This is an optimization exercise on Yosys and OpenROAD, whose aim is small area, not a production implementation.
RTL that was checked went through simulation tests only; none was proved equivalent to the original.
Some runs may be left out. An edit can pass the tests and still lose a function that they never use.
Only the layout flow was run in run 4; the RTL was not checked for function there.

--- flow/constraint.sdc ---
create_clock -name core_clock -period 5.0 [get_ports {clk}]
set_input_delay 1.0000 -clock core_clock [delete_from_list [all_inputs] [get_ports {clk}]]
set_output_delay 1.0000 -clock core_clock [all_outputs]
set_load 0.01 [all_outputs]
--- flow/run.sh ---
#!/bin/bash
# synth_recipe.tcl (not shown) runs the flow's synth.tcl, then flattens the netlist and writes it again
# the make line also repeats each setting of config.mk as NAME=value (left out here)
make -C /OpenROAD-flow-scripts/flow DESIGN_CONFIG=/design/flow/config.mk WORK_HOME=/design/flow/orfs CLKGATE_MAP_FILE= SYNTH_SCRIPT=/design/flow/synth_recipe.tcl finish
--- flow/design.v ---
module mtm_Alu_deserializer (
	input wire clk,
	input wire rst_n,
	input wire in,
	input wire data_ready_in,
	output reg [71:0] out,
	output wire data_ready_out,
	output reg [6:0] err_flags
);
reg [3:0] counter;
reg [3:0] frame_counter;
reg [3:0] crc;
reg drdy;
reg [6:0] err_flags_n;
reg [71:0] out_n;
reg drdy_n;
reg [3:0] counter_n;
reg [3:0] frame_counter_n;
reg [3:0] crc_n;
assign data_ready_out = drdy;
always @(posedge clk or negedge rst_n)
    begin
        if(!rst_n)
            begin
                err_flags <= 7'b0;
                out <= 72'b0;
                drdy <= 1'b0;
                counter <= 4'b0;
                frame_counter <= 4'b0;
                crc <= 4'b0;
            end
        else 
		begin	
			err_flags_n = err_flags;
			out_n = out;
			drdy_n = drdy;
			counter_n = counter;
			frame_counter_n = frame_counter;
			crc_n = crc;
			if(data_ready_in)
			    begin
				drdy_n = 1'b0;
				counter_n = 4'b0;
				frame_counter_n = 4'b0;
				crc_n = 4'b0;
				err_flags_n = 7'b0;
			    end
			if(!drdy_n)
			    begin
			    if((in == 1'b0) || (counter_n != 4'b0))
				begin
				    if (counter_n == 4'h0) counter_n = counter_n + 1'b1;
				    else if (counter_n == 4'h1)
				        begin
				            if((in == 1'b1) && (frame_counter_n != 4'h8))  err_flags_n = 7'b1100100;
				            else if ((in == 1'b0) && (frame_counter_n == 4'h8)) err_flags_n =7'b1100100;
				            counter_n = counter_n + 1'b1;
				        end
				    else if (counter_n == 4'b1010)
				        begin
				            if(frame_counter_n == 4'h8)
				                begin
				                    frame_counter_n = 4'b0;
				                    if (crc_n != out_n[3:0]) err_flags_n =7'b1010010;
				                    if (out_n[6:4] != 3'b0 && out_n[6:4] != 3'b001 && out_n[6:4] != 3'b100 && out_n[6:4] != 3'b101) err_flags_n =7'b1001001;
				                    drdy_n = 1'b1;
				                end
				            else if(err_flags_n != 7'b0) drdy_n = 1'b1;
				            else frame_counter_n = frame_counter_n + 1'b1;
				            counter_n = 4'h0;
				        end
				    else
				        begin
				            if((frame_counter_n != 4'h8) || (counter_n < 4'h6))
				                begin
				                    crc_n[3]  = crc_n[2] ^ in ^ crc_n[3];
				                    crc_n[2]  = crc_n[1];
				                    crc_n[1]  = crc_n[0];
				                    crc_n[0]  = in ^ crc_n[3];
				                end
				            counter_n = counter_n + 1'b1;
				            out_n = out_n << 1;
				            out_n[0] = in;
				        end
				end
			    end
			err_flags <= err_flags_n;
			out <= out_n;
			drdy <= drdy_n;
			counter <= counter_n;
			frame_counter <= frame_counter_n;
			crc <= crc_n;
		end
    end
endmodule
module mtm_Alu_core(
	input wire [32:0] A,
	input wire [32:0] B,
	input wire [2:0] OP,
	input wire clk,
	input wire rst_n,
	input wire data_ready_in,
	input wire [6:0] err_flags,
	output wire data_ready_out,
	output reg [32:0] C,
	output reg [7:0] CTL  
);
localparam AND = 0;
localparam OR = 1;
localparam ADD = 4;
localparam SUB = 5;
assign data_ready_out = data_ready_in;
always @*
        begin
            CTL = 8'b0;
            C = 33'b0;
            if(err_flags == 7'b0)
                begin
                    case(OP)
                        AND: 
                            C = A & B; 
                        OR: 
                            C = A | B; 
                        ADD: 
                            begin
                                C = A + B; 
                                CTL[6] = C[32];
                                CTL[5] = (~(A[31] ^ B[31])) & (A[31] ^ C[31]);
                            end
                        SUB: 
                            begin
                                C = A - B; 
                                CTL[6] = C[32];
                                CTL[5] = ((A[31] ^ B[31]) & ~(B[31] ^ C[31]));
                            end
                        default: CTL = CTL | 8'b10010010;
                    endcase
                    CTL[4] = (C[31:0] == 32'b0)? 1'b1 : 1'b0;
                    CTL[3] = C[31];
                end
            else
                begin
                    CTL[7:1] = err_flags;
                end
        end
endmodule
module mtm_Alu_serializer (
	input wire clk,
	input wire rst_n,
	input wire [39:0] in,
	input wire data_ready,
	output reg out
);
wire out_nxt;
reg [2:0] set_counter;
reg [3:0] counter;
reg [39:0] data;
reg data_case;
reg [2:0] crc;
reg parity;
always @(posedge clk or negedge rst_n)
begin
    if(!rst_n)
        begin
            set_counter <= 3'b0;
            counter <= 4'b0;
            data <= 40'b0;
            data_case <= 1'b0;
            crc <= 3'b0;
            parity <= 1'b1;
        end
    else
	begin
	if(data_ready)
		    begin
			set_counter <= (in[7]) ? 3'h5 : 3'h1;
			data_case <= in[7];
			data <= (in[7])? {in[0+:8],32'b0}:in;
			counter <= 4'h0;
			parity <= 1'b1;
			crc <= 3'b0;
		    end
        else if(set_counter != 3'b0)
            begin
                if(counter == 4'h0a) 
                    begin
                        set_counter <= (set_counter == 3'h5)? 3'h0 : (set_counter + 1'b1);    
                    end
                else if(counter != 4'h0 && counter != 4'h1)
                    begin
                        if(data_case)
                            parity <= data[39] ^ parity;
                        else
                            begin
                                crc[2]  <= crc[1] ^ data[39] ^ crc[0];
                                crc[1]  <= crc[0];
                                crc[0]  <= data[39] ^ crc[2];
                            end
                        data <= data << 1;
                        if(data_case && (counter == 4'h8))
                            data[39] <= ~(data[39] ^ parity);
                        if(!data_case && (set_counter == 3'h5) && (counter == 4'h6))
                            data[39:37] <= {crc[1] ^ data[39] ^ crc[0], crc[0], data[39] ^ crc[2]};
                    end
                counter <= (counter == 4'ha)? 4'b0 : counter + 1'b1;
            end
	end
end
assign out_nxt = (set_counter == 3'b0)? 1'b1:
	(counter == 4'h0)? 1'b0:
	((counter == 4'h1) && (set_counter == 3'h5))? 1'b1:
 	(counter == 4'h1)? 1'b0:
	(counter == 4'ha)? 1'b1: data[39];
always @(posedge clk)
	out <= out_nxt;
endmodule
module mtm_Alu (
    input  wire clk,    
    input  wire rst_n,  
    input  wire sin,    
    output wire sout    
);
wire [71:0] pout1;
wire [6:0] err_flags;
wire data_ready1, data_ready2;
wire [32:0] result;
wire [7:0] CTL;
mtm_Alu_deserializer u_mtm_Alu_deserializer(
	.clk(clk),
	.rst_n(rst_n),
	.in(sin),
	.data_ready_in(data_ready2),
	.out(pout1),
	.data_ready_out(data_ready1),
	.err_flags(err_flags)
);
mtm_Alu_core u_mtm_Alu_core(
	.B({1'b0,pout1[71:40]}),
	.A({1'b0,pout1[39:8]}),
	.OP(pout1[6:4]),
	.rst_n(rst_n),
	.data_ready_in(data_ready1),
	.err_flags(err_flags),
	.data_ready_out(data_ready2),
	.C(result),
	.CTL(CTL)
);
mtm_Alu_serializer u_mtm_Alu_serializer(
	.clk(clk),
	.rst_n(rst_n),
	.in({result[31:0],CTL}),
	.data_ready(data_ready2),
	.out(sout)
);
endmodule
--- flow/config.mk ---
export PLATFORM = sky130hd
export DESIGN_NAME = mtm_Alu
export DESIGN_NICKNAME = mtm_Alu
export VERILOG_FILES = /design/flow/design.v
export SDC_FILE = /design/flow/constraint.sdc
export NUM_CORES = 4
export LEC_CHECK = 0
export CAP_MARGIN = 20
export CORE_MARGIN = 2
export CORE_UTILIZATION = 40
export SLEW_MARGIN = 20
Run 1, sequential cells grouped by signal name:
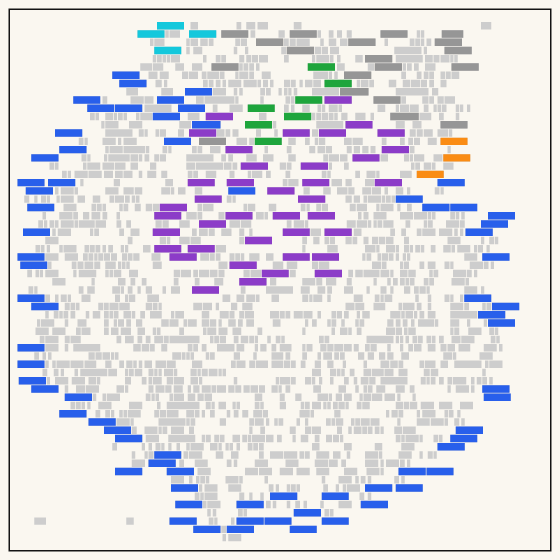
| color | signal | flops |
|---|---|---|
| purple | `u_mtm_Alu_serializer.data` | 39 |
| orange | `u_mtm_Alu_serializer.crc` | 3 |
| green | `u_mtm_Alu_deserializer.err_flags` | 7 |
| blue | `u_mtm_Alu_deserializer.out` | 72 |
| cyan | `u_mtm_Alu_deserializer.crc` | 4 |
area occupied by registers: 3602 um2
sequential share of cell area: 0.2770

Run 1, wiring by layer:
Bar = 50 um.
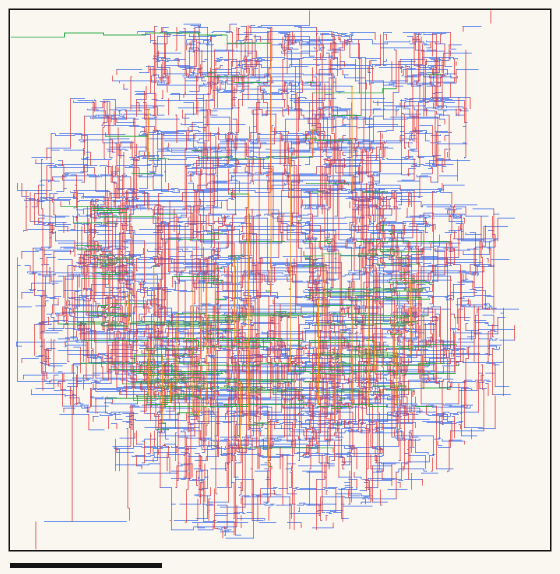
| color | layer | wire length |
|---|---|---|
| green | met3 | 2270 um |
| orange | met4 | 1080 um |
| red | met2 | 15300 um |
| blue | met1 | 15700 um |
number of vias after detailed routing: 11228
global router's overall resource usage: 0.2253
final routed wirelength across all metal layers: 34400 um

Run 1, clock network drawn from the DEF:
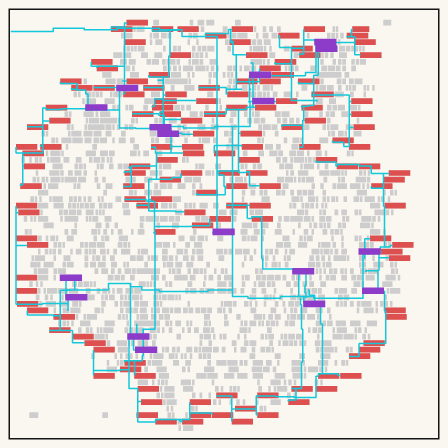
[red] flip-flops | count: 144
[purple] cells driving clock nets | count: 17
[cyan] clock wires | length: 2320 um
flops lie: widely spread
skew final: 15.32 ps
clock latency (worst-skew pair): 450 ps

==> run notes, run 1 <==
----------------------------------------------------
[Status]
  Run status ... no timing/DRC/antenna violations

[Finish]
  Growth of design area from synthesis to finish ... 7.467%
  Final core utilization ... 0.4375
  ANT cells ... 0
  NumNets Final ... 1586
  Multi-input logic area ... 7720 um2
  Fill cell count ... 2955
  Fin area ... 13000 um2
  Non-filler cells, final ... 1874
  Share of cells above drive strength 1 ... 0.05930

[Placement]
  Cell area reported after detailed placement ... 12390 um2
  Post-placement worst setup slack ... 738.4 ps
  Placer Congestion ... 1.044
  Detailed Place HPWL ... 25030 um
  Port bufs ... 3
  Count of placed standard cells including taps ... 1842

[Routing]
  Post-route antenna net violation count ... 0
  Top layer used by detailed routing ... met4
  Met2 routed WL ... 15320 um
  Drt wl/cell ... 18.35 um
  Detailed-routed wire length on met3 ... 2268 um
  Total iterations of the first detailed-routing run ... 6
  Number of DRC violations after detailed routing ... 0
  Via density ... 5.991
  Met1 routed wirelength after detailed routing ... 15730 um
  Drt first-iter violations ... 1081

[Worst setup path]
  Worst Reg-to-Reg Cells ... 13
  Reg-to-reg slack, setup ... 670 ps
  Data required time of the worst path ... 5370 ps
  Type of the worst setup path ... reg -> reg
  Worst setup path end ... u_mtm_Alu_serializer.data[4]
  Crit Path Max Fanout ... 16
  Arrival time worst endpoint ... 4700 ps
  Critical path origin ... u_mtm_Alu_deserializer.out[25]
  Element type at the critical path end ... flop
  CP Launch Type ... flop
  End of the worst register-to-register path ... u_mtm_Alu_serializer.data[4]
  Worst r2r src ... u_mtm_Alu_deserializer.out[25]

[Floorplan]
  Starting density of the core ... 0.4071
  I/O pins ... 4
  Vertical die dimension ... 177.9 um
  Floorplan die width ... 177.9 um
  Die Footprint ... 31660 um2
  Number of placement rows ... 63
  Placeable core area ... 29720 um2

[Global route]
  Largest net degree at the start of global routing ... 82
  Global routing usage on met3 ... 0.03877
  Met2 usage in global routing ... 0.3496
  Global-route wire length before repair ... 56630 um
  Overall overflow remaining after global route ... 0
  Layer with the highest usage ... met2
  Vias in the first global route ... 10458
  Met1 capacity usage during global routing ... 0.3120
  Antenna violations before repair ... 0

[Timing]
  Final TNS setup ... 0 ps
  Ratio of final minimum period to clock period ... 0.8663
  Actual transition at the worst max-transition pin ... 939.9 ps
  Fmax ... 230.9 MHz
  Worst hold-check slack ... 511.8 ps
  Final critical-path setup slack ... 668.5 ps
  Number of hold-slack violations in the final timing report ... 0
  # setup viols final ... 0
  Clock period minus final worst setup slack ... 4331 ps
  Unrepaired setup endpoints after global routing ... false
  Worst slew margin relative to its limit ... 0.3706
  Total count of max-transition violations in the final report ... 0

[Yosys]
  Ranking of synthesized cells by area ... sky130_fd_sc_hd__dfrtp_1, sky130_fd_sc_hd__ha_1, sky130_fd_sc_hd__o21ai_0, sky130_fd_sc_hd__nand2_1, sky130_fd_sc_hd__a21oi_1
  Netlist area before placement ... 12100 um2
  Number of flip-flops and latches in the synthesized netlist ... 144
  Biggest area consumer among synthesized cells ... sky130_fd_sc_hd__dfrtp_1
  Share of the synthesized area in the top cell type ... 0.2937
  Most frequently used cell type in the post-synthesis netlist ... sky130_fd_sc_hd__nand2_1
  Number of synthesized flops with an enable pin ... 0
  Netlist cell types ... 90
  Gate count after technology mapping ... 1529
  Post-synthesis net count ... 1644
  Post-synthesis sequential area ratio ... 0.2975
  Post-Synthesis Mean Instance Area ... 7.913 um2
  Async set or reset register ratio after synthesis ... 0.9931
  Dominant synthesized flop cell ... sky130_fd_sc_hd__dfrtp_1
  Commonest cells in the synthesized netlist ... sky130_fd_sc_hd__nand2_1, sky130_fd_sc_hd__o21ai_0, sky130_fd_sc_hd__dfrtp_1, sky130_fd_sc_hd__nor2_1, sky130_fd_sc_hd__ha_1
  Warnings from Yosys ... 3

[Clock network]
  Post-cts repair resize count ... 0
  Sink count of the clock tree ... 144
  Clock Path Buffers ... 2
  Clock edge transition at the registers on the reported setup and hold paths ... 70 ps
  Root cell of the clock tree ... sky130_fd_sc_hd__clkbuf_16
  Clock buffers created by TritonCTS ... 17
  CTS hold repair buffers ... 0
  Clock tree from TritonCTS ... done
  Max H-tree Level ... 4
  Setup fix buffers added after clock tree synthesis ... 0

[Job]
  Number of maximum-capacitance constraint violations ... 0

[Worst hold path]
  Path class of the lowest-slack min-delay path ... reg -> reg

----------------------------------------------------
run 1: cell usage in the layout, fill, tap and decap left out, types with 10 or more instances in the layout:
cell type	instances
sky130_fd_sc_hd__a211oi_1	21
sky130_fd_sc_hd__a21o_1	10
sky130_fd_sc_hd__a21oi_1	109
sky130_fd_sc_hd__a31oi_1	18
sky130_fd_sc_hd__buf_4	16
sky130_fd_sc_hd__clkbuf_16	17
sky130_fd_sc_hd__dfrtp_1	140
sky130_fd_sc_hd__ha_1	110
sky130_fd_sc_hd__inv_1	106
sky130_fd_sc_hd__mux2_2	10
sky130_fd_sc_hd__mux2i_1	47
sky130_fd_sc_hd__nand2_1	170
sky130_fd_sc_hd__nand2b_1	10
sky130_fd_sc_hd__nand3_1	40
sky130_fd_sc_hd__nand4_1	22
sky130_fd_sc_hd__nor2_1	123
sky130_fd_sc_hd__nor2b_1	18
sky130_fd_sc_hd__nor3_1	44
sky130_fd_sc_hd__nor4_1	20
sky130_fd_sc_hd__o211ai_1	20
sky130_fd_sc_hd__o21a_1	11
sky130_fd_sc_hd__o21ai_0	149
sky130_fd_sc_hd__o22ai_1	23
sky130_fd_sc_hd__o31ai_1	17
sky130_fd_sc_hd__or3_1	10
sky130_fd_sc_hd__xnor2_1	24
run 1: critical path, cell delays in order (launching register included):
cell and delay [ps]:
sky130_fd_sc_hd__dfrtp_1 430, sky130_fd_sc_hd__inv_1 80, sky130_fd_sc_hd__ha_1 510, sky130_fd_sc_hd__or4_4 600, sky130_fd_sc_hd__or3_4 370, sky130_fd_sc_hd__a2111oi_4 350, sky130_fd_sc_hd__o21ai_2 180, sky130_fd_sc_hd__and4_4 230
sky130_fd_sc_hd__o21a_1 190, sky130_fd_sc_hd__nor4b_2 560, sky130_fd_sc_hd__o2111ai_1 230, sky130_fd_sc_hd__nor4_2 210, sky130_fd_sc_hd__nand2_1 120, sky130_fd_sc_hd__a31oi_1 190
run 1: layout make-up:
| cell class | instances | share of cell area |
|---|---|---|
| multi-input combinational | 1180 | 0.5937 |
| sequential | 144 | 0.2770 |
| tap | 390 | 0.03753 |
| clock buffer | 18 | 0.03378 |
| inverter | 108 | 0.03118 |
| timing repair buffer | 20 | 0.01376 |
| clock inverter | 14 | 0.01299 |
run 1: worst min path at each step:
stage | cells after the start | endpoint | start
4_1_cts | 2 | u_mtm_Alu_deserializer.out[51] | u_mtm_Alu_deserializer.out[51]
6_report | 2 | u_mtm_Alu_deserializer.out[51] | u_mtm_Alu_deserializer.out[51]
3_5_place_dp | 1 | u_mtm_Alu_deserializer.out[8] | u_mtm_Alu_deserializer.out[7]
2_1_floorplan | 1 | u_mtm_Alu_deserializer.err_flags[4] | u_mtm_Alu_deserializer.err_flags[4]
5_1_grt | 2 | u_mtm_Alu_deserializer.out[65] | u_mtm_Alu_deserializer.out[65]
3_3_place_gp | 2 | u_mtm_Alu_deserializer.out[50] | u_mtm_Alu_deserializer.out[50]
run 1: cells by family (layout without fill, tap and decap cells):
family | after synthesis | in the layout | share of synthesized area
compound gates | 481 | 481 | 0.2538
buf+inv | 205 | 160 | 0.06587
mux | 57 | 57 | 0.04819
xor+xnor | 27 | 27 | 0.01955
fa+ha+maj | 112 | 112 | 0.1171
simple gates | 503 | 503 | 0.1980
flops | 144 | 144 | 0.2975
run 1: flip-flops by register name (all words and copies together) (netlist names):
| register | cells |
|---|---|
| u_mtm_Alu_deserializer.counter | 4 |
| u_mtm_Alu_serializer.out | 1 |
| u_mtm_Alu_deserializer.drdy | 1 |
| u_mtm_Alu_serializer.crc | 3 |
| u_mtm_Alu_serializer.set_counter | 3 |
| u_mtm_Alu_deserializer.out | 72 |
| u_mtm_Alu_deserializer.frame_counter | 4 |
| u_mtm_Alu_serializer.data_case | 1 |
| u_mtm_Alu_deserializer.err_flags | 7 |
| u_mtm_Alu_serializer.parity | 1 |
| u_mtm_Alu_serializer.counter | 4 |
| u_mtm_Alu_deserializer.crc | 4 |
| u_mtm_Alu_serializer.data | 39 |
Run 1, full-chip view from the flow's report step:
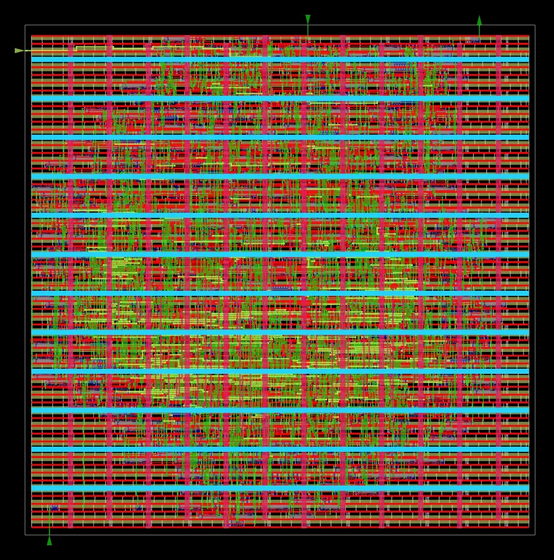

==> run 1 -> run 2 <==
==> flow/design.v (replaced) <==
module mtm_Alu (
    input  wire clk,    
    input  wire rst_n,  
    input  wire sin,    
    output reg  sout    
);
reg [3:0] rc;     
reg [3:0] rf;     
reg       rdy;    
reg       terr;   
reg [3:0] crc;
reg [2:0] op;
reg [31:0] L, U;
wire rx_bit = (rc >= 4'd2) && (rc <= 4'd9);
wire cmp    = rf[3] && (rc >= 4'd6);      
always @(posedge clk or negedge rst_n)
    if (!rst_n) begin
        rc  <= 4'd0;
        rf  <= 4'd0;
        rdy <= 1'b0;
    end else begin
        rdy <= (rc == 4'd10) && (rf[3] || terr);
        if (rdy)
            rf <= 4'd0;
        else if ((rc == 4'd10) && !terr && !rf[3])
            rf <= rf + 4'd1;
        if (rc == 4'd10)
            rc <= 4'd0;
        else if ((rc != 4'd0) || !sin)
            rc <= rc + 4'd1;
    end
always @(posedge clk) begin
    if (rc == 4'd1)
        terr <= sin ^ rf[3];
    if ((rf == 4'd0) && (rc[3:1] == 3'd0))
        crc <= 4'd0;
    else if (rx_bit)
        crc <= {crc[3] ^ crc[2] ^ sin, crc[1], crc[0], crc[3] ^ (cmp ? sin : crc[2])};
    if (rx_bit && !cmp)
        op <= {op[1:0], sin};
    if (rx_bit && !rf[3])
        L <= {L[30:0], sin};
end
wire sub   = op[0];
wire arith = op[2];
wire [31:0] Bx = U ^ {32{sub}};
wire [32:0] cy;
reg k8, k16, k24;
wire [31:0] C;
assign cy[0] = sub;
genvar i;
generate
    for (i = 0; i < 32; i = i + 1) begin : g_alu
        wire cin = (i == 8) ? k8 : (i == 16) ? k16 : (i == 24) ? k24 : cy[i];
        assign cy[i+1] = (L[i] & Bx[i]) | (L[i] & cin) | (Bx[i] & cin);
        assign C[i] = arith ? (L[i] ^ Bx[i] ^ cin) : (sub ? (L[i] | U[i]) : (L[i] & U[i]));
    end
endgenerate
always @(posedge clk) begin
    k8  <= cy[8];
    k16 <= cy[16];
    k24 <= cy[24];
end
wire flag_c = arith & (cy[32] ^ sub);
wire flag_v = arith & (cy[32] ^ cy[31]);
wire full    = rf[3];
wire crc_bad = |crc;
wire err_op  = full & op[1];
wire err_crc = full & ~op[1] & crc_bad;
wire err_dat = ~full | (~op[1] & ~crc_bad & terr);
wire is_err  = ~full | op[1] | crc_bad | terr;
reg [2:0] tf;     
reg [3:0] tc;     
reg       terr_tx;
reg [3:0] F;      
reg [2:0] tcrc;
wire tx_on  = (tf != 3'd0);
wire ctl_fr = (tf == 3'd5);
wire tx_bit = tx_on && (tc >= 4'd2) && (tc <= 4'd9);
wire c_bit  = tx_bit && !ctl_fr;           
wire k0     = (tc == 4'd2);
wire k7     = (tc == 4'd9);
wire k_hi   = (tc >= 4'd7);                
reg pay;
always @* begin
    if (!ctl_fr)
        pay = U[31];
    else if (k0)
        pay = terr_tx;
    else if (k7)
        pay = terr_tx | tcrc[2];
    else if (k_hi && !terr_tx)
        pay = tcrc[2];
    else
        pay = F[3];
end
wire out_nxt = !tx_on ? 1'b1 :
               (tc == 4'd0) ? 1'b0 :
               (tc == 4'd1) ? ctl_fr :
               (tc == 4'd10) ? 1'b1 : pay;
always @(posedge clk or negedge rst_n)
    if (!rst_n)
        tf <= 3'd0;
    else if (rdy)
        tf <= is_err ? 3'd5 : 3'd1;
    else if (tx_on && (tc == 4'd10))
        tf <= ctl_fr ? 3'd0 : tf + 3'd1;
wire tcrc_d = (ctl_fr && k_hi) ? tcrc[0] : pay;
always @(posedge clk) begin
    if (rdy)
        tc <= 4'd0;
    else if (tx_on)
        tc <= (tc == 4'd10) ? 4'd0 : tc + 4'd1;
    if (rdy) begin
        terr_tx <= is_err;
        tcrc    <= 3'd0;
        F       <= is_err ? {err_dat, err_crc, err_op, 1'b0} : {flag_c, flag_v, 1'b1, C[31]};
    end else begin
        if (tx_bit)
            tcrc <= {tcrc[1] ^ tcrc_d ^ tcrc[0], tcrc[0], tcrc_d ^ tcrc[2]};
        if (c_bit)
            F[1] <= F[1] & ~U[31];
        else if (ctl_fr && tx_bit && !k0)
            F <= {F[2], F[1], terr_tx ? F[3] : F[0], F[0]};
    end
    if (rdy)
        U <= C;
    else if ((rx_bit && rf[2]) || c_bit)
        U <= {U[30:0], L[31]};
    sout <= out_nxt;
end
endmodule
--- a/flow/config.mk
+++ b/flow/config.mk
@@ -5,7 +5,8 @@
 export SDC_FILE = /design/flow/constraint.sdc
 export NUM_CORES = 4
 export LEC_CHECK = 0
+export ABC_AREA = 1
 export CAP_MARGIN = 20
 export CORE_MARGIN = 2
-export CORE_UTILIZATION = 40
+export CORE_UTILIZATION = 60
 export SLEW_MARGIN = 20
Run 2, full-chip view from the flow's report step:
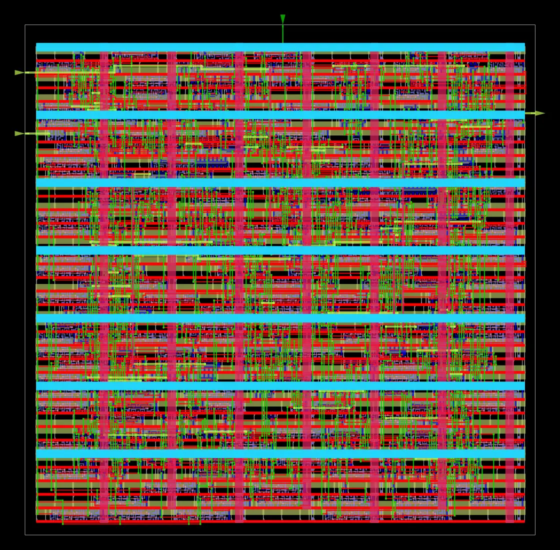
Die Footprint: 10490 um2
non-filler cells, final: 787

Run 2, wires at chosen ports, followed through buffers:
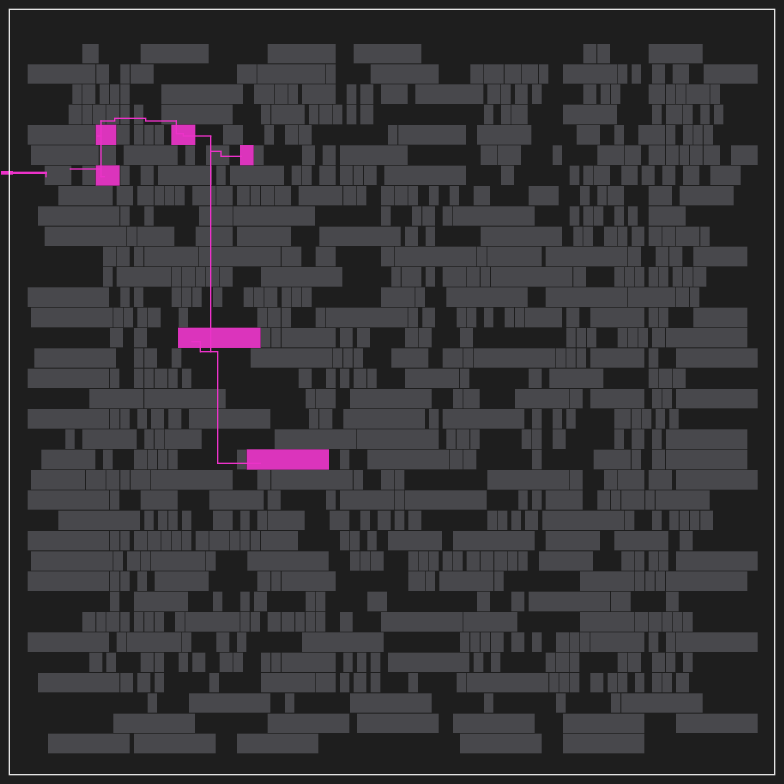
| color | port | bits | direction | end cells | wire |
|---|---|---|---|---|---|
| magenta | `sin` | 1 | input | 6 | 94.1 um |
I/O pins: 4
port bufs: 3

==> run notes, run 2 <==
----------------------------------------------------
[Timing]
  Skew final ... 11.49 ps (-3.833 ps)
  # setup viols final ... 0 (unchanged)
  Worst slew margin relative to its limit ... 0.3967 (+0.02608)
  Clock period minus final worst setup slack ... 4593 ps (+261.3 ps)
  Final TNS setup ... 0 ps (unchanged)
  Actual transition at the worst max-transition pin ... 903.7 ps (-36.19 ps)
  Number of hold-slack violations in the final timing report ... 0 (unchanged)
  Total count of max-transition violations in the final report ... 0 (unchanged)
  Fmax ... 217.7 MHz (-5.7%)
  Final critical-path setup slack ... 407.2 ps (-261.3 ps)
  Unrepaired setup endpoints after global routing ... false
  Ratio of final minimum period to clock period ... 0.9186 (+0.05227)

[Routing]
  Drt first-iter violations ... 228 (-79%)
  Number of vias after detailed routing ... 4229 (-62%)
  Top layer used by detailed routing ... met4
  Post-route antenna net violation count ... 0 (unchanged)
  Final routed wirelength across all metal layers ... 10890 um (-68%)
  Detailed-routed wire length on met3 ... 405 um (-82%)
  Number of DRC violations after detailed routing ... 0 (unchanged)
  Via density ... 5.374 (-10%)
  Met2 routed WL ... 5097 um (-67%)
  Met1 routed wirelength after detailed routing ... 5211 um (-67%)
  Total iterations of the first detailed-routing run ... 5 (-1)
  Drt wl/cell ... 13.83 um (-25%)

[Worst setup path]
  Data required time of the worst path ... 5100 ps (-270 ps)
  Crit Path Max Fanout ... 14 (-2)
  Type of the worst setup path ... reg -> reg
  CP Launch Type ... flop
  Maximum single-stage delay on the critical path ... 670 ps (+70 ps)
  CP delay by family, top ... adder cells
  CP max stage cell ... sky130_fd_sc_hd__edfxtp_1
  Buffer and inverter count on the worst path ... 2 (+1)
  Arrival time worst endpoint ... 4690 ps (about the same)
  Element type at the critical path end ... flop
  Library cell appearing most often on the critical path ... sky130_fd_sc_hd__fa_1
  Sequence of cells on the critical path ... nor2_1 -> nor2_1 -> fa_1 -> inv_1 -> fa_1 -> fa_1 -> fa_1 -> fa_1 -> fa_1 -> fa_1 -> inv_1 -> fa_1 -> o211ai_1 -> o21ai_0

[Yosys]
  Biggest area consumer among synthesized cells ... sky130_fd_sc_hd__edfxtp_1
  Netlist cell types ... 41 (-54%)
  Commonest cells in the synthesized netlist ... sky130_fd_sc_hd__nand2_1, sky130_fd_sc_hd__inv_1, sky130_fd_sc_hd__edfxtp_1, sky130_fd_sc_hd__nor2_1, sky130_fd_sc_hd__o21ai_0
  Post-synthesis sequential area ratio ... 0.4806 (+0.1831)
  Most frequently used cell type in the post-synthesis netlist ... sky130_fd_sc_hd__nand2_1
  Post-synthesis net count ... 691 (-58%)
  Ranking of synthesized cells by area ... sky130_fd_sc_hd__edfxtp_1, sky130_fd_sc_hd__fa_1, sky130_fd_sc_hd__nand2_1, sky130_fd_sc_hd__o21ai_0, sky130_fd_sc_hd__inv_1
  Async set or reset register ratio after synthesis ... 0.1200 (-0.8731)
  Post-Synthesis Mean Instance Area ... 8.885 um2 (+12%)
  Dominant synthesized flop cell ... sky130_fd_sc_hd__edfxtp_1
  Gate count after technology mapping ... 654 (-57%)
  Share of the synthesized area in the top cell type ... 0.3773 (+0.08357)
  Number of synthesized flops with an enable pin ... 73 (+73)
  Number of flip-flops and latches in the synthesized netlist ... 100 (-31%)
  Netlist area before placement ... 5811 um2 (-52%)
  Warnings from Yosys ... 1 (-2)

[Global route]
  Largest net degree at the start of global routing ... 63 (-23%)
  Global-route wire length before repair ... 18980 um (-66%)
  Global router's overall resource usage ... 0.2316 (+0.006303)
  Antenna violations before repair ... 0 (unchanged)
  Vias in the first global route ... 4193 (-60%)
  Overall overflow remaining after global route ... 0 (unchanged)

[Placement]
  Placer Congestion ... 0.8006 (-23%)
  Detailed Place HPWL ... 7334 um (-71%)
  Post-placement worst setup slack ... 458.6 ps (-279.8 ps)

[Finish]
  NumNets Final ... 690 (-56%)
  Fill cell count ... 742 (-75%)
  Most used cells in the layout excluding fill and tap cells ... sky130_fd_sc_hd__nand2_1, sky130_fd_sc_hd__inv_1, sky130_fd_sc_hd__edfxtp_1, sky130_fd_sc_hd__nor2_1, sky130_fd_sc_hd__o21ai_0
  Growth of design area from synthesis to finish ... 6.891%
  Regs by FF count ... L x32, U x32
  Share of cells above drive strength 1 ... 0.08207 (+0.02277)
  Most common cell after layout, fill and taps aside ... sky130_fd_sc_hd__nand2_1
  ANT cells ... 0 (unchanged)

[Clock network]
  Setup fix buffers added after clock tree synthesis ... 0 (unchanged)
  Clock tree from TritonCTS ... done
  Clock Path Buffers ... 2 (unchanged)
  CTS hold repair buffers ... 0 (unchanged)
  Clock edge transition at the registers on the reported setup and hold paths ... 90 ps (+20 ps)
  Sink count of the clock tree ... 100 (-31%)
  Root cell of the clock tree ... sky130_fd_sc_hd__clkbuf_8
  Max H-tree Level ... 3 (-1)
  Clock buffers created by TritonCTS ... 9 (-8)
  Post-cts repair resize count ... 0 (unchanged)

[Floorplan]
  Floorplan die width ... 102.4 um (-42%)
  Vertical die dimension ... 102.4 um (-42%)
  Starting density of the core ... 0.6229 (+0.2158)
  Placeable core area ... 9328 um2 (-69%)
  Number of placement rows ... 35 (-44%)

[Worst hold path]
  Path class of the lowest-slack min-delay path ... reg -> reg

[Status]
  Run status ... no timing/DRC/antenna violations

[Job]
  Number of maximum-capacitance constraint violations ... 0 (unchanged)

----------------------------------------------------
Run 2, clock network drawn from the DEF:
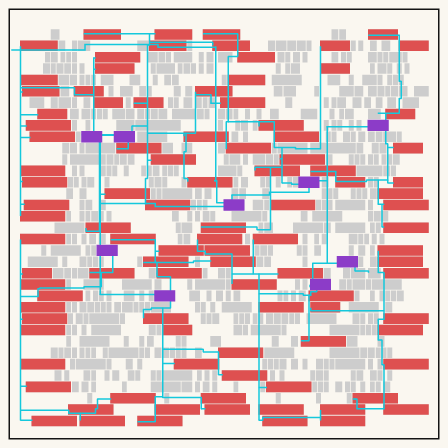
[purple] cells driving clock nets | count: 9
[red] flip-flops | count: 100
[cyan] clock wires | length: 1210 um
routed clock nets: 10
flops lie: widely spread
clock latency (worst-skew pair): 370 ps

## run 2: changes by cell type in the layout (fill, tap and decap cells not counted), moves of 28 or more
| cell | change |
|---|---|
| sky130_fd_sc_hd__fa_1 | +28 |
| sky130_fd_sc_hd__nor3_1 | -37 |
| sky130_fd_sc_hd__ha_1 | -106 |
| sky130_fd_sc_hd__edfxtp_1 | +73 |
| sky130_fd_sc_hd__nor2_1 | -53 |
| sky130_fd_sc_hd__o21ai_0 | -84 |
| sky130_fd_sc_hd__a21oi_1 | -63 |
| sky130_fd_sc_hd__dfrtp_1 | -129 |
| sky130_fd_sc_hd__mux2i_1 | -47 |
## run 2: area by class of cell
class,instances,area [um2],share of cell area
Clock buffer,11,151.4,0.02438
Multi-Input combinational cell,438,2584,0.4160
Clock inverter,5,82.58,0.01330
Timing Repair Buffer,10,82.58,0.01330
Sequential cell,100,2794,0.4498
Tap cell,129,161.4,0.02599
Inverter,94,355.3,0.05721
## run 2: final timing paths
check,to,cells past startpoint,slack [ps],start
max in group asynchronous,rdy,1,3640,rst_n
min in group asynchronous,tf[1],1,970,rst_n
min reg2reg,L[13],0,460,L[12]
min,L[13],0,460,L[12]
max,U[23],14,410,op[0]
max reg2reg,U[23],14,410,op[0]
## run 2: per-layer routing
| layer | up-vias | GRT usage |
|---|---|---|
| li1 | 2128 | - |
| met1 | 2001 | 0.3251 |
| met2 | 83 | 0.3644 |
| met3 | 17 | 0.04309 |
| met4 | 0 | 0.08410 |
| met5 | - | 0 |
## run 2: stage by stage
stage / hold slack (ps) / utilization / area, um2 / cells
after global routing: 469.4 / 0.6659 / 6211 / 787
after CTS: 462.9 / 0.6659 / 6211 / 787
after detailed placement: 433.7 / 0.6408 / 5977 / 771
after floorplan: 420.6 / - / 5811 / 654
after global placement: 430.1 / 0.6408 / 5977 / 771
final: 458.1 / 0.6659 / 6211 / 787
## run 2: cells by family after synthesis
logic type | share of synthesized area
compound gates | 0.1247
buf+inv | 0.07709
simple gates | 0.1934
fa+ha+maj | 0.1137
xor+xnor | 0.01055
flops | 0.4806
## run 2: worst register-to-register path, delay by kind of cell (launching register included)
kind / cells / cell delay (ps)
and+or+nand+nor: 2 / 290
buffers and inverters: 2 / 130
AOI/OAI and AO/OA: 2 / 270
DFF: 1 / 670
adders and majority gates: 8 / 2970
Run 2, sequential cells grouped by signal name:
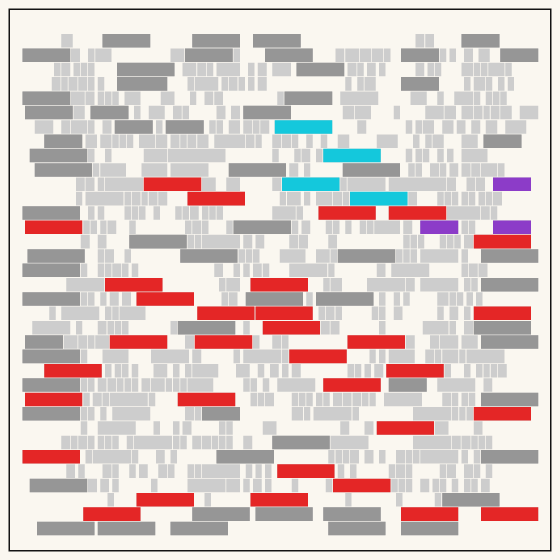

==> run 2 -> run 3 <==
--- a/flow/design.v
+++ b/flow/design.v
@@ -43,26 +43,35 @@
 end
 wire sub   = op[0];
 wire arith = op[2];
-wire [31:0] Bx = U ^ {32{sub}};
-wire [32:0] cy;
-reg k8, k16, k24;
-wire [31:0] C;
-assign cy[0] = sub;
+wire pass  = rf[3] & (rc[3] | rdy);           
+wire [1:0] sel = {rc[1] | rdy, rc[0] | rdy};    
+reg  [7:0] La;
+always @*
+    case (sel)
+        2'd0: La = L[7:0];
+        2'd1: La = L[15:8];
+        2'd2: La = L[23:16];
+        default: La = L[31:24];
+    endcase
+wire [7:0] Ub = U[7:0];
+wire [7:0] Bx = Ub ^ {8{sub & arith}};
+reg        kc;                                  
+wire [8:0] cy;
+wire [7:0] C8;
+assign cy[0] = kc;
 genvar i;
 generate
-    for (i = 0; i < 32; i = i + 1) begin : g_alu
-        wire cin = (i == 8) ? k8 : (i == 16) ? k16 : (i == 24) ? k24 : cy[i];
-        assign cy[i+1] = (L[i] & Bx[i]) | (L[i] & cin) | (Bx[i] & cin);
-        assign C[i] = arith ? (L[i] ^ Bx[i] ^ cin) : (sub ? (L[i] | U[i]) : (L[i] & U[i]));
+    for (i = 0; i < 8; i = i + 1) begin : g_alu
+        wire cin = arith ? cy[i] : sub;
+        wire co  = (La[i] & Bx[i]) | (La[i] & cin) | (Bx[i] & cin);
+        assign cy[i+1] = co;
+        assign C8[i] = arith ? (La[i] ^ Bx[i] ^ cin) : co;
     end
 endgenerate
-always @(posedge clk) begin
-    k8  <= cy[8];
-    k16 <= cy[16];
-    k24 <= cy[24];
-end
-wire flag_c = arith & (cy[32] ^ sub);
-wire flag_v = arith & (cy[32] ^ cy[31]);
+always @(posedge clk)
+    kc <= pass ? cy[8] : sub;
+wire flag_c = arith & (cy[8] ^ sub);
+wire flag_v = arith & (cy[8] ^ cy[7]);
 wire full    = rf[3];
 wire crc_bad = |crc;
 wire err_op  = full & op[1];
@@ -114,7 +123,7 @@
     if (rdy) begin
         terr_tx <= is_err;
         tcrc    <= 3'd0;
-        F       <= is_err ? {err_dat, err_crc, err_op, 1'b0} : {flag_c, flag_v, 1'b1, C[31]};
+        F       <= is_err ? {err_dat, err_crc, err_op, 1'b0} : {flag_c, flag_v, 1'b1, C8[7]};
     end else begin
         if (tx_bit)
             tcrc <= {tcrc[1] ^ tcrc_d ^ tcrc[0], tcrc[0], tcrc_d ^ tcrc[2]};
@@ -123,8 +132,8 @@
         else if (ctl_fr && tx_bit && !k0)
             F <= {F[2], F[1], terr_tx ? F[3] : F[0], F[0]};
     end
-    if (rdy)
-        U <= C;
+    if (pass)
+        U <= {C8, U[31:8]};
     else if ((rx_bit && rf[2]) || c_bit)
         U <= {U[30:0], L[31]};
     sout <= out_nxt;
Run 3, sequential cells grouped by signal name:
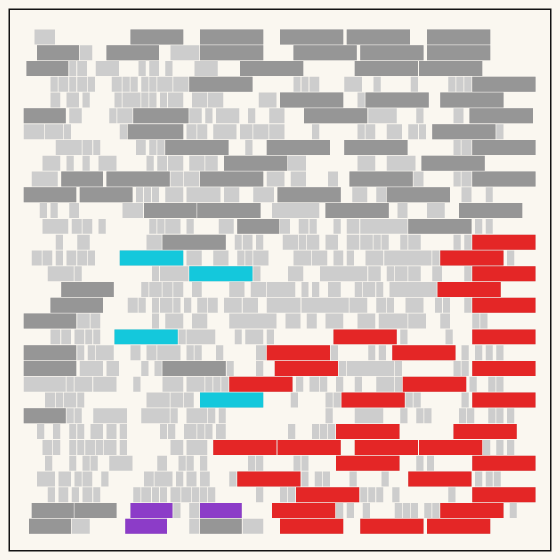
| color | signal | flops |
|---|---|---|
| red | `U` | 32 |
| purple | `tcrc` | 3 |
| cyan | `F` | 4 |
area occupied by registers: 2755 um2

Run 3, wires at chosen ports, followed through buffers:
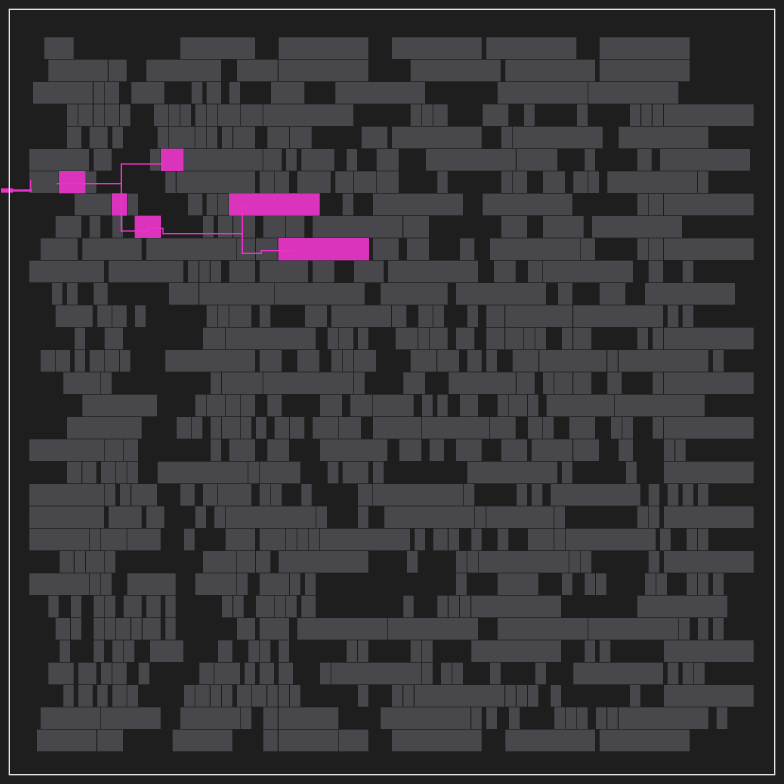

==> run notes, run 3 <==
----------------------------------------------------
[Status]
  Run status ... complete, but fails checks
  Violated layout checks ..... negative setup slack

[Finish]
  Final core utilization ... 0.6955 (+0.02961)
  Growth of design area from synthesis to finish ... 12.39%
  Most common cell after layout, fill and taps aside ... sky130_fd_sc_hd__nand2_1
  Most used cells in the layout excluding fill and tap cells ... sky130_fd_sc_hd__nand2_1, sky130_fd_sc_hd__edfxtp_1, sky130_fd_sc_hd__inv_1, sky130_fd_sc_hd__a21oi_1, sky130_fd_sc_hd__buf_4
  Fill cell count ... 597 (-20%)
  NumNets Final ... 534 (-23%)
  ANT cells ... 0 (unchanged)
  Regs by FF count ... L x32, U x32
  Share of cells above drive strength 1 ... 0.2114 (+0.1294)

[Timing]
  Total count of max-transition violations in the final report ... 0 (unchanged)
  # setup viols final ... 5 (+5)
  Clock period minus final worst setup slack ... 5408 ps (+815.4 ps)
  Actual transition at the worst max-transition pin ... 598.6 ps (-305.0 ps)
  Worst slew margin relative to its limit ... 0.6003 (+0.2037)
  Final critical-path setup slack ... -408.2 ps (-815.4 ps)
  Number of hold-slack violations in the final timing report ... 0 (unchanged)
  Skew final ... 10.06 ps (-1.435 ps)
  Fmax ... 184.9 MHz (-15%)
  Ratio of final minimum period to clock period ... 1.082 (+0.1631)
  Unrepaired setup endpoints after global routing ... true

[Worst setup path]
  CP delay by family, top ... adder cells
  Maximum single-stage delay on the critical path ... 470 ps (-200 ps)
  Number of gates on the worst path with buffers counted ... 34 (+20)
  CP max stage cell ... sky130_fd_sc_hd__dfrtp_2
  Arrival time worst endpoint ... 5530 ps (+840 ps)
  Data required time of the worst path ... 5120 ps (+20 ps)
  CP Launch Type ... flop
  Type of the worst setup path ... reg -> reg
  Buffer and inverter count on the worst path ... 3 (+1)
  Crit Path Max Fanout ... 4 (-10)
  Element type at the critical path end ... flop
  Reg-to-reg slack, setup ... -410 ps (-820 ps)
  Worst Reg-to-Reg Cells ... 34 (+20)
  Library cell appearing most often on the critical path ... sky130_fd_sc_hd__nand2_2

[Yosys]
  Commonest cells in the synthesized netlist ... sky130_fd_sc_hd__nand2_1, sky130_fd_sc_hd__edfxtp_1, sky130_fd_sc_hd__inv_1, sky130_fd_sc_hd__a21oi_1, sky130_fd_sc_hd__nor2_1
  Share of the synthesized area in the top cell type ... 0.4608 (+0.08355)
  Number of synthesized flops with an enable pin ... 73 (unchanged)
  Multiplexer share of the synthesized area ... 0 (unchanged)
  Post-Synthesis Mean Instance Area ... 9.669 um2 (+8.8%)
  Parity-gate share of the synthesized area counting xor and xnor cells ... 0.02393 (+0.01338)
  Biggest area consumer among synthesized cells ... sky130_fd_sc_hd__edfxtp_1
  Netlist cell types ... 37 (-9.8%)
  Async set or reset register ratio after synthesis ... 0.1224 (+0.002449)
  Dominant synthesized flop cell ... sky130_fd_sc_hd__edfxtp_1
  Number of flip-flops and latches in the synthesized netlist ... 98 (-2.0%)
  Post-Synth Adder-Cell Area ... 0.04156 (-0.07214)
  Area fraction in compound gates after synthesis ... 0.08101 (-0.04367)
  Gate count after technology mapping ... 492 (-25%)
  Combinational family with the most area after synthesis ... simple AND/OR/NAND/NOR gates
  Post-synthesis net count ... 506 (-27%)
  Most frequently used cell type in the post-synthesis netlist ... sky130_fd_sc_hd__nand2_1
  Post-synthesis simple-gate area fraction ... 0.2254 (+0.03204)
  Post-synthesis sequential area ratio ... 0.5786 (+0.09802)
  Ranking of synthesized cells by area ... sky130_fd_sc_hd__edfxtp_1, sky130_fd_sc_hd__nand2_1, sky130_fd_sc_hd__dfrtp_1, sky130_fd_sc_hd__dfxtp_1, sky130_fd_sc_hd__fa_1
  Warnings from Yosys ... 1 (unchanged)
  Netlist area before placement ... 4757 um2 (-18%)

[Placement]
  Post-placement worst setup slack ... -379.0 ps (-837.6 ps)
  Port bufs ... 3 (unchanged)
  Detailed Place HPWL ... 6366 um (-13%)
  Placer Congestion ... 0.8170 (+2.0%)

[Global route]
  Overall overflow remaining after global route ... 0 (unchanged)
  Global-route wire length before repair ... 15590 um (-18%)
  Antenna violations before repair ... 0 (unchanged)
  Largest net degree at the start of global routing ... 37 (-41%)
  Vias in the first global route ... 3365 (-20%)

[Clock network]
  Max H-tree Level ... 3 (unchanged)
  Clock buffers created by TritonCTS ... 9 (unchanged)
  Root cell of the clock tree ... sky130_fd_sc_hd__clkbuf_8
  Sink count of the clock tree ... 98 (-2.0%)
  Clock tree from TritonCTS ... done
  Clock edge transition at the registers on the reported setup and hold paths ... 100 ps (about the same)
  CTS hold repair buffers ... 0 (unchanged)
  Clock latency (worst-skew pair) ... 370 ps (about the same)
  Clock Path Buffers ... 2 (unchanged)

[Floorplan]
  Starting density of the core ... 0.6188 (-0.004123)
  Die Footprint ... 8656 um2 (-17%)
  Floorplan die width ... 93.04 um (-9.1%)
  Number of placement rows ... 32 (-8.6%)
  Placeable core area ... 7687 um2 (-18%)
  I/O pins ... 4 (unchanged)
  Vertical die dimension ... 93.04 um (-9.1%)

[Worst hold path]
  Hold Path Stages ... 0 (unchanged)
  Path class of the lowest-slack min-delay path ... reg -> reg

[Routing]
  Met2 routed WL ... 4443 um (-13%)
  Post-route antenna net violation count ... 0 (unchanged)
  Met1 routed wirelength after detailed routing ... 4295 um (-18%)
  Drt first-iter violations ... 186 (-18%)
  Detailed-routed wire length on met3 ... 308 um (-24%)
  Total iterations of the first detailed-routing run ... 4 (-1)
  Number of DRC violations after detailed routing ... 0 (unchanged)
  Via density ... 5.352 (-0.39%)
  Top layer used by detailed routing ... met4

[Job]
  Number of maximum-capacitance constraint violations ... 0 (unchanged)

----------------------------------------------------
Run 3, wiring by layer:
Bar = 20 um.
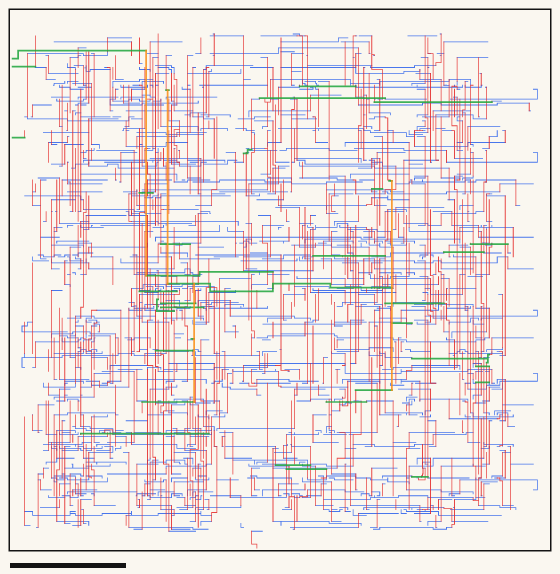
final routed wirelength across all metal layers: 9175 um
number of vias after detailed routing: 3356
global router's overall resource usage: 0.2319
drt wl/cell: 14.63 um

==> run 3: changes by cell type after synthesis, sizes merged, moves of 4 or more <==
cell,delta
nand2,+26
fa,-22
o21ai,-46
xor2,+5
o211ai,-4
nor2,-48
clkbuf,-12
a21oi,-17
nand3,+6
inv,-46
==> run 3: per-stage QoR <==
stage / area, um2 / hold WS [ps] / instances / TNS (ps)
6_report: 5346 / 456.2 / 627 / -1581
5_1_grt: 5346 / 465.5 / 627 / -3184
4_1_cts: 5296 / 458.9 / 626 / -1070
3_5_place_dp: 5095 / 434.5 / 610 / -1438
3_3_place_gp: 5095 / 427.2 / 610 / -925.0
2_1_floorplan: 4812 / 426.4 / 492 / -1039
==> run 3: routing by layer <==
metal / up-vias / track usage
met5: - / 0
met3: 11 / 0.03868
met1: 1593 / 0.3120
met4: 0 / 0.08211
met2: 61 / 0.3847
li1: 1691 / -
==> run 3: final cells by class <==
cell class | instances | area [um2] | share of cell area
sequential | 98 | 2755 | 0.5153
timing repair buffer | 29 | 225.2 | 0.04212
multi-input combinational | 335 | 1882 | 0.3520
clock buffer | 9 | 123.9 | 0.02317
tap | 102 | 127.6 | 0.02387
inverter | 47 | 178.9 | 0.03347
clock inverter | 7 | 53.80 | 0.01006
==> run 3: final timing paths <==
kind | from | end
worst max-delay path | rc[1] | F[2]
worst min-delay path | L[28] | L[29]
worst max register to register | rc[1] | F[2]
worst min register to register | L[28] | L[29]
max in group asynchronous | rst_n | rc[1]
min in group asynchronous | rst_n | rc[3]
==> run 3: repair_timing <==
item / CTS / global route
pin swaps: 7 / 22
setup buffers: 0 / 1
resized for setup: 13 / 15
setup endpoints to repair: 5 / 6
==> run 3: kinds of logic after synthesis <==
logic type,after synthesis
AOI/OAI and AO/OA,67
xor gates and xnor gates,13
adders and majority gates,11
buffers and inverters,59
DFF,98
and+or+nand+nor,244
Run 3, full-chip view from the flow's report step:
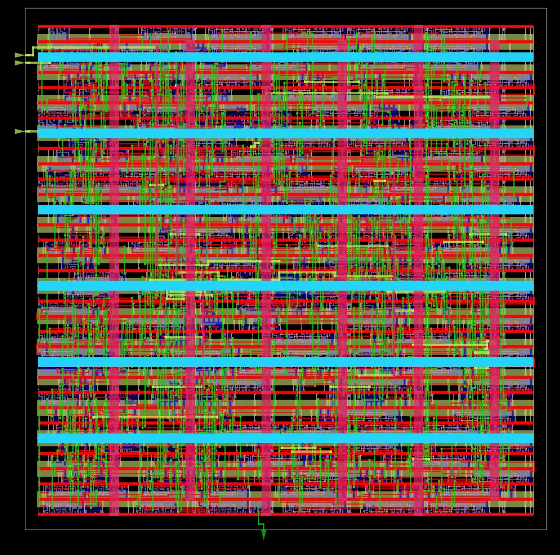

==> run 3 -> run 4 <==
==> flow/design.v (replaced) <==
module mtm_Alu (
    input  wire clk,    
    input  wire rst_n,  
    input  wire sin,    
    output reg  sout    
);
localparam R_IDLE = 4'b0110, R_TYPE = 4'b0111, R_STOP = 4'b0000, R_RDY = 4'b0010;
reg [3:0] rs;
reg [3:0] rf;     
reg       terr;   
reg [3:0] crc;
reg [2:0] op;
reg [31:0] L, U;
wire rx_bit = rs[3];
wire r_type = ~rs[3] & rs[0];
wire r_stop = ~rs[3] & ~rs[1];
wire r_wait = ~rs[3] & rs[1] & ~rs[0];
wire rdy    = ~rs[3] & ~rs[2] & rs[1];
wire full   = rf[3];
wire cmp    = full & rs[3] & rs[2];       
wire r_end  = full | terr;
always @(posedge clk or negedge rst_n)
    if (!rst_n) begin
        rs <= R_IDLE;
        rf <= 4'd0;
    end else begin
        if (rdy)
            rf <= 4'd0;
        else if (r_stop && !r_end)
            rf <= rf + 4'd1;
        if (r_stop)
            rs <= r_end ? R_RDY : R_IDLE;
        else if (r_wait)
            rs <= sin ? R_IDLE : R_TYPE;
        else
            rs <= rs + 4'd1;
    end
always @(posedge clk) begin
    if (r_type)
        terr <= sin ^ full;
    if ((rf == 4'd0) && !rs[3] && rs[2])
        crc <= 4'd0;
    else if (rx_bit)
        crc <= {crc[3] ^ crc[2] ^ sin, crc[1], crc[0], crc[3] ^ (cmp ? sin : crc[2])};
    if (rx_bit && !cmp)
        op <= {op[1:0], sin};
    if (rx_bit && !full)
        L <= {L[30:0], sin};
end
wire sub   = op[0];
wire arith = op[2];
wire pass  = cmp;
wire [1:0] sel = rs[1:0];                       
reg  [7:0] La;
always @*
    case (sel)
        2'd0: La = L[7:0];
        2'd1: La = L[15:8];
        2'd2: La = L[23:16];
        default: La = L[31:24];
    endcase
wire [7:0] Bx = U[7:0] ^ {8{sub & arith}};
reg        kc;                                  
wire [8:0] cy;
wire [7:0] C8;
assign cy[0] = (sel == 2'd0) ? sub : kc;
genvar i;
generate
    for (i = 0; i < 8; i = i + 1) begin : g_alu
        wire cin = arith ? cy[i] : sub;
        wire co  = (La[i] & Bx[i]) | (La[i] & cin) | (Bx[i] & cin);
        assign cy[i+1] = co;
        assign C8[i] = arith ? (La[i] ^ Bx[i] ^ cin) : co;
    end
endgenerate
always @(posedge clk)
    kc <= cy[8];
wire flag_c = arith & (cy[8] ^ sub);
wire flag_v = arith & (cy[8] ^ cy[7]);
wire crc_bad = |crc;
wire err_op  = full & op[1];
wire err_crc = full & ~op[1] & crc_bad;
wire err_dat = ~full | (~op[1] & ~crc_bad & terr);
wire is_err  = ~full | op[1] | crc_bad | terr;
localparam T_START = 4'b0110;
reg [2:0] tf;
reg [3:0] ts;
reg [3:0] F;      
reg [2:0] tcrc;
wire tx_on  = (tf != 3'd0);
wire ctl_fr = tf[2] & tf[0];
wire t_err  = tf[1];                       
wire tx_bit = tx_on & ts[3];
wire c_bit  = tx_bit & ~ctl_fr;            
wire t_stop = ~ts[3] & ~ts[1];
wire k0     = (ts[2:0] == 3'd0);
wire k_hi   = ts[2] & (ts[1] | ts[0]);     
wire pay = !ctl_fr ? U[31] : k0 ? t_err : k_hi ? tcrc[2] : F[3];
wire out_nxt = !tx_on ? 1'b1 :
               ts[3] ? pay :
               ~ts[1] | (ts[0] & ctl_fr);
always @(posedge clk or negedge rst_n)
    if (!rst_n)
        tf <= 3'd0;
    else if (rdy)
        tf <= is_err ? 3'd7 : 3'd1;
    else if (tx_on && t_stop)
        tf <= ctl_fr ? 3'd0 : tf + 3'd1;
wire tcrc_d = (ctl_fr && k_hi) ? tcrc[0] : pay;
always @(posedge clk) begin
    if (rdy || t_stop)
        ts <= T_START;
    else
        ts <= ts + 4'd1;
    if (rdy)
        tcrc <= {err_crc, err_op, is_err};
    else if (tx_bit && !(ctl_fr && t_err && !k_hi))
        tcrc <= {tcrc[1] ^ tcrc_d ^ tcrc[0], tcrc[0], tcrc_d ^ tcrc[2]};
    if (rdy) begin
        if (is_err)
            F <= {err_dat, err_crc, err_op, err_dat};
    end else if (pass && (sel == 2'd3))
        F <= {flag_c, flag_v, 1'b1, C8[7]};
    else if (c_bit)
        F[1] <= F[1] & ~U[31];
    else if (ctl_fr && tx_bit && !k0)
        F <= {F[2:0], 1'b0};
    if (pass)
        U <= {C8, U[31:8]};
    else if ((rx_bit && rf[2]) || c_bit)
        U <= {U[30:0], L[31]};
    sout <= out_nxt;
end
endmodule
--- a/flow/config.mk
+++ b/flow/config.mk
@@ -5,7 +5,7 @@
 export SDC_FILE = /design/flow/constraint.sdc
 export NUM_CORES = 4
 export LEC_CHECK = 0
-export ABC_AREA = 1
+export ABC_AREA = 0
 export CAP_MARGIN = 20
 export CORE_MARGIN = 2
 export CORE_UTILIZATION = 60
Run 4, full-chip view from the flow's report step:
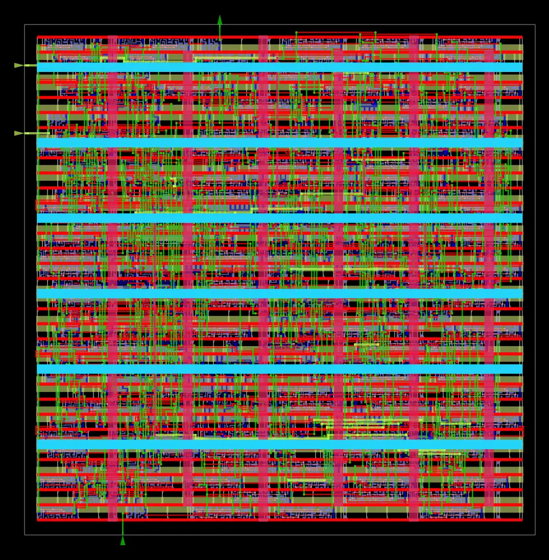
fin area: 5164 um2
floorplan die width: 92.03 um
Die Footprint: 8470 um2

Run 4, clock network drawn from the DEF:
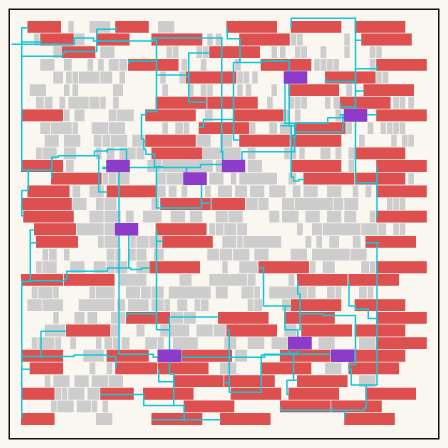
[purple] cells driving clock nets | count: 9
[cyan] clock wires | length: 1090 um
[red] flip-flops | count: 96
flops lie: widely spread
routed clock nets: 10
skew final: 9.520 ps
clock latency (worst-skew pair): 360 ps

Run 4, sequential cells grouped by signal name:
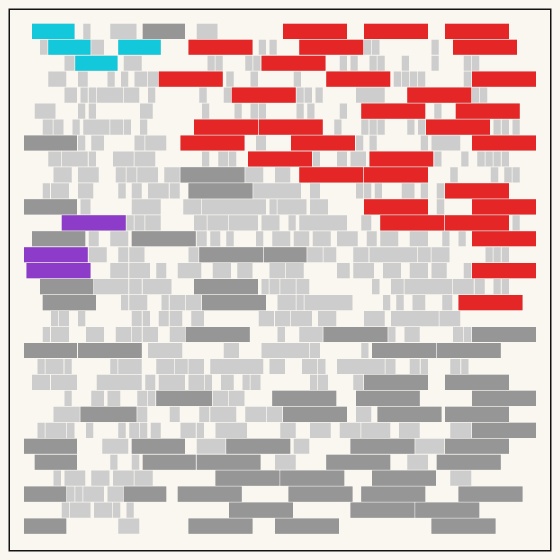
| color | signal | flops |
|---|---|---|
| cyan | `ts` | 4 |
| red | `U` | 32 |
| purple | `tcrc` | 3 |
sequential share of cell area: 0.5287
area occupied by registers: 2730 um2
final core utilization: 0.6788

==> run notes, run 4 <==
----------------------------------------------------
[Status]
  Violated layout checks ..... negative setup slack
  Run status ... complete, but fails checks

[Yosys]
  Post-Synthesis Mean Instance Area ... 11.31 um2 (+17%)
  Most frequently used cell type in the post-synthesis netlist ... sky130_fd_sc_hd__nand2_1
  Async set or reset register ratio after synthesis ... 0.1146 (-0.007866)
  Netlist area before placement ... 4649 um2 (-2.3%)
  Biggest area consumer among synthesized cells ... sky130_fd_sc_hd__edfxtp_1
  Dominant synthesized flop cell ... sky130_fd_sc_hd__edfxtp_1
  Share of the synthesized area in the top cell type ... 0.4844 (+0.02358)
  Netlist cell types ... 49 (+32%)
  Post-synthesis sequential area ratio ... 0.5872 (+0.008548)
  Post-synthesis net count ... 433 (-14%)
  Number of synthesized flops with an enable pin ... 75 (+2.7%)
  Ranking of synthesized cells by area ... sky130_fd_sc_hd__edfxtp_1, sky130_fd_sc_hd__nand2_1, sky130_fd_sc_hd__dfrtp_1, sky130_fd_sc_hd__dfxtp_1, sky130_fd_sc_hd__mux2i_1
  Gate count after technology mapping ... 411 (-16%)
  Commonest cells in the synthesized netlist ... sky130_fd_sc_hd__nand2_1, sky130_fd_sc_hd__edfxtp_1, sky130_fd_sc_hd__nor2_1, sky130_fd_sc_hd__a21oi_1, sky130_fd_sc_hd__mux2i_1
  Warnings from Yosys ... 1 (unchanged)
  Number of flip-flops and latches in the synthesized netlist ... 96 (-2.0%)

[Clock network]
  Max H-tree Level ... 3 (unchanged)
  Clock tree from TritonCTS ... done
  Clock buffers created by TritonCTS ... 9 (unchanged)
  Clock Path Buffers ... 2 (unchanged)
  CTS hold repair buffers ... 0 (unchanged)
  Clock edge transition at the registers on the reported setup and hold paths ... 90 ps (about the same)
  Sink count of the clock tree ... 96 (-2.0%)
  Root cell of the clock tree ... sky130_fd_sc_hd__clkbuf_8

[Finish]
  Regs by FF count ... L x32, U x32
  Most common cell after layout, fill and taps aside ... sky130_fd_sc_hd__nand2_1
  ANT cells ... 0 (unchanged)
  Growth of design area from synthesis to finish ... 11.06%
  NumNets Final ... 453 (-15%)
  Most used cells in the layout excluding fill and tap cells ... sky130_fd_sc_hd__nand2_1, sky130_fd_sc_hd__edfxtp_1, sky130_fd_sc_hd__buf_4, sky130_fd_sc_hd__nor2_1, sky130_fd_sc_hd__a21oi_1
  Share of cells above drive strength 1 ... 0.1720 (-0.03941)
  Fill cell count ... 605 (+1.3%)

[Worst setup path]
  Data required time of the worst path ... 5090 ps (-30 ps)
  Worst Reg-to-Reg Cells ... 26 (-24%)
  Type of the worst setup path ... reg -> reg
  CP max stage cell ... sky130_fd_sc_hd__dfstp_2
  Library cell appearing most often on the critical path ... sky130_fd_sc_hd__fa_2
  CP Launch Type ... flop
  Arrival time worst endpoint ... 5520 ps (about the same)
  Maximum single-stage delay on the critical path ... 560 ps (+90 ps)
  Crit Path Max Fanout ... 3 (-1)
  Element type at the critical path end ... flop

[Routing]
  Number of DRC violations after detailed routing ... 0 (unchanged)
  Total iterations of the first detailed-routing run ... 5 (+1)
  Post-route antenna net violation count ... 0 (unchanged)
  Final routed wirelength across all metal layers ... 8513 um (-7.2%)
  Via density ... 5.519 (+3.1%)
  Drt wl/cell ... 15.82 um (+8.1%)
  Drt first-iter violations ... 205 (+10%)
  Number of vias after detailed routing ... 2969 (-12%)

[Floorplan]
  Number of placement rows ... 32 (unchanged)
  Placeable core area ... 7607 um2 (-1.0%)
  I/O pins ... 4 (unchanged)
  Starting density of the core ... 0.6112 (-0.007631)

[Timing]
  Ratio of final minimum period to clock period ... 1.086 (+0.004005)
  Actual transition at the worst max-transition pin ... 729.8 ps (+131.2 ps)
  Final critical-path setup slack ... -428.2 ps (-20.03 ps)
  Worst slew margin relative to its limit ... 0.5090 (-0.09135)
  Fmax ... 184.2 MHz (-0.37%)
  Number of hold-slack violations in the final timing report ... 0 (unchanged)
  Clock period minus final worst setup slack ... 5428 ps (+20.02 ps)
  Final TNS setup ... -1606 ps (-25.02 ps)
  Unrepaired setup endpoints after global routing ... true
  # setup viols final ... 4 (-1)
  Total count of max-transition violations in the final report ... 0 (unchanged)

[Global route]
  Overall overflow remaining after global route ... 0 (unchanged)
  Global-route wire length before repair ... 14370 um (-7.8%)
  Largest net degree at the start of global routing ... 42 (+14%)
  Antenna violations before repair ... 0 (unchanged)
  Global router's overall resource usage ... 0.2203 (-0.01162)
  Vias in the first global route ... 2986 (-11%)

[Placement]
  Port bufs ... 3 (unchanged)
  Placer Congestion ... 0.7897 (-3.3%)
  Post-placement worst setup slack ... -425.7 ps (-46.65 ps)
  Cell area reported after detailed placement ... 4912 um2 (-3.6%)
  Detailed Place HPWL ... 5715 um (-10%)

[Worst hold path]
  Path class of the lowest-slack min-delay path ... reg -> reg
  Hold Path Stages ... 0 (unchanged)

[Job]
  Number of maximum-capacitance constraint violations ... 0 (unchanged)

----------------------------------------------------
==> run 4: changes by cell type after synthesis, moves of 7 or more <==
cell,previous run,this run
sky130_fd_sc_hd__a222oi_1,0,8
sky130_fd_sc_hd__mux2i_1,0,17
sky130_fd_sc_hd__nand2_1,173,108
sky130_fd_sc_hd__clkbuf_1,1,8
sky130_fd_sc_hd__ha_1,3,11
sky130_fd_sc_hd__inv_1,34,14
sky130_fd_sc_hd__a21oi_1,28,21
sky130_fd_sc_hd__xnor2_1,2,14
sky130_fd_sc_hd__inv_2,13,2
sky130_fd_sc_hd__nand3_1,22,4
==> run 4: cell type report <==
type	count	area, um2	area share
Tap cell	102	127.6	0.02472
Inverter	16	62.56	0.01212
Sequential cell	96	2730	0.5287
Timing Repair Buffer	28	217.7	0.04216
Multi-Input combinational cell	280	1838	0.3559
Clock buffer	10	127.6	0.02472
Clock inverter	6	60.06	0.01163
==> run 4: cells by family (layout without fill, tap and decap cells) <==
group,after synthesis,in the layout,synth area share
compound gates,62,62,0.08370
mux,18,18,0.03902
buf+inv,35,60,0.03229
xor+xnor,22,22,0.04144
simple gates,159,159,0.1523
fa+ha+maj,19,19,0.06405
flops,96,96,0.5872
==> run 4: metrics by stage <==
step                      hold WS [ps]  cells
final                            452.4    538
after detailed placement         437.0    517
after global placement           427.0    517
after global routing             459.9    538
after CTS                        453.4    536
after floorplan                  420.7    411
==> run 4: critical path, delay by kind of cell, from the launching register on <==
| family | cells | cell delay [ps] |
|---|---|---|
| and+or+nand+nor | 8 | 530 |
| AOI/OAI and AO/OA | 7 | 1040 |
| buffers and inverters | 1 | 50 |
| xor gates and xnor gates | 1 | 180 |
| adders and majority gates | 9 | 2780 |
| DFF | 1 | 560 |
==> run 4: worst paths after layout <==
check	endpoint	startpoint	slack [ps]
worst min-delay path	L[4]	L[3]	450
worst max register to register	F[3]	rs[1]	-430
max in group asynchronous	rs[1]	rst_n	3670
worst min register to register	L[4]	L[3]	450
min in group asynchronous	tf[2]	rst_n	970
worst max-delay path	F[3]	rs[1]	-430
==> run 4: repair_timing <==
| item | in CTS | in global routing |
|---|---|---|
| buffers inserted | 3 | 2 |
| pin swaps | 4 | 1 |
| endpoints found under the setup margin | 5 | 6 |
| gates resized for setup | 3 | 8 |
==> run 4: layer usage <==
metal | wire length (um) | track usage
met1 | 3915 | 0.2936
met2 | 4260 | 0.3670
met3 | 257 | 0.05341
met4 | 80 | 0.05597
met5 | 0 | 0
Run 4, wires at chosen ports, followed through buffers:
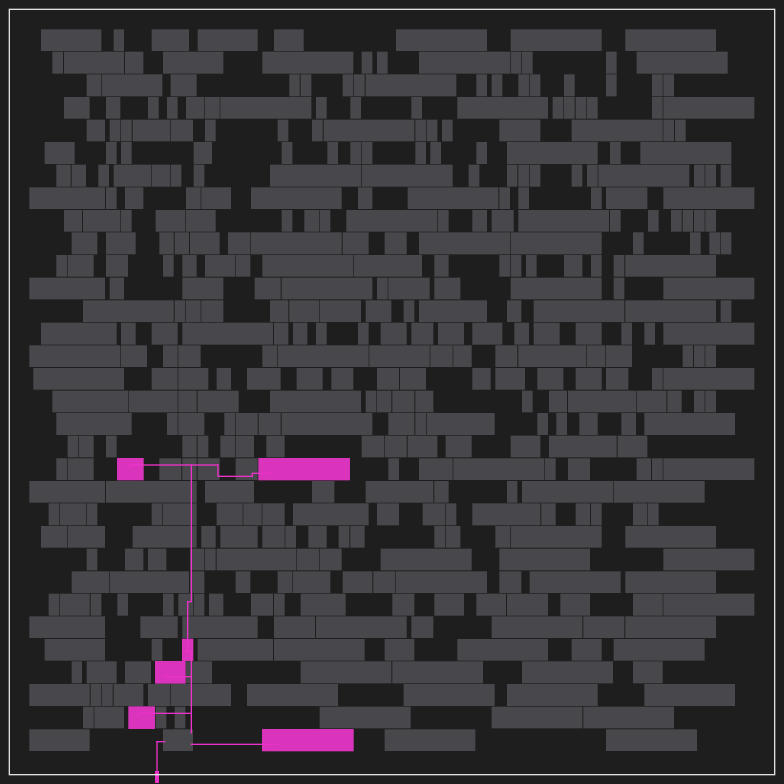

==> run 4 -> run 5 <==
--- a/flow/design.v
+++ b/flow/design.v
@@ -59,7 +59,8 @@
         2'd2: La = L[23:16];
         default: La = L[31:24];
     endcase
-wire [7:0] Bx = U[7:0] ^ {8{sub & arith}};
+wire [7:0] Ub = U[7:0];
+wire [7:0] Bx = Ub ^ {8{sub}};
 reg        kc;                                  
 wire [8:0] cy;
 wire [7:0] C8;
@@ -67,10 +68,8 @@
 genvar i;
 generate
     for (i = 0; i < 8; i = i + 1) begin : g_alu
-        wire cin = arith ? cy[i] : sub;
-        wire co  = (La[i] & Bx[i]) | (La[i] & cin) | (Bx[i] & cin);
-        assign cy[i+1] = co;
-        assign C8[i] = arith ? (La[i] ^ Bx[i] ^ cin) : co;
+        assign cy[i+1] = (La[i] & Bx[i]) | (La[i] & cy[i]) | (Bx[i] & cy[i]);
+        assign C8[i] = arith ? (La[i] ^ Bx[i] ^ cy[i]) : sub ? (La[i] | Ub[i]) : (La[i] & Ub[i]);
     end
 endgenerate
 always @(posedge clk)
--- a/flow/config.mk
+++ b/flow/config.mk
@@ -5,7 +5,7 @@
 export SDC_FILE = /design/flow/constraint.sdc
 export NUM_CORES = 4
 export LEC_CHECK = 0
-export ABC_AREA = 0
+export ABC_AREA = 1
 export CAP_MARGIN = 20
 export CORE_MARGIN = 2
 export CORE_UTILIZATION = 60
Run 5, wires at chosen ports, followed through buffers:
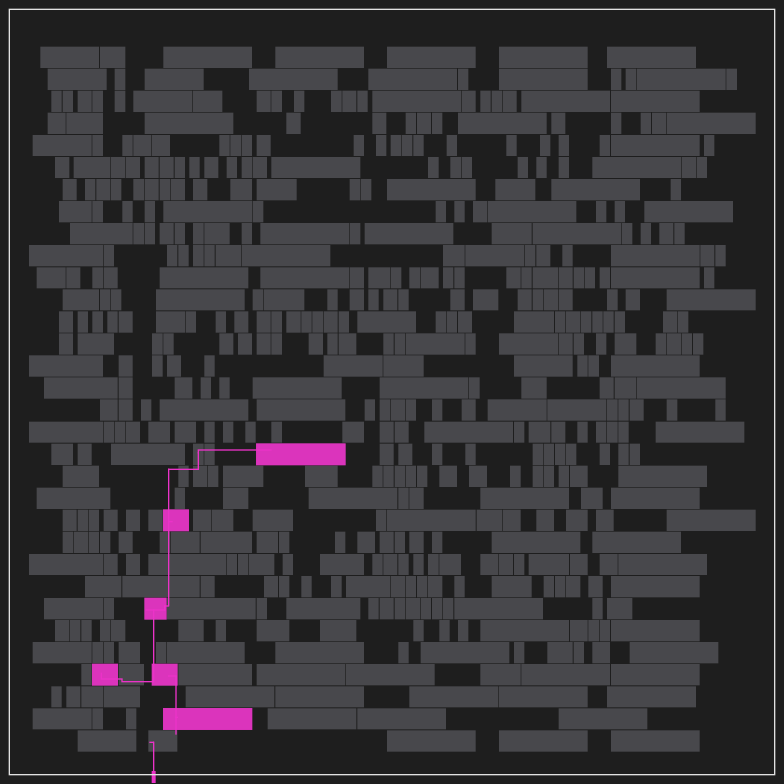
| color | port | bits | direction | end cells | wire |
|---|---|---|---|---|---|
| magenta | `sin` | 1 | input | 6 | 64.1 um |

Run 5, clock network drawn from the DEF:
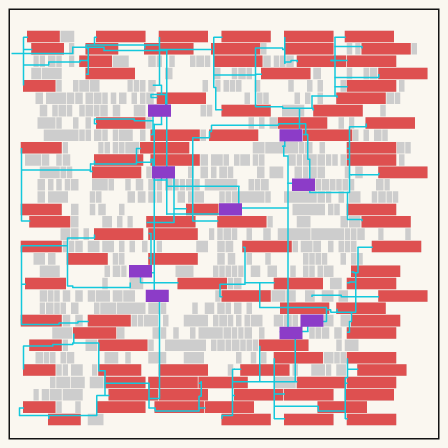
[purple] cells driving clock nets | count: 9
[cyan] clock wires | length: 1090 um
[red] flip-flops | count: 96
routed clock nets: 10
skew final: 10.34 ps

Run 5, sequential cells grouped by signal name:
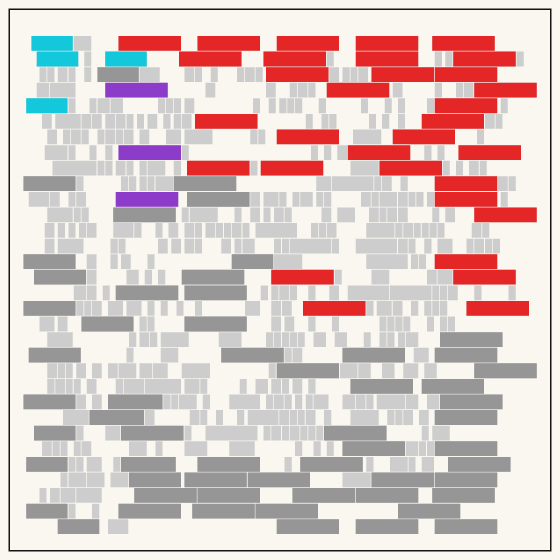
| color | signal | flops |
|---|---|---|
| red | `U` | 32 |
| cyan | `ts` | 4 |
| purple | `tcrc` | 3 |
not colored: 57
area occupied by registers: 2731 um2
sequential share of cell area: 0.5275
final core utilization: 0.6631

==> run notes, run 5 <==
----------------------------------------------------
[Status]
  Run status ... no timing/DRC/antenna violations

[Routing]
  Number of vias after detailed routing ... 3330 (+12%)
  Post-route antenna net violation count ... 0 (unchanged)
  Number of DRC violations after detailed routing ... 0 (unchanged)
  Via density ... 5.388 (-2.4%)
  Drt first-iter violations ... 215 (+4.9%)
  Total iterations of the first detailed-routing run ... 5 (unchanged)
  Final routed wirelength across all metal layers ... 8836 um (+3.8%)
  Drt wl/cell ... 14.30 um (-9.6%)

[Worst setup path]
  CP Launch Type ... flop
  Buffer and inverter count on the worst path ... 2 (+1)
  Maximum single-stage delay on the critical path ... 630 ps (+70 ps)
  Element type at the critical path end ... flop
  CP delay by family, top ... adder cells
  Crit Path Max Fanout ... 8 (+5)
  Sequence of cells on the critical path ... inv_1 -> ha_2 -> nand2_1 -> nand3_1 -> nand2_1 -> nand3_1 -> nand2_1 -> nand2_1 -> fa_1 -> fa_1 -> fa_1 -> fa_1 -> fa_1 -> inv_1 -> fa_1 -> fa_1 -> nand2_1 -> nand3_1 -> nor2_1 -> a21oi_1 -> o21ai_1
  CP max stage cell ... sky130_fd_sc_hd__dfstp_2
  Type of the worst setup path ... reg -> reg
  Library cell appearing most often on the critical path ... sky130_fd_sc_hd__fa_1
  Data required time of the worst path ... 5100 ps (about the same)
  Arrival time worst endpoint ... 4720 ps (-800 ps)

[Placement]
  Cell area reported after detailed placement ... 4962 um2 (+1.0%)
  Post-placement worst setup slack ... 310.7 ps (+736.3 ps)
  Placer Congestion ... 0.8069 (+2.2%)
  Count of placed standard cells including taps ... 601 (+16%)
  Port bufs ... 3 (unchanged)
  Detailed Place HPWL ... 6247 um (+9.3%)

[Yosys]
  Netlist cell types ... 43 (-12%)
  Netlist area before placement ... 4885 um2 (+5.1%)
  Post-synthesis net count ... 531 (+23%)
  Post-synthesis simple-gate area fraction ... 0.2098 (+0.05747)
  Dominant synthesized flop cell ... sky130_fd_sc_hd__edfxtp_1
  Number of synthesized flops with an enable pin ... 75 (unchanged)
  Parity-gate share of the synthesized area counting xor and xnor cells ... 0.01434 (-0.02710)
  Biggest area consumer among synthesized cells ... sky130_fd_sc_hd__edfxtp_1
  Combinational family with the most area after synthesis ... simple AND/OR/NAND/NOR gates
  Post-Synthesis Mean Instance Area ... 9.578 um2 (-15%)
  Async set or reset register ratio after synthesis ... 0.1146 (unchanged)
  Commonest cells in the synthesized netlist ... sky130_fd_sc_hd__nand2_1, sky130_fd_sc_hd__edfxtp_1, sky130_fd_sc_hd__inv_1, sky130_fd_sc_hd__nand3_1, sky130_fd_sc_hd__nor2_1
  Ranking of synthesized cells by area ... sky130_fd_sc_hd__edfxtp_1, sky130_fd_sc_hd__nand2_1, sky130_fd_sc_hd__dfrtp_1, sky130_fd_sc_hd__dfxtp_1, sky130_fd_sc_hd__inv_1
  Multiplexer share of the synthesized area ... 0 (-0.03902)
  Most frequently used cell type in the post-synthesis netlist ... sky130_fd_sc_hd__nand2_1
  Area fraction in compound gates after synthesis ... 0.09170 (+0.008009)
  Number of flip-flops and latches in the synthesized netlist ... 96 (unchanged)
  Gate count after technology mapping ... 510 (+24%)
  Warnings from Yosys ... 1 (unchanged)
  Post-Synth Adder-Cell Area ... 0.05686 (-0.007183)
  Share of the synthesized area in the top cell type ... 0.4611 (-0.02333)
  Post-synthesis sequential area ratio ... 0.5589 (-0.02828)

[Floorplan]
  Die Footprint ... 8879 um2 (+4.8%)
  Placeable core area ... 7807 um2 (+2.6%)
  Number of placement rows ... 32 (unchanged)
  Starting density of the core ... 0.6256 (+0.01446)
  Floorplan die width ... 94.23 um (+2.4%)
  I/O pins ... 4 (unchanged)
  Vertical die dimension ... 94.23 um

[Clock network]
  Clock latency (worst-skew pair) ... 360 ps (about the same)
  Clock buffers created by TritonCTS ... 9 (unchanged)
  Clock Path Buffers ... 2 (unchanged)
  Max H-tree Level ... 3 (unchanged)
  Sink count of the clock tree ... 96 (unchanged)
  Clock edge transition at the registers on the reported setup and hold paths ... 100 ps (about the same)
  Clock tree from TritonCTS ... done
  Root cell of the clock tree ... sky130_fd_sc_hd__clkbuf_8

[Global route]
  Global router's overall resource usage ... 0.2249 (+0.004636)
  Overall overflow remaining after global route ... 0 (unchanged)
  Vias in the first global route ... 3218 (+7.8%)
  Global-route wire length before repair ... 15230 um (+6.0%)
  Largest net degree at the start of global routing ... 48 (+14%)
  Antenna violations before repair ... 0 (unchanged)

[Timing]
  Ratio of final minimum period to clock period ... 0.9232 (-0.1625)
  Number of hold-slack violations in the final timing report ... 0 (unchanged)
  Actual transition at the worst max-transition pin ... 579.9 ps (-149.9 ps)
  Unrepaired setup endpoints after global routing ... false
  Final critical-path setup slack ... 384.1 ps (+812.3 ps)
  Total count of max-transition violations in the final report ... 0 (unchanged)
  Worst slew margin relative to its limit ... 0.6134 (+0.1044)
  Clock period minus final worst setup slack ... 4616 ps (-812.3 ps)
  Fmax ... 216.6 MHz (+18%)
  # setup viols final ... 0 (-4)
  Final TNS setup ... 0 ps (+1606 ps)

[Finish]
  Fin area ... 5177 um2 (+0.27%)
  Most used cells in the layout excluding fill and tap cells ... sky130_fd_sc_hd__nand2_1, sky130_fd_sc_hd__edfxtp_1, sky130_fd_sc_hd__inv_1, sky130_fd_sc_hd__nand3_1, sky130_fd_sc_hd__nor2_1
  ANT cells ... 0 (unchanged)
  Regs by FF count ... L x32, U x32
  Most common cell after layout, fill and taps aside ... sky130_fd_sc_hd__nand2_1
  Growth of design area from synthesis to finish ... 5.994%
  Share of cells above drive strength 1 ... 0.1027 (-0.06931)
  Multi-input logic area ... 1841 um2 (+0.14%)
  NumNets Final ... 532 (+17%)
  Fill cell count ... 654 (+8.1%)
  Non-filler cells, final ... 618 (+15%)

[Job]
  Number of maximum-capacitance constraint violations ... 0 (unchanged)

[Worst hold path]
  Path class of the lowest-slack min-delay path ... reg -> reg

----------------------------------------------------
## run 5: changes by cell type after synthesis, moves of 12 or more
cell / previous run / this run
sky130_fd_sc_hd__inv_1: 14 / 51
sky130_fd_sc_hd__nand3_1: 4 / 31
sky130_fd_sc_hd__xnor2_1: 14 / 2
sky130_fd_sc_hd__o21ai_1: 4 / 27
sky130_fd_sc_hd__mux2i_1: 17 / 0
sky130_fd_sc_hd__nand2_1: 108 / 143
## run 5: layout make-up
class / count / area share
Sequential cell: 96 / 0.5275
Multi-Input combinational cell: 337 / 0.3555
Inverter: 59 / 0.04277
Clock buffer: 11 / 0.02924
Tap cell: 102 / 0.02465
Timing Repair Buffer: 8 / 0.01305
Clock inverter: 5 / 0.007250
## run 5: per-stage QoR
step                  util  hold slack, ps
floorplan                -           417.9
global placement    0.6356           427.1
detailed placement  0.6356           426.1
CTS                 0.6598           456.1
global route        0.6631           465.7
finish              0.6631           458.0
## run 5: what timing repair did
action / CTS / global route
setup endpoints to repair: 0 / 2
resized for setup: 0 / 5
hold buffers: 0 / 0
setup buffers: 0 / 1
## run 5: cell families after synthesis
group           Yosys count
simple gates            233
flops                    96
compound gates           78
buf+inv                  77
fa+ha+maj                18
xor+xnor                  8
## run 5: path summary, 6_finish.rpt
path / startpoint / to / slack, ps / cells past startpoint
worst max register to register: rs[1] / F[3] / 380 / 21
worst max-delay path: rs[1] / F[3] / 380 / 21
min in group asynchronous: rst_n / rs[3] / 960 / 1
worst min-delay path: L[25] / L[26] / 460 / 0
worst min register to register: L[25] / L[26] / 460 / 0
max in group asynchronous: rst_n / rs[2] / 3680 / 1
## run 5: worst reg2reg max path, stage by stage (launching register included)
cell,delay (ps)
sky130_fd_sc_hd__dfstp_2,630
sky130_fd_sc_hd__inv_1,90
sky130_fd_sc_hd__ha_2,230
sky130_fd_sc_hd__nand2_1,100
sky130_fd_sc_hd__nand3_1,80
sky130_fd_sc_hd__nand2_1,80
sky130_fd_sc_hd__nand3_1,110
sky130_fd_sc_hd__nand2_1,80
sky130_fd_sc_hd__nand2_1,80
sky130_fd_sc_hd__fa_1,400
sky130_fd_sc_hd__fa_1,400
sky130_fd_sc_hd__fa_1,390
sky130_fd_sc_hd__fa_1,390
sky130_fd_sc_hd__fa_1,380
sky130_fd_sc_hd__inv_1,70
sky130_fd_sc_hd__fa_1,230
sky130_fd_sc_hd__fa_1,240
sky130_fd_sc_hd__nand2_1,60
sky130_fd_sc_hd__nand3_1,60
sky130_fd_sc_hd__nor2_1,60
sky130_fd_sc_hd__a21oi_1,120
sky130_fd_sc_hd__o21ai_1,80
## run 5: metal layers
| layer | part of all wire | global-route usage | vias to the layer above | routed length, um |
|---|---|---|---|---|
| li1 | - | - | 1691 | - |
| met4 | 0.023 | 0.08454 | 0 | 202 |
| met3 | 0.028 | 0.03612 | 18 | 244 |
| met1 | 0.48 | 0.3205 | 1561 | 4241 |
| met2 | 0.47 | 0.3500 | 60 | 4148 |
| met5 | 0 | 0 | - | 0 |
Run 5, full-chip view from the flow's report step:
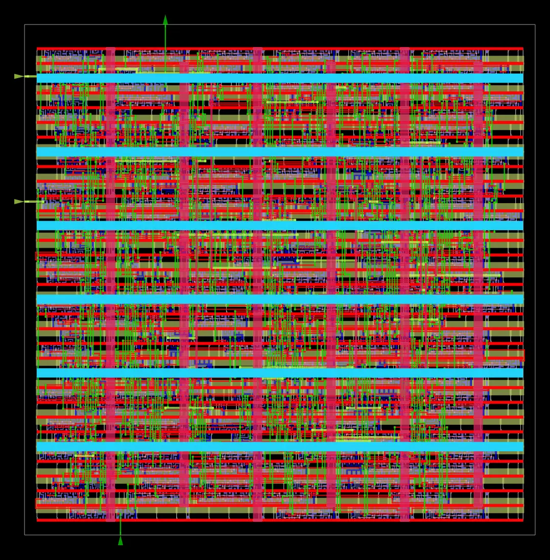

==> run 5 -> run 6 <==
--- a/flow/design.v
+++ b/flow/design.v
@@ -94,7 +94,8 @@
 wire t_stop = ~ts[3] & ~ts[1];
 wire k0     = (ts[2:0] == 3'd0);
 wire k_hi   = ts[2] & (ts[1] | ts[0]);     
-wire pay = !ctl_fr ? U[31] : k0 ? t_err : k_hi ? tcrc[2] : F[3];
+wire k7     = ts[2] & ts[1] & ts[0];
+wire pay = !ctl_fr ? U[31] : (k0 | (k7 & t_err)) ? t_err : (k_hi & ~t_err) ? tcrc[2] : F[3];
 wire out_nxt = !tx_on ? 1'b1 :
                ts[3] ? pay :
                ~ts[1] | (ts[0] & ctl_fr);
@@ -112,8 +113,8 @@
     else
         ts <= ts + 4'd1;
     if (rdy)
-        tcrc <= {err_crc, err_op, is_err};
-    else if (tx_bit && !(ctl_fr && t_err && !k_hi))
+        tcrc <= 3'd0;
+    else if (tx_bit)
         tcrc <= {tcrc[1] ^ tcrc_d ^ tcrc[0], tcrc[0], tcrc_d ^ tcrc[2]};
     if (rdy) begin
         if (is_err)
@@ -123,7 +124,7 @@
     else if (c_bit)
         F[1] <= F[1] & ~U[31];
     else if (ctl_fr && tx_bit && !k0)
-        F <= {F[2:0], 1'b0};
+        F <= {F[2:0], F[2]};
     if (pass)
         U <= {C8, U[31:8]};
     else if ((rx_bit && rf[2]) || c_bit)
Run 6, full-chip view from the flow's report step:
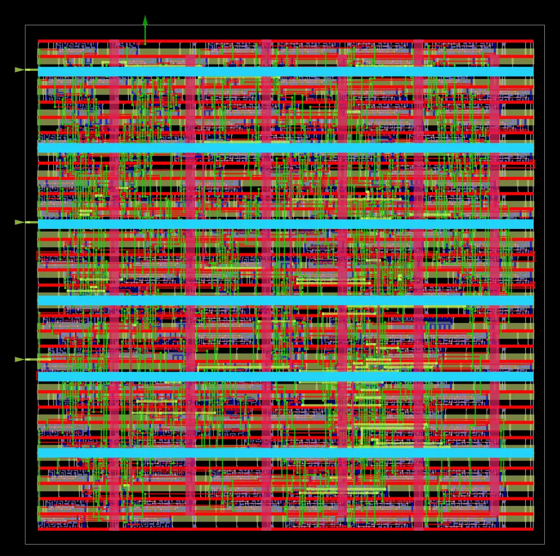
number of placement rows: 32
vertical die dimension: 92.64 um
floorplan die width: 92.64 um
fin area: 5007 um2

Run 6, sequential cells grouped by signal name:
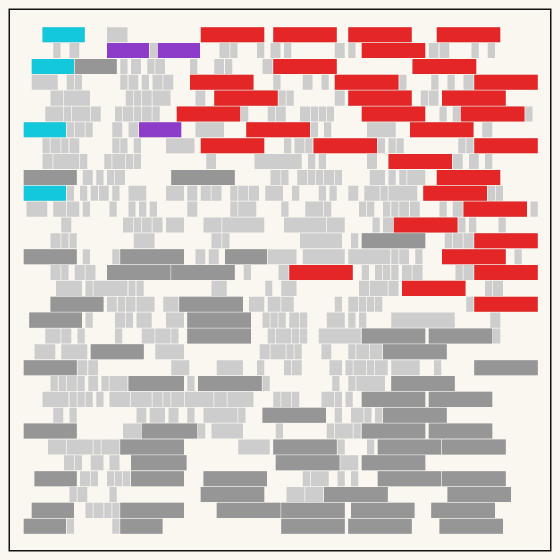
| color | signal | flops |
|---|---|---|
| cyan | `ts` | 4 |
| red | `U` | 32 |
| purple | `tcrc` | 3 |
not colored: 57
sequential share of cell area: 0.5395
final core utilization: 0.6514
area occupied by registers: 2701 um2

==> run notes, run 6 <==
----------------------------------------------------
[Worst setup path]
  Data required time of the worst path ... 5090 ps (about the same)
  Worst r2r src ... rs[1]
  CP Launch Type ... flop
  Worst Reg-to-Reg Cells ... 18 (-14%)
  Type of the worst setup path ... reg -> reg
  Arrival time worst endpoint ... 4770 ps (+50 ps)
  End of the worst register-to-register path ... F[3]
  Crit Path Max Fanout ... 8 (unchanged)

[Yosys]
  Netlist area before placement ... 4715 um2 (-3.5%)
  Warnings from Yosys ... 1 (unchanged)
  Number of synthesized flops with an enable pin ... 72 (-4.0%)
  Biggest area consumer among synthesized cells ... sky130_fd_sc_hd__edfxtp_1
  Post-synthesis net count ... 497 (-6.4%)
  Dominant synthesized flop cell ... sky130_fd_sc_hd__edfxtp_1
  Gate count after technology mapping ... 476 (-6.7%)
  Async set or reset register ratio after synthesis ... 0.1146 (unchanged)
  Number of flip-flops and latches in the synthesized netlist ... 96 (unchanged)
  Area fraction in compound gates after synthesis ... 0.1229 (+0.03118)
  Post-synthesis simple-gate area fraction ... 0.1545 (-0.05533)
  Most frequently used cell type in the post-synthesis netlist ... sky130_fd_sc_hd__nand2_1
  Post-Synth Adder-Cell Area ... 0.05892 (+0.002052)
  Post-Synthesis Mean Instance Area ... 9.904 um2 (+3.4%)
  Post-synthesis sequential area ratio ... 0.5727 (+0.01380)

[Clock network]
  CTS hold repair buffers ... 0 (unchanged)
  Max H-tree Level ... 3 (unchanged)
  Clock edge transition at the registers on the reported setup and hold paths ... 90 ps (about the same)
  Sink count of the clock tree ... 96 (unchanged)
  Clock tree from TritonCTS ... done
  Clock latency (worst-skew pair) ... 360 ps (about the same)
  Setup fix buffers added after clock tree synthesis ... 0 (unchanged)
  Clock buffers created by TritonCTS ... 9 (unchanged)

[Finish]
  Most used cells in the layout excluding fill and tap cells ... sky130_fd_sc_hd__nand2_1, sky130_fd_sc_hd__edfxtp_1, sky130_fd_sc_hd__inv_1, sky130_fd_sc_hd__o21ai_0, sky130_fd_sc_hd__nor2_1
  Growth of design area from synthesis to finish ... 6.210%
  ANT cells ... 0 (unchanged)

[Timing]
  Worst slew margin relative to its limit ... 0.4583 (-0.1551)
  Fmax ... 213.8 MHz (-1.3%)
  Actual transition at the worst max-transition pin ... 811.6 ps (+231.7 ps)
  Number of hold-slack violations in the final timing report ... 0 (unchanged)
  Unrepaired setup endpoints after global routing ... false

[Worst hold path]
  Path class of the lowest-slack min-delay path ... reg -> reg
  Hold Path Stages ... 0 (unchanged)
  Min-Delay Startpoint ... L[0]

[Floorplan]
  Die Footprint ... 8582 um2 (-3.3%)
  I/O pins ... 4 (unchanged)
  Placeable core area ... 7687 um2 (-1.5%)
  Starting density of the core ... 0.6133 (-0.01236)

[Global route]
  Vias in the first global route ... 3057 (-5.0%)
  Antenna violations before repair ... 0 (unchanged)
  Global-route wire length before repair ... 14840 um (-2.5%)
  Global router's overall resource usage ... 0.2247 (-0.0002276)

[Routing]
  Drt first-iter violations ... 226 (+5.1%)
  Number of DRC violations after detailed routing ... 0 (unchanged)
  Number of vias after detailed routing ... 3262 (-2.0%)

[Placement]
  Placer Congestion ... 0.8386 (+3.9%)
  Detailed Place HPWL ... 6169 um (-1.2%)
  Port bufs ... 3 (unchanged)

[Status]
  Run status ... no timing/DRC/antenna violations

----------------------------------------------------
Run 6, clock network drawn from the DEF:
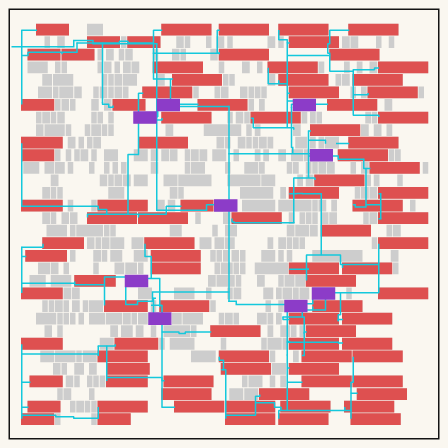
skew final: 10.25 ps

==> run 6: cell types whose count changed in the layout (fill, tap and decap cells not counted), sizes merged, moves of 3 or more <==
cell    change
nand2      -45
nand3      -10
o21ai       +9
o22ai       +8
or2         -8
nor2        +6
a21boi      -4
dfxtp       +3
edfxtp      -3
nand3b      -3
o211ai      +3
xnor2       +3
xor2        +3
==> run 6: worst max-delay path by stage <==
stage,from,endpoint,cells after the start
after floorplan,rs[1],F[3],22
after global placement,rs[1],F[3],21
after detailed placement,rs[1],F[3],21
after CTS,rs[1],F[3],21
after global routing,rs[1],F[3],21
final,rs[1],F[3],18
==> run 6: critical path: stages, from the launching register on <==
cell                       delay, ps
sky130_fd_sc_hd__dfstp_2         600
sky130_fd_sc_hd__inv_2            80
sky130_fd_sc_hd__ha_2            220
sky130_fd_sc_hd__a22o_1          210
sky130_fd_sc_hd__o22ai_1         190
sky130_fd_sc_hd__inv_1           100
sky130_fd_sc_hd__fa_1            460
sky130_fd_sc_hd__fa_1            390
sky130_fd_sc_hd__fa_1            390
sky130_fd_sc_hd__fa_1            380
sky130_fd_sc_hd__fa_1            360
sky130_fd_sc_hd__inv_1            80
sky130_fd_sc_hd__fa_2            230
sky130_fd_sc_hd__fa_1            210
sky130_fd_sc_hd__inv_1            70
sky130_fd_sc_hd__o21ai_0         160
sky130_fd_sc_hd__a211oi_1         80
sky130_fd_sc_hd__a21oi_1         120
sky130_fd_sc_hd__o21ai_0          90
==> run 6: cell families after synthesis <==
logic type,count (synthesis)
simple gates,172
compound gates,101
flops,96
buf+inv,75
fa+ha+maj,18
xor+xnor,14
==> run 6: metal layers <==
metal  vias to the layer above  part of all wire  global-route usage
met5                         -                 0                   0
met4                         0             0.016             0.06618
met3                        13             0.052             0.05370
met2                       104              0.48              0.3571
met1                      1537              0.46              0.3114
li1                       1608                 -                   -
==> run 6: cell type report <==
cell class | instances | area (um2)
sequential | 96 | 2701
clock inverter | 7 | 70.07
inverter | 57 | 214.0
multi-input combinational | 305 | 1718
tap | 102 | 127.6
timing repair buffer | 6 | 52.55
fill | 650 | 2680
clock buffer | 9 | 123.9
==> run 6: through the flow <==
stage,util,setup WS (ps),area [um2],std cells
finish,0.6514,321.9,5007,582
global route,0.6514,9.848,5007,582
CTS,0.6502,202.2,4999,582
detailed placement,0.6250,246.5,4805,566
global placement,0.6250,398.3,4805,566
floorplan,-,554.8,4715,476
Run 6, wiring by layer:
Bar = 20 um.
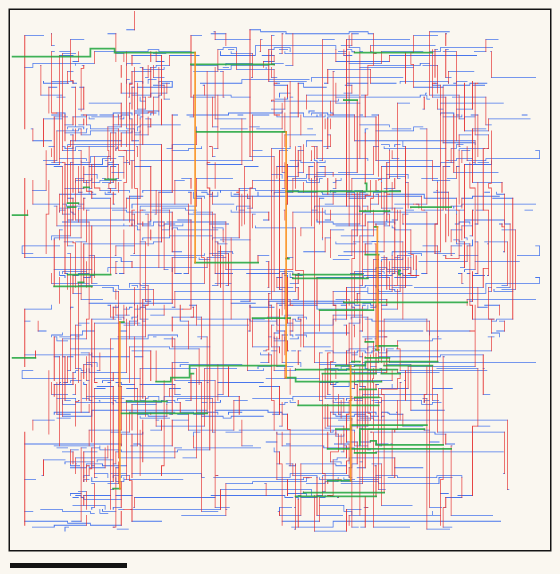

==> run 6 -> run 7 <==
==> flow/flow/run.sh (new file) <==
#!/bin/bash
# Own layout flow: the standard synthesis, then the combinational logic between the
# registers is mapped again by ABC with an area-oriented script (registers, full adders
# and the design's ports are kept as they are), then the standard layout from the
# floorplan on. Each tool's output goes to a log file of its own in this folder.
set -euo pipefail
HERE=$(pwd)
FLOWDIR=$HERE/flow
RES=$HERE/orfs/results/${FLOW_PLATFORM}/mtm_Alu/base
LIB=$FLOW_HOME/platforms/${FLOW_PLATFORM}/lib/sky130_fd_sc_hd__tt_025C_1v80.lib
YOSYS=$FLOW_HOME/../tools/install/yosys/bin/yosys
[[ -x $YOSYS ]] || YOSYS=$(command -v yosys)

# 1. standard synthesis
bash standard.sh synth > $HERE/log_1_standard_synth.txt 2>&1

# 2. re-map the combinational logic
cp $RES/1_2_yosys.v $HERE/standard_1_2_yosys.v
python3 $FLOWDIR/unmap.py $LIB $HERE/standard_1_2_yosys.v $HERE/unmapped.v fa_ > $HERE/log_2_unmap.txt 2>&1
DONTUSE=""
for c in $(sed -n '/DONT_USE_CELLS/,/^$/p' $FLOW_HOME/platforms/${FLOW_PLATFORM}/config.mk | grep -o 'sky130_fd_sc_hd__[a-z0-9_]*'); do
  DONTUSE="$DONTUSE -dont_use $c"
done
cat > $HERE/resynth.ys <<EOY
read_liberty -lib $LIB
read_verilog $HERE/unmapped.v
hierarchy -check -top $FLOW_TOP
techmap
opt -fast
opt_clean
abc -liberty $LIB $DONTUSE -script $FLOWDIR/abc_area.scr -D 5000
opt_clean -purge
hilomap -singleton -hicell sky130_fd_sc_hd__conb_1 HI -locell sky130_fd_sc_hd__conb_1 LO
splitnets
opt_clean -purge
insbuf -buf sky130_fd_sc_hd__buf_4 A X
check -assert
tee -o $HERE/resynth_stat.txt stat -liberty $LIB
write_verilog -noattr -noexpr -nohex -nodec $HERE/resynth.v
EOY
$YOSYS -s $HERE/resynth.ys > $HERE/log_3_resynth.txt 2>&1
cp $HERE/resynth.v $RES/1_2_yosys.v
touch $RES/1_2_yosys.v

# 3. standard layout from the floorplan on
bash standard.sh > $HERE/log_4_standard_layout.txt 2>&1
==> flow/flow/abc_area.scr (new file) <==
strash; dch -f; amap; topo; stime -c
==> flow/flow/unmap.py (new file) <==
#!/usr/bin/env python3
"""Turn a mapped sky130hd netlist back into generic logic: combinational cells become
assign statements from their liberty functions; sequential cells stay as instances."""
import re,sys
lib, src, dst = sys.argv[1], sys.argv[2], sys.argv[3]
KEEP=tuple(sys.argv[4].split(",")) if len(sys.argv)>4 else ("@",)
cells={}
cur=None; pin=None; depth=0
text=open(lib).read()
for m in re.finditer(r'cell\s*\(\s*"?(\w+)"?\s*\)\s*\{', text):
    pass
# crude block parser
i=0
cellre=re.compile(r'\bcell\s*\(\s*"?(\w+)"?\s*\)\s*\{')
pos=0
while True:
    m=cellre.search(text,pos)
    if not m: break
    name=m.group(1); j=m.end(); d=1
    while d:
        c=text[j]
        if c=='{': d+=1
        elif c=='}': d-=1
        j+=1
    body=text[m.end():j]; pos=j
    seq = bool(re.search(r'\b(ff|latch|statetable)\s*\(',body))
    funcs={}
    for pm in re.finditer(r'\bpin\s*\(\s*"?(\w+)"?\s*\)\s*\{',body):
        k=pm.end(); dd=1
        while dd:
            c=body[k]
            if c=='{': dd+=1
            elif c=='}': dd-=1
            k+=1
        pb=body[pm.end():k]
        f=re.search(r'\bfunction\s*:\s*"([^"]*)"',pb)
        dirm=re.search(r'\bdirection\s*:\s*"?(\w+)"?',pb)
        if dirm and dirm.group(1)=='output' and f: funcs[pm.group(1)]=f.group(1)
    cells[name]=(seq,funcs)
net=open(src).read()
out=[]
inst=re.compile(r'^\s*(sky130_fd_sc_hd__\w+)\s+(\S+)\s*\((.*?)\);',re.S|re.M)
last=0; body=[]
def conv(expr,pins):
    e=expr.replace('!','~')
    def sub(mm):
        p=mm.group(0)
        return '('+pins[p]+' )' if p in pins else p
    return re.sub(r'\b[A-Za-z_]\w*\b',sub,e)
res=[]
for m in inst.finditer(net):
    res.append(net[last:m.start()])
    typ,name,pbody=m.group(1),m.group(2),m.group(3)
    pins={k:v.strip() for k,v in re.findall(r'\.(\w+)\(([^()]*?)\)\s*,?',pbody)}
    seq,funcs=cells[typ]
    if seq or not funcs or typ.split("__")[1].startswith(KEEP):
        res.append(m.group(0))
    else:
        for o,f in funcs.items():
            if o in pins and pins[o]:
                res.append(f'  assign {pins[o]}  = {conv(f,pins)};\n')
    last=m.end()
res.append(net[last:])
open(dst,'w').write(''.join(res))
==> flow/standard.sh (new file) <==
#!/bin/bash
# synth_recipe.tcl (not shown) runs the flow's synth.tcl, then flattens the netlist and writes it again
# the make line also repeats each setting of config.mk as NAME=value (left out here)
make -C /OpenROAD-flow-scripts/flow DESIGN_CONFIG=/design/flow/config.mk WORK_HOME=/design/flow/orfs CLKGATE_MAP_FILE= SYNTH_SCRIPT=/design/flow/synth_recipe.tcl "${@:-finish}"
removed: flow/run.sh
Run 7, wiring by layer:
Bar = 20 um.
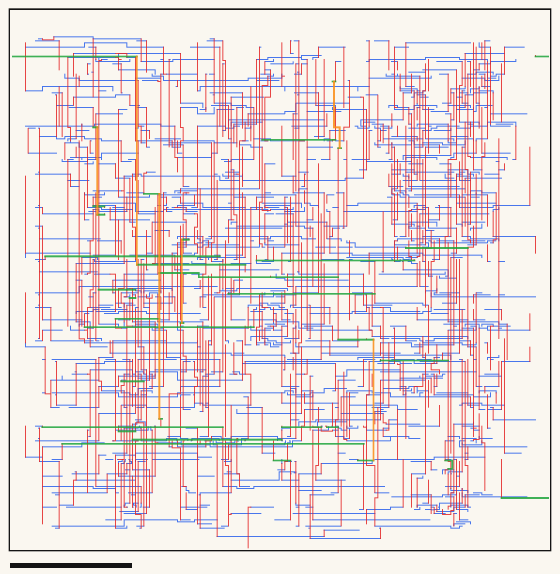
| color | layer | wire length |
|---|---|---|
| orange | met4 | 130 um |
| red | met2 | 4200 um |
| blue | met1 | 3760 um |
| green | met3 | 371 um |
number of vias after detailed routing: 2976
global router's overall resource usage: 0.2403
final routed wirelength across all metal layers: 8458 um

Run 7, clock network drawn from the DEF:
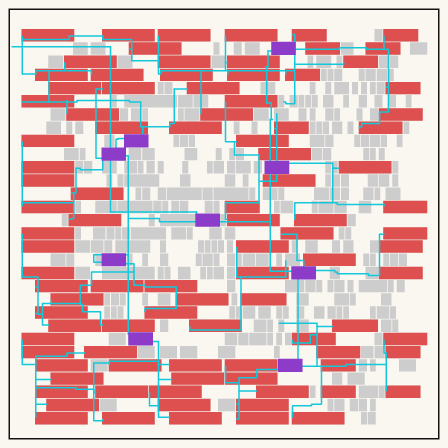
[purple] cells driving clock nets | count: 9
[red] flip-flops | count: 96
[cyan] clock wires | length: 1040 um
routed clock nets: 10
flops lie: widely spread
skew final: 13.97 ps

Run 7, wires at chosen ports, followed through buffers:
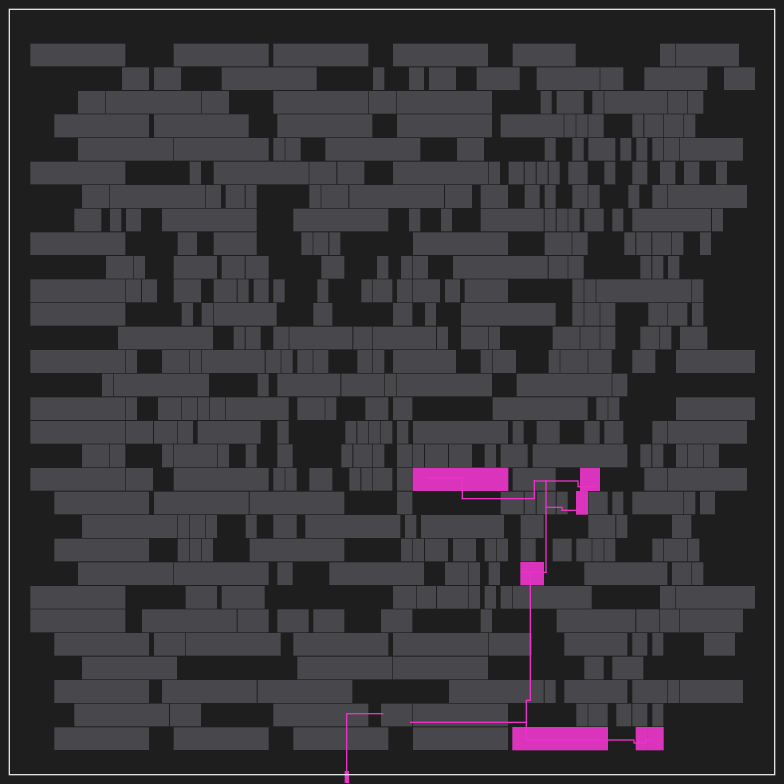

==> run notes, run 7 <==
----------------------------------------------------
[Worst setup path]
  Reg-to-reg slack, setup ... 360 ps
  CP delay by family, top ... adder cells
  Critical path origin ... rs[1]
  Arrival time worst endpoint ... 4730 ps (-40 ps)
  CP max stage cell ... sky130_fd_sc_hd__dfstp_2
  Worst r2r src ... rs[1]
  Worst Reg-to-Reg Cells ... 17 (-1)
  CP Launch Type ... flop
  Crit Path Max Fanout ... 4 (-4)
  Maximum single-stage delay on the critical path ... 570 ps (-30 ps)
  End of the worst register-to-register path ... F[2]
  Type of the worst setup path ... reg -> reg
  Number of gates on the worst path with buffers counted ... 17 (-1)
  Worst setup path end ... F[2]
  Element type at the critical path end ... flop
  Data required time of the worst path ... 5100 ps (about the same)
  Library cell appearing most often on the critical path ... sky130_fd_sc_hd__fa_1
  Buffer and inverter count on the worst path ... 1 (-3)
  Sequence of cells on the critical path ... nor2_1 -> a222oi_1 -> nand2_1 -> and2_0 -> nor2_1 -> nor2_1 -> fa_1 -> fa_1 -> fa_1 -> fa_1 -> fa_1 -> clkinv_1 -> fa_1 -> fa_1 -> a21oi_1 -> a32oi_1 -> o21ai_0

[Timing]
  Final TNS setup ... 0 ps
  Unrepaired setup endpoints after global routing ... false
  Worst slew margin relative to its limit ... 0.6411 (+0.1828)
  Number of hold-slack violations in the final timing report ... 0 (unchanged)
  Worst hold-check slack ... 454.0 ps
  # setup viols final ... 0
  Total count of max-transition violations in the final report ... 0
  Actual transition at the worst max-transition pin ... 538.3 ps (-273.3 ps)
  Fmax ... 215.6 MHz (+0.86%)
  Clock period minus final worst setup slack ... 4638 ps
  Ratio of final minimum period to clock period ... 0.9276
  Final critical-path setup slack ... 361.8 ps (+39.94 ps)

[Status]
  Run status ... no timing/DRC/antenna violations

[Floorplan]
  Floorplan die width ... 88.17 um (-4.8%)
  Vertical die dimension ... 88.17 um (-4.8%)
  Starting density of the core ... 0.6222 (+0.008880)
  Number of placement rows ... 30 (-6.3%)
  I/O pins ... 4 (unchanged)
  Placeable core area ... 6832 um2 (-11%)
  Die Footprint ... 7773 um2 (-9.4%)

[Clock network]
  Max H-tree Level ... 3 (unchanged)
  Clock edge transition at the registers on the reported setup and hold paths ... 90 ps (about the same)
  Root cell of the clock tree ... sky130_fd_sc_hd__clkbuf_8
  Clock buffers created by TritonCTS ... 9 (unchanged)
  Clock Path Buffers ... 2
  Clock latency (worst-skew pair) ... 360 ps (about the same)
  Clock tree from TritonCTS ... done
  Sink count of the clock tree ... 96 (unchanged)

[Routing]
  Number of DRC violations after detailed routing ... 0 (unchanged)
  Via density ... 5.976
  Total iterations of the first detailed-routing run ... 7
  Post-route antenna net violation count ... 0
  Drt first-iter violations ... 230 (+1.8%)
  Drt wl/cell ... 16.98 um

[Finish]
  Fin area ... 4722 um2 (-5.7%)
  Regs by FF count ... L x32, U x32
  ANT cells ... 0 (unchanged)
  Most used cells in the layout excluding fill and tap cells ... sky130_fd_sc_hd__edfxtp_1, sky130_fd_sc_hd__nor2_1, sky130_fd_sc_hd__clkinv_1, sky130_fd_sc_hd__nand2_1, sky130_fd_sc_hd__a21oi_1
  Most common cell after layout, fill and taps aside ... sky130_fd_sc_hd__edfxtp_1
  Growth of design area from synthesis to finish ... 11.10%
  Area occupied by registers ... 2700 um2 (about the same)
  Share of cells above drive strength 1 ... 0.07463
  Fill cell count ... 518 (-20%)
  Multi-input logic area ... 1421 um2 (-17%)
  Final core utilization ... 0.6912 (+0.03984)
  NumNets Final ... 407

[Global route]
  Largest net degree at the start of global routing ... 44
  Global-route wire length before repair ... 14020 um (-5.5%)
  Vias in the first global route ... 2916 (-4.6%)
  Overall overflow remaining after global route ... 0
  Antenna violations before repair ... 0 (unchanged)

[Yosys]
  Post-Synthesis Mean Instance Area ... 11.46 um2 (+16%)
  Post-synthesis net count ... 381 (-23%)
  Warnings from Yosys ... 1 (unchanged)
  Netlist area before placement ... 4250 um2 (-9.8%)
  Gate count after technology mapping ... 371 (-22%)

[Placement]
  Cell area reported after detailed placement ... 4504 um2 (-6.3%)
  Placer Congestion ... 0.8464 (+0.93%)
  Post-placement worst setup slack ... 381.9 ps (+135.4 ps)
  Detailed Place HPWL ... 5988 um (-2.9%)
  Port bufs ... 3 (unchanged)

[Job]
  Number of maximum-capacitance constraint violations ... 0

[Worst hold path]
  Path class of the lowest-slack min-delay path ... reg -> reg

----------------------------------------------------
run 7: what timing repair did:
action                                  CTS  global route
setup buffers                             0             0
hold buffers                              0             0
endpoints found under the setup margin    0             1
gates resized for setup                   0             1
run 7: worst min path at each step:
| stage | startpoint | to | slack [ps] | cells after the start |
|---|---|---|---|---|
| final | L[30] | L[31] | 450 | 0 |
| after detailed placement | L[30] | L[31] | 430 | 0 |
| after floorplan | L[30] | L[31] | 420 | 0 |
| after global routing | L[30] | L[31] | 460 | 0 |
| after global placement | L[30] | L[31] | 420 | 0 |
| after CTS | L[30] | L[31] | 450 | 0 |
run 7: routing by layer:
metal	GRT usage	vias up	wire (um)
met2	0.3958	60	4202
li1	-	1457	-
met5	0	-	0
met3	0.04618	14	370
met1	0.3240	1445	3756
met4	0.07989	0	130
run 7: cell type report:
| cell class | instances | share of cell area |
|---|---|---|
| clock buffers | 10 | 0.02703 |
| clock inverters | 6 | 0.01908 |
| multi-input cells | 237 | 0.3010 |
| well taps | 96 | 0.02544 |
| repair buffers | 15 | 0.02544 |
| flip-flops and latches | 96 | 0.5718 |
| inverters | 38 | 0.03021 |
run 7: through the flow:
step	cells
2_1_floorplan	371
3_3_place_gp	482
3_5_place_dp	482
4_1_cts	498
5_1_grt	498
6_report	498
Run 7, full-chip view from the flow's report step:
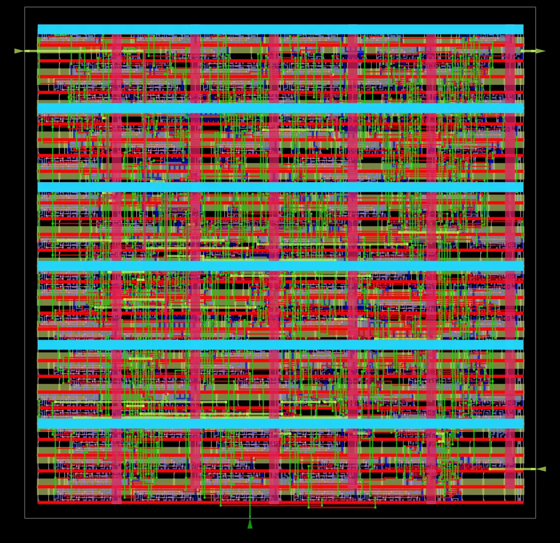

==> run 7 -> run 8 <==
--- a/flow/flow/run.sh
+++ b/flow/flow/run.sh
@@ -42,5 +42,5 @@
 cp $HERE/resynth.v $RES/1_2_yosys.v
 touch $RES/1_2_yosys.v
 
-# 3. standard layout from the floorplan on
-bash standard.sh > $HERE/log_4_standard_layout.txt 2>&1
+# 3. standard layout from the floorplan on; the clock tree without dummy loads
+bash standard.sh finish "CTS_ARGS=-sink_clustering_enable -repair_clock_nets -dont_use_dummy_load" > $HERE/log_4_standard_layout.txt 2>&1
--- a/flow/config.mk
+++ b/flow/config.mk
@@ -9,4 +9,5 @@
 export CAP_MARGIN = 20
 export CORE_MARGIN = 2
 export CORE_UTILIZATION = 60
+export GPL_TIMING_DRIVEN = 0
 export SLEW_MARGIN = 20
Run 8, full-chip view from the flow's report step:
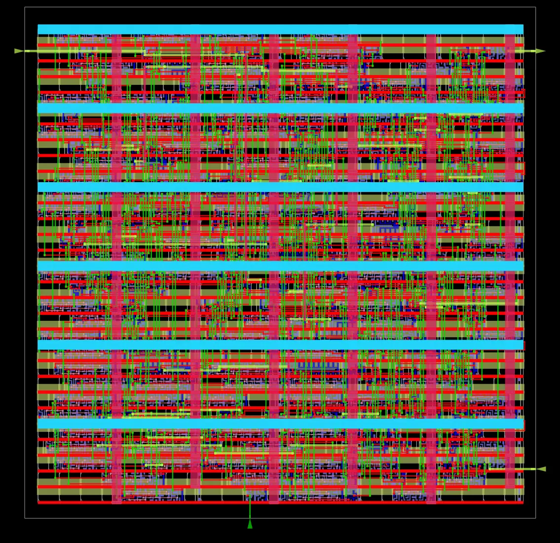
Die Footprint: 7773 um2
vertical die dimension: 88.17 um
final routed wirelength across all metal layers: 8415 um
fin area: 4673 um2
non-filler cells, final: 486

Run 8, wiring by layer:
Bar = 20 um.
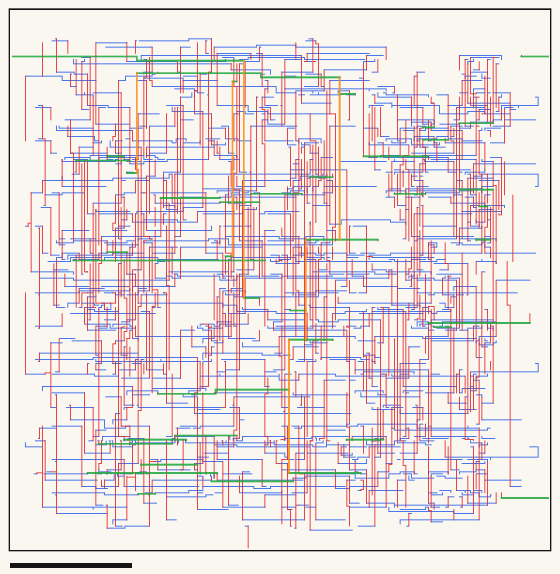
| color | layer | wire length |
|---|---|---|
| red | met2 | 4110 um |
| blue | met1 | 3790 um |
| green | met3 | 362 um |
| orange | met4 | 148 um |
drt wl/cell: 17.31 um
global router's overall resource usage: 0.2398

==> run notes, run 8 <==
----------------------------------------------------
[Finish]
  Multi-input logic area ... 1444 um2 (+1.6%)
  Regs by FF count ... L x32, U x32
  Growth of design area from synthesis to finish ... 9.950%
  Fill cell count ... 536 (+3.5%)

[Worst setup path]
  Crit Path Max Fanout ... 10 (+6)
  CP Launch Type ... flop
  Reg-to-reg slack, setup ... 180 ps (-180 ps)
  End of the worst register-to-register path ... F[0]
  Element type at the critical path end ... flop
  Worst r2r src ... rs[1]

[Placement]
  Detailed Place HPWL ... 5893 um (-1.6%)
  Port bufs ... 3 (unchanged)
  Post-placement worst setup slack ... -140.1 ps (-521.9 ps)

[Status]
  Run status ... no timing/DRC/antenna violations

[Timing]
  Ratio of final minimum period to clock period ... 0.9630 (+0.03537)
  Total count of max-transition violations in the final report ... 0 (unchanged)
  # setup viols final ... 0 (unchanged)
  Fmax ... 207.7 MHz (-3.7%)
  Worst hold-check slack ... 443.7 ps (-10.33 ps)
  Number of hold-slack violations in the final timing report ... 0 (unchanged)
  Final TNS setup ... 0 ps (unchanged)

[Routing]
  Total iterations of the first detailed-routing run ... 5 (-2)
  Met1 routed wirelength after detailed routing ... 3792 um (+0.96%)
  Number of DRC violations after detailed routing ... 0 (unchanged)
  Number of vias after detailed routing ... 2980 (+0.13%)
  Top layer used by detailed routing ... met4
  Drt first-iter violations ... 203 (-12%)

[Floorplan]
  Placeable core area ... 6832 um2 (unchanged)
  Starting density of the core ... 0.6222 (unchanged)
  Floorplan die width ... 88.17 um (unchanged)
  Number of placement rows ... 30 (unchanged)

[Clock network]
  Clock tree from TritonCTS ... done
  Clock latency (worst-skew pair) ... 360 ps (about the same)
  Clock edge transition at the registers on the reported setup and hold paths ... 90 ps (about the same)
  Max H-tree Level ... 3 (unchanged)

[Yosys]
  Netlist area before placement ... 4250 um2 (unchanged)
  Post-synthesis net count ... 381 (unchanged)
  Gate count after technology mapping ... 371 (unchanged)
  Warnings from Yosys ... 1 (unchanged)

[Global route]
  Vias in the first global route ... 2818 (-3.4%)
  Overall overflow remaining after global route ... 0 (unchanged)

----------------------------------------------------
Run 8, sequential cells grouped by signal name:
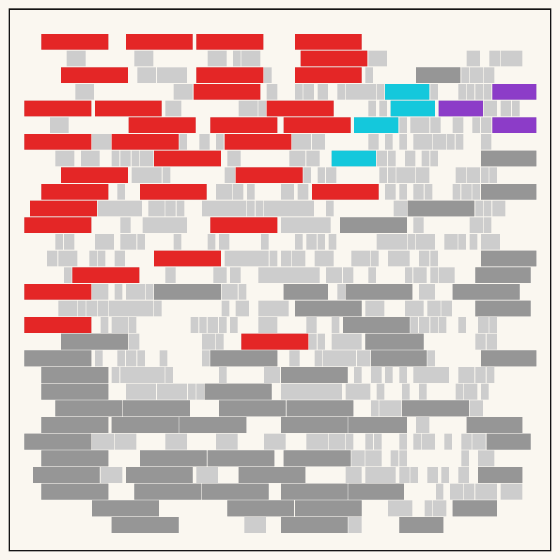
| color | signal | flops |
|---|---|---|
| purple | `tcrc` | 3 |
| red | `U` | 32 |
| cyan | `ts` | 4 |
final core utilization: 0.6841
area occupied by registers: 2700 um2
sequential share of cell area: 0.5778

==> run 8: final cells by class <==
| cell class | instances | share of cell area |
|---|---|---|
| multi-input cells | 237 | 0.3090 |
| flip-flops and latches | 96 | 0.5778 |
| inverters | 38 | 0.03052 |
| repair buffers | 10 | 0.03052 |
| clock buffers | 9 | 0.02651 |
| well taps | 96 | 0.02570 |
==> run 8: what timing repair did <==
item,4_1_cts,5_1_grt
setup buffers,1,2
pin swaps,0,2
setup endpoints to repair,4,4
hold buffers,0,0
resized for setup,0,5
==> run 8: how the worst max path moves through the flow <==
stage            to  slack, ps
2_1_floorplan  F[0]        450
3_3_place_gp   U[9]      -1490
3_5_place_dp   F[0]       -140
4_1_cts        F[0]         40
5_1_grt        F[3]         -7
6_report       F[0]        180
==> run 8: per-layer routing <==
layer | vias to the layer above | track usage
met5 | - | 0
met4 | 0 | 0.09366
met3 | 15 | 0.05372
met2 | 68 | 0.3753
met1 | 1451 | 0.3298
li1 | 1446 | -
==> run 8: through the flow <==
stage / utilization / cell area, um2 / cells
after global routing: 0.6841 / 4673 / 486
final: 0.6841 / 4673 / 486
after detailed placement: 0.6608 / 4514 / 474
after CTS: 0.6800 / 4646 / 484
after global placement: 0.6449 / 4405 / 470
after floorplan: - / 4255 / 371
==> run 8: critical path, cell delays in order, from the launching register on <==
cell	delay (ps)
sky130_fd_sc_hd__dfstp_2	580
sky130_fd_sc_hd__nor2_2	110
sky130_fd_sc_hd__a222oi_1	360
sky130_fd_sc_hd__nand2_1	130
sky130_fd_sc_hd__and2_0	190
sky130_fd_sc_hd__nor2_1	110
sky130_fd_sc_hd__nor2_1	60
sky130_fd_sc_hd__fa_1	390
sky130_fd_sc_hd__fa_1	420
sky130_fd_sc_hd__fa_1	410
sky130_fd_sc_hd__fa_1	410
sky130_fd_sc_hd__fa_1	390
sky130_fd_sc_hd__clkinv_1	70
sky130_fd_sc_hd__fa_2	230
sky130_fd_sc_hd__fa_2	420
sky130_fd_sc_hd__nand2_1	60
sky130_fd_sc_hd__o311ai_1	140
sky130_fd_sc_hd__o21ai_1	160
Run 8, clock network drawn from the DEF:
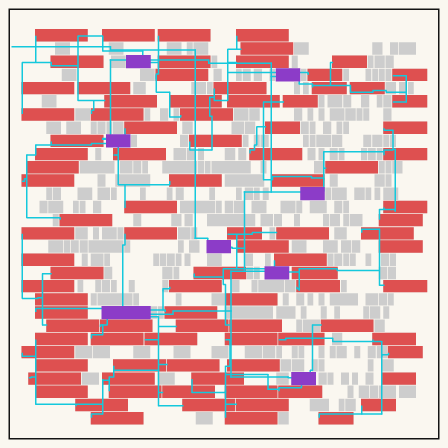

==> run 8 -> run 9 <==
--- a/flow/config.mk
+++ b/flow/config.mk
@@ -9,5 +9,4 @@
 export CAP_MARGIN = 20
 export CORE_MARGIN = 2
 export CORE_UTILIZATION = 60
-export GPL_TIMING_DRIVEN = 0
 export SLEW_MARGIN = 20
Run 9, clock network drawn from the DEF:
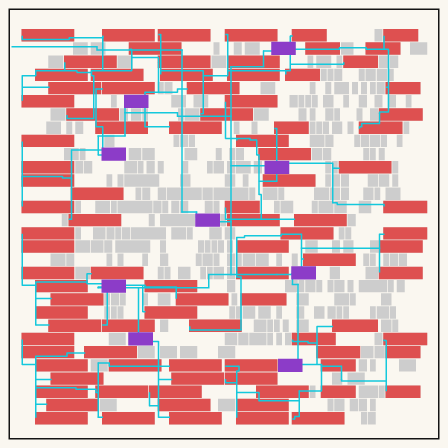
skew final: 26.52 ps

Run 9, sequential cells grouped by signal name:
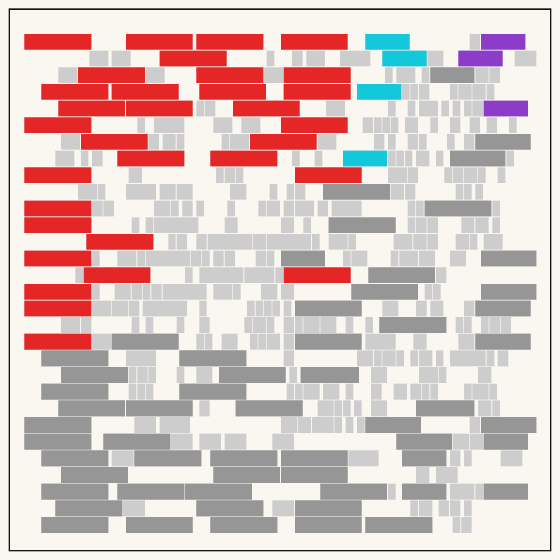
final core utilization: 0.6775
sequential share of cell area: 0.5834

==> run notes, run 9 <==
----------------------------------------------------
[Status]
  Run status ... no timing/DRC/antenna violations

[Global route]
  Vias in the first global route ... 2909 (+3.2%)
  Global routing usage on met3 ... 0.04901 (-0.004713)
  Layer with the highest usage ... met2
  Met2 usage in global routing ... 0.3951 (+0.01982)
  Overall overflow remaining after global route ... 0 (unchanged)
  Met1 capacity usage during global routing ... 0.3238 (-0.005926)

[Timing]
  Number of hold-slack violations in the final timing report ... 0 (unchanged)
  Final TNS setup ... 0 ps (unchanged)
  Total count of max-transition violations in the final report ... 0 (unchanged)
  Fmax ... 215.6 MHz (+3.8%)
  Worst slew margin relative to its limit ... 0.6422
  Worst hold-check slack ... 449.6 ps (+5.885 ps)
  Ratio of final minimum period to clock period ... 0.9278 (-0.03521)

[Worst setup path]
  Crit Path Max Fanout ... 4 (-6)
  CP Launch Type ... flop
  Element type at the critical path end ... flop

[Clock network]
  CTS hold repair buffers ... 0 (unchanged)
  Setup fix buffers added after clock tree synthesis ... 0 (-1)
  Max H-tree Level ... 3 (unchanged)
  Clock latency (worst-skew pair) ... 360 ps (about the same)
  Clock tree from TritonCTS ... done

[Yosys]
  Netlist area before placement ... 4250 um2 (unchanged)
  Post-synthesis net count ... 381 (unchanged)
  Warnings from Yosys ... 1 (unchanged)
  Gate count after technology mapping ... 371 (unchanged)

[Routing]
  Total iterations of the first detailed-routing run ... 5 (unchanged)
  Number of DRC violations after detailed routing ... 0 (unchanged)
  Drt first-iter violations ... 209 (+3.0%)
  Via density ... 6.039

[Floorplan]
  Number of placement rows ... 30 (unchanged)
  Die Footprint ... 7773 um2 (unchanged)
  Floorplan die width ... 88.17 um (unchanged)
  Vertical die dimension ... 88.17 um (unchanged)
  Placeable core area ... 6832 um2 (unchanged)

[Finish]
  Fill cell count ... 528 (-1.5%)
  Area occupied by registers ... 2700 um2 (unchanged)
  Multi-input logic area ... 1421 um2 (-1.6%)
  Regs by FF count ... L x32, U x32
  Growth of design area from synthesis to finish ... 8.890%

[Placement]
  Port bufs ... 3 (unchanged)
  Detailed Place HPWL ... 5988 um (+1.6%)

----------------------------------------------------
Run 9, wiring by layer:
Bar = 20 um.
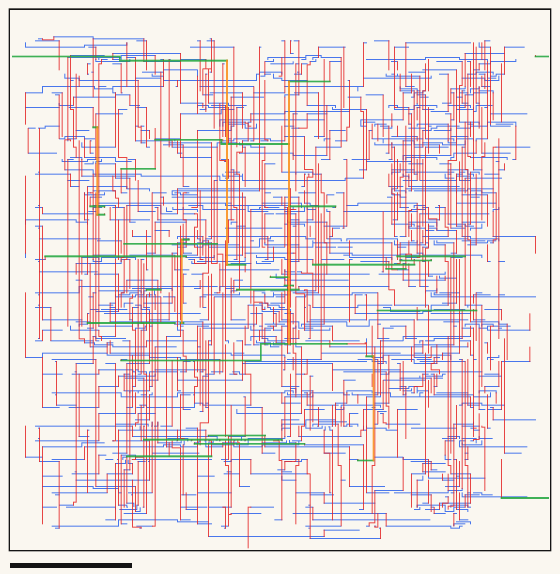
global router's overall resource usage: 0.2407
final routed wirelength across all metal layers: 8481 um
number of vias after detailed routing: 2965
drt wl/cell: 17.27 um

[run 9: metrics by stage]
step	cells	utilization	cell area [um2]	setup WS [ps]
detailed placement	482	0.6593	4504	381.9
CTS	491	0.6775	4628	358.9
finish	491	0.6775	4628	361.0
floorplan	371	-	4255	451.5
global route	491	0.6775	4628	18.35
global placement	482	0.6593	4504	459.0
[run 9: metal layers]
metal | share of wire | wire (um)
met5 | 0 | 0
met4 | 0.014 | 121
met3 | 0.038 | 324
met1 | 0.45 | 3823
met2 | 0.50 | 4212
[run 9: path summary, 6_finish.rpt]
kind | from | slack, ps | end
max | rs[1] | 360 | F[2]
min | L[22] | 450 | L[23]
max reg2reg | rs[1] | 360 | F[2]
min reg2reg | L[22] | 450 | L[23]
max in group asynchronous | rst_n | 3650 | rs[1]
min in group asynchronous | rst_n | 970 | tf[2]
[run 9: worst max-delay path: stages, from the launching register on]
cell and delay (ps):
sky130_fd_sc_hd__dfstp_2 550, sky130_fd_sc_hd__nor2_1 60, sky130_fd_sc_hd__a222oi_1 340, sky130_fd_sc_hd__nand2_1 140, sky130_fd_sc_hd__and2_0 190, sky130_fd_sc_hd__nor2_1 100, sky130_fd_sc_hd__nor2_1 60, sky130_fd_sc_hd__fa_1 370
sky130_fd_sc_hd__fa_1 390, sky130_fd_sc_hd__fa_1 400, sky130_fd_sc_hd__fa_1 400, sky130_fd_sc_hd__fa_1 370, sky130_fd_sc_hd__clkinv_1 70, sky130_fd_sc_hd__fa_1 240, sky130_fd_sc_hd__fa_1 270, sky130_fd_sc_hd__a21oi_1 110
sky130_fd_sc_hd__a32oi_1 210, sky130_fd_sc_hd__o21ai_0 110
[run 9: repair_timing]
action | CTS | global route
gates resized for setup | 0 | 1
hold endpoints to repair | 0 | 0
setup endpoints to repair | 0 | 1
[run 9: area by class of cell]
type / count / share of cell area
clock buffer: 9 / 0.02676
inverter: 38 / 0.03082
multi-input combinational: 237 / 0.3071
sequential: 96 / 0.5834
tap: 96 / 0.02595
timing repair buffer: 15 / 0.02595

re-timing with driven ports:
Ports are ideal in the flow. The routed layouts listed here were re-timed in OpenROAD. Step 1: set_driving_cell puts a clkbuf_16 on clk and a buf_2 on each other input, an assumption about the parent block. Step 2 times the ports against the registers' clock, not the clock port: input delays grow and output delays shrink by t, the midpoint of the rising clock arrivals with the driver on. Three values: ideal ports, drivers, drivers and shift; two values: the first two.
run | t (ns) | slack for setup (ns) | worst setup path after step 2 | worst slew at a driven data input, ns
run 1 | 0.494 | 0.669 / 0.669 / 0.669 | register to register | 0.04
run 2 | 0.398 | 0.407 / 0.407 / 0.407 | register to register | 0.03
run 3 | 0.401 | -0.408 / -0.408 / -0.408 | register to register | 0.03
run 4 | 0.384 | -0.428 / -0.428 / -0.428 | register to register | 0.03
run 5 | 0.383 | 0.384 / 0.384 / 0.384 | register to register | 0.03
run 6 | 0.385 | 0.322 / 0.322 / 0.322 | register to register | 0.03
run 7 | 0.382 | 0.362 / 0.362 / 0.362 | register to register | 0.03
run 8 | 0.382 | 0.185 / 0.185 / 0.185 | register to register | 0.03
run 9 | 0.381 | 0.361 / 0.361 / 0.361 | register to register | 0.03
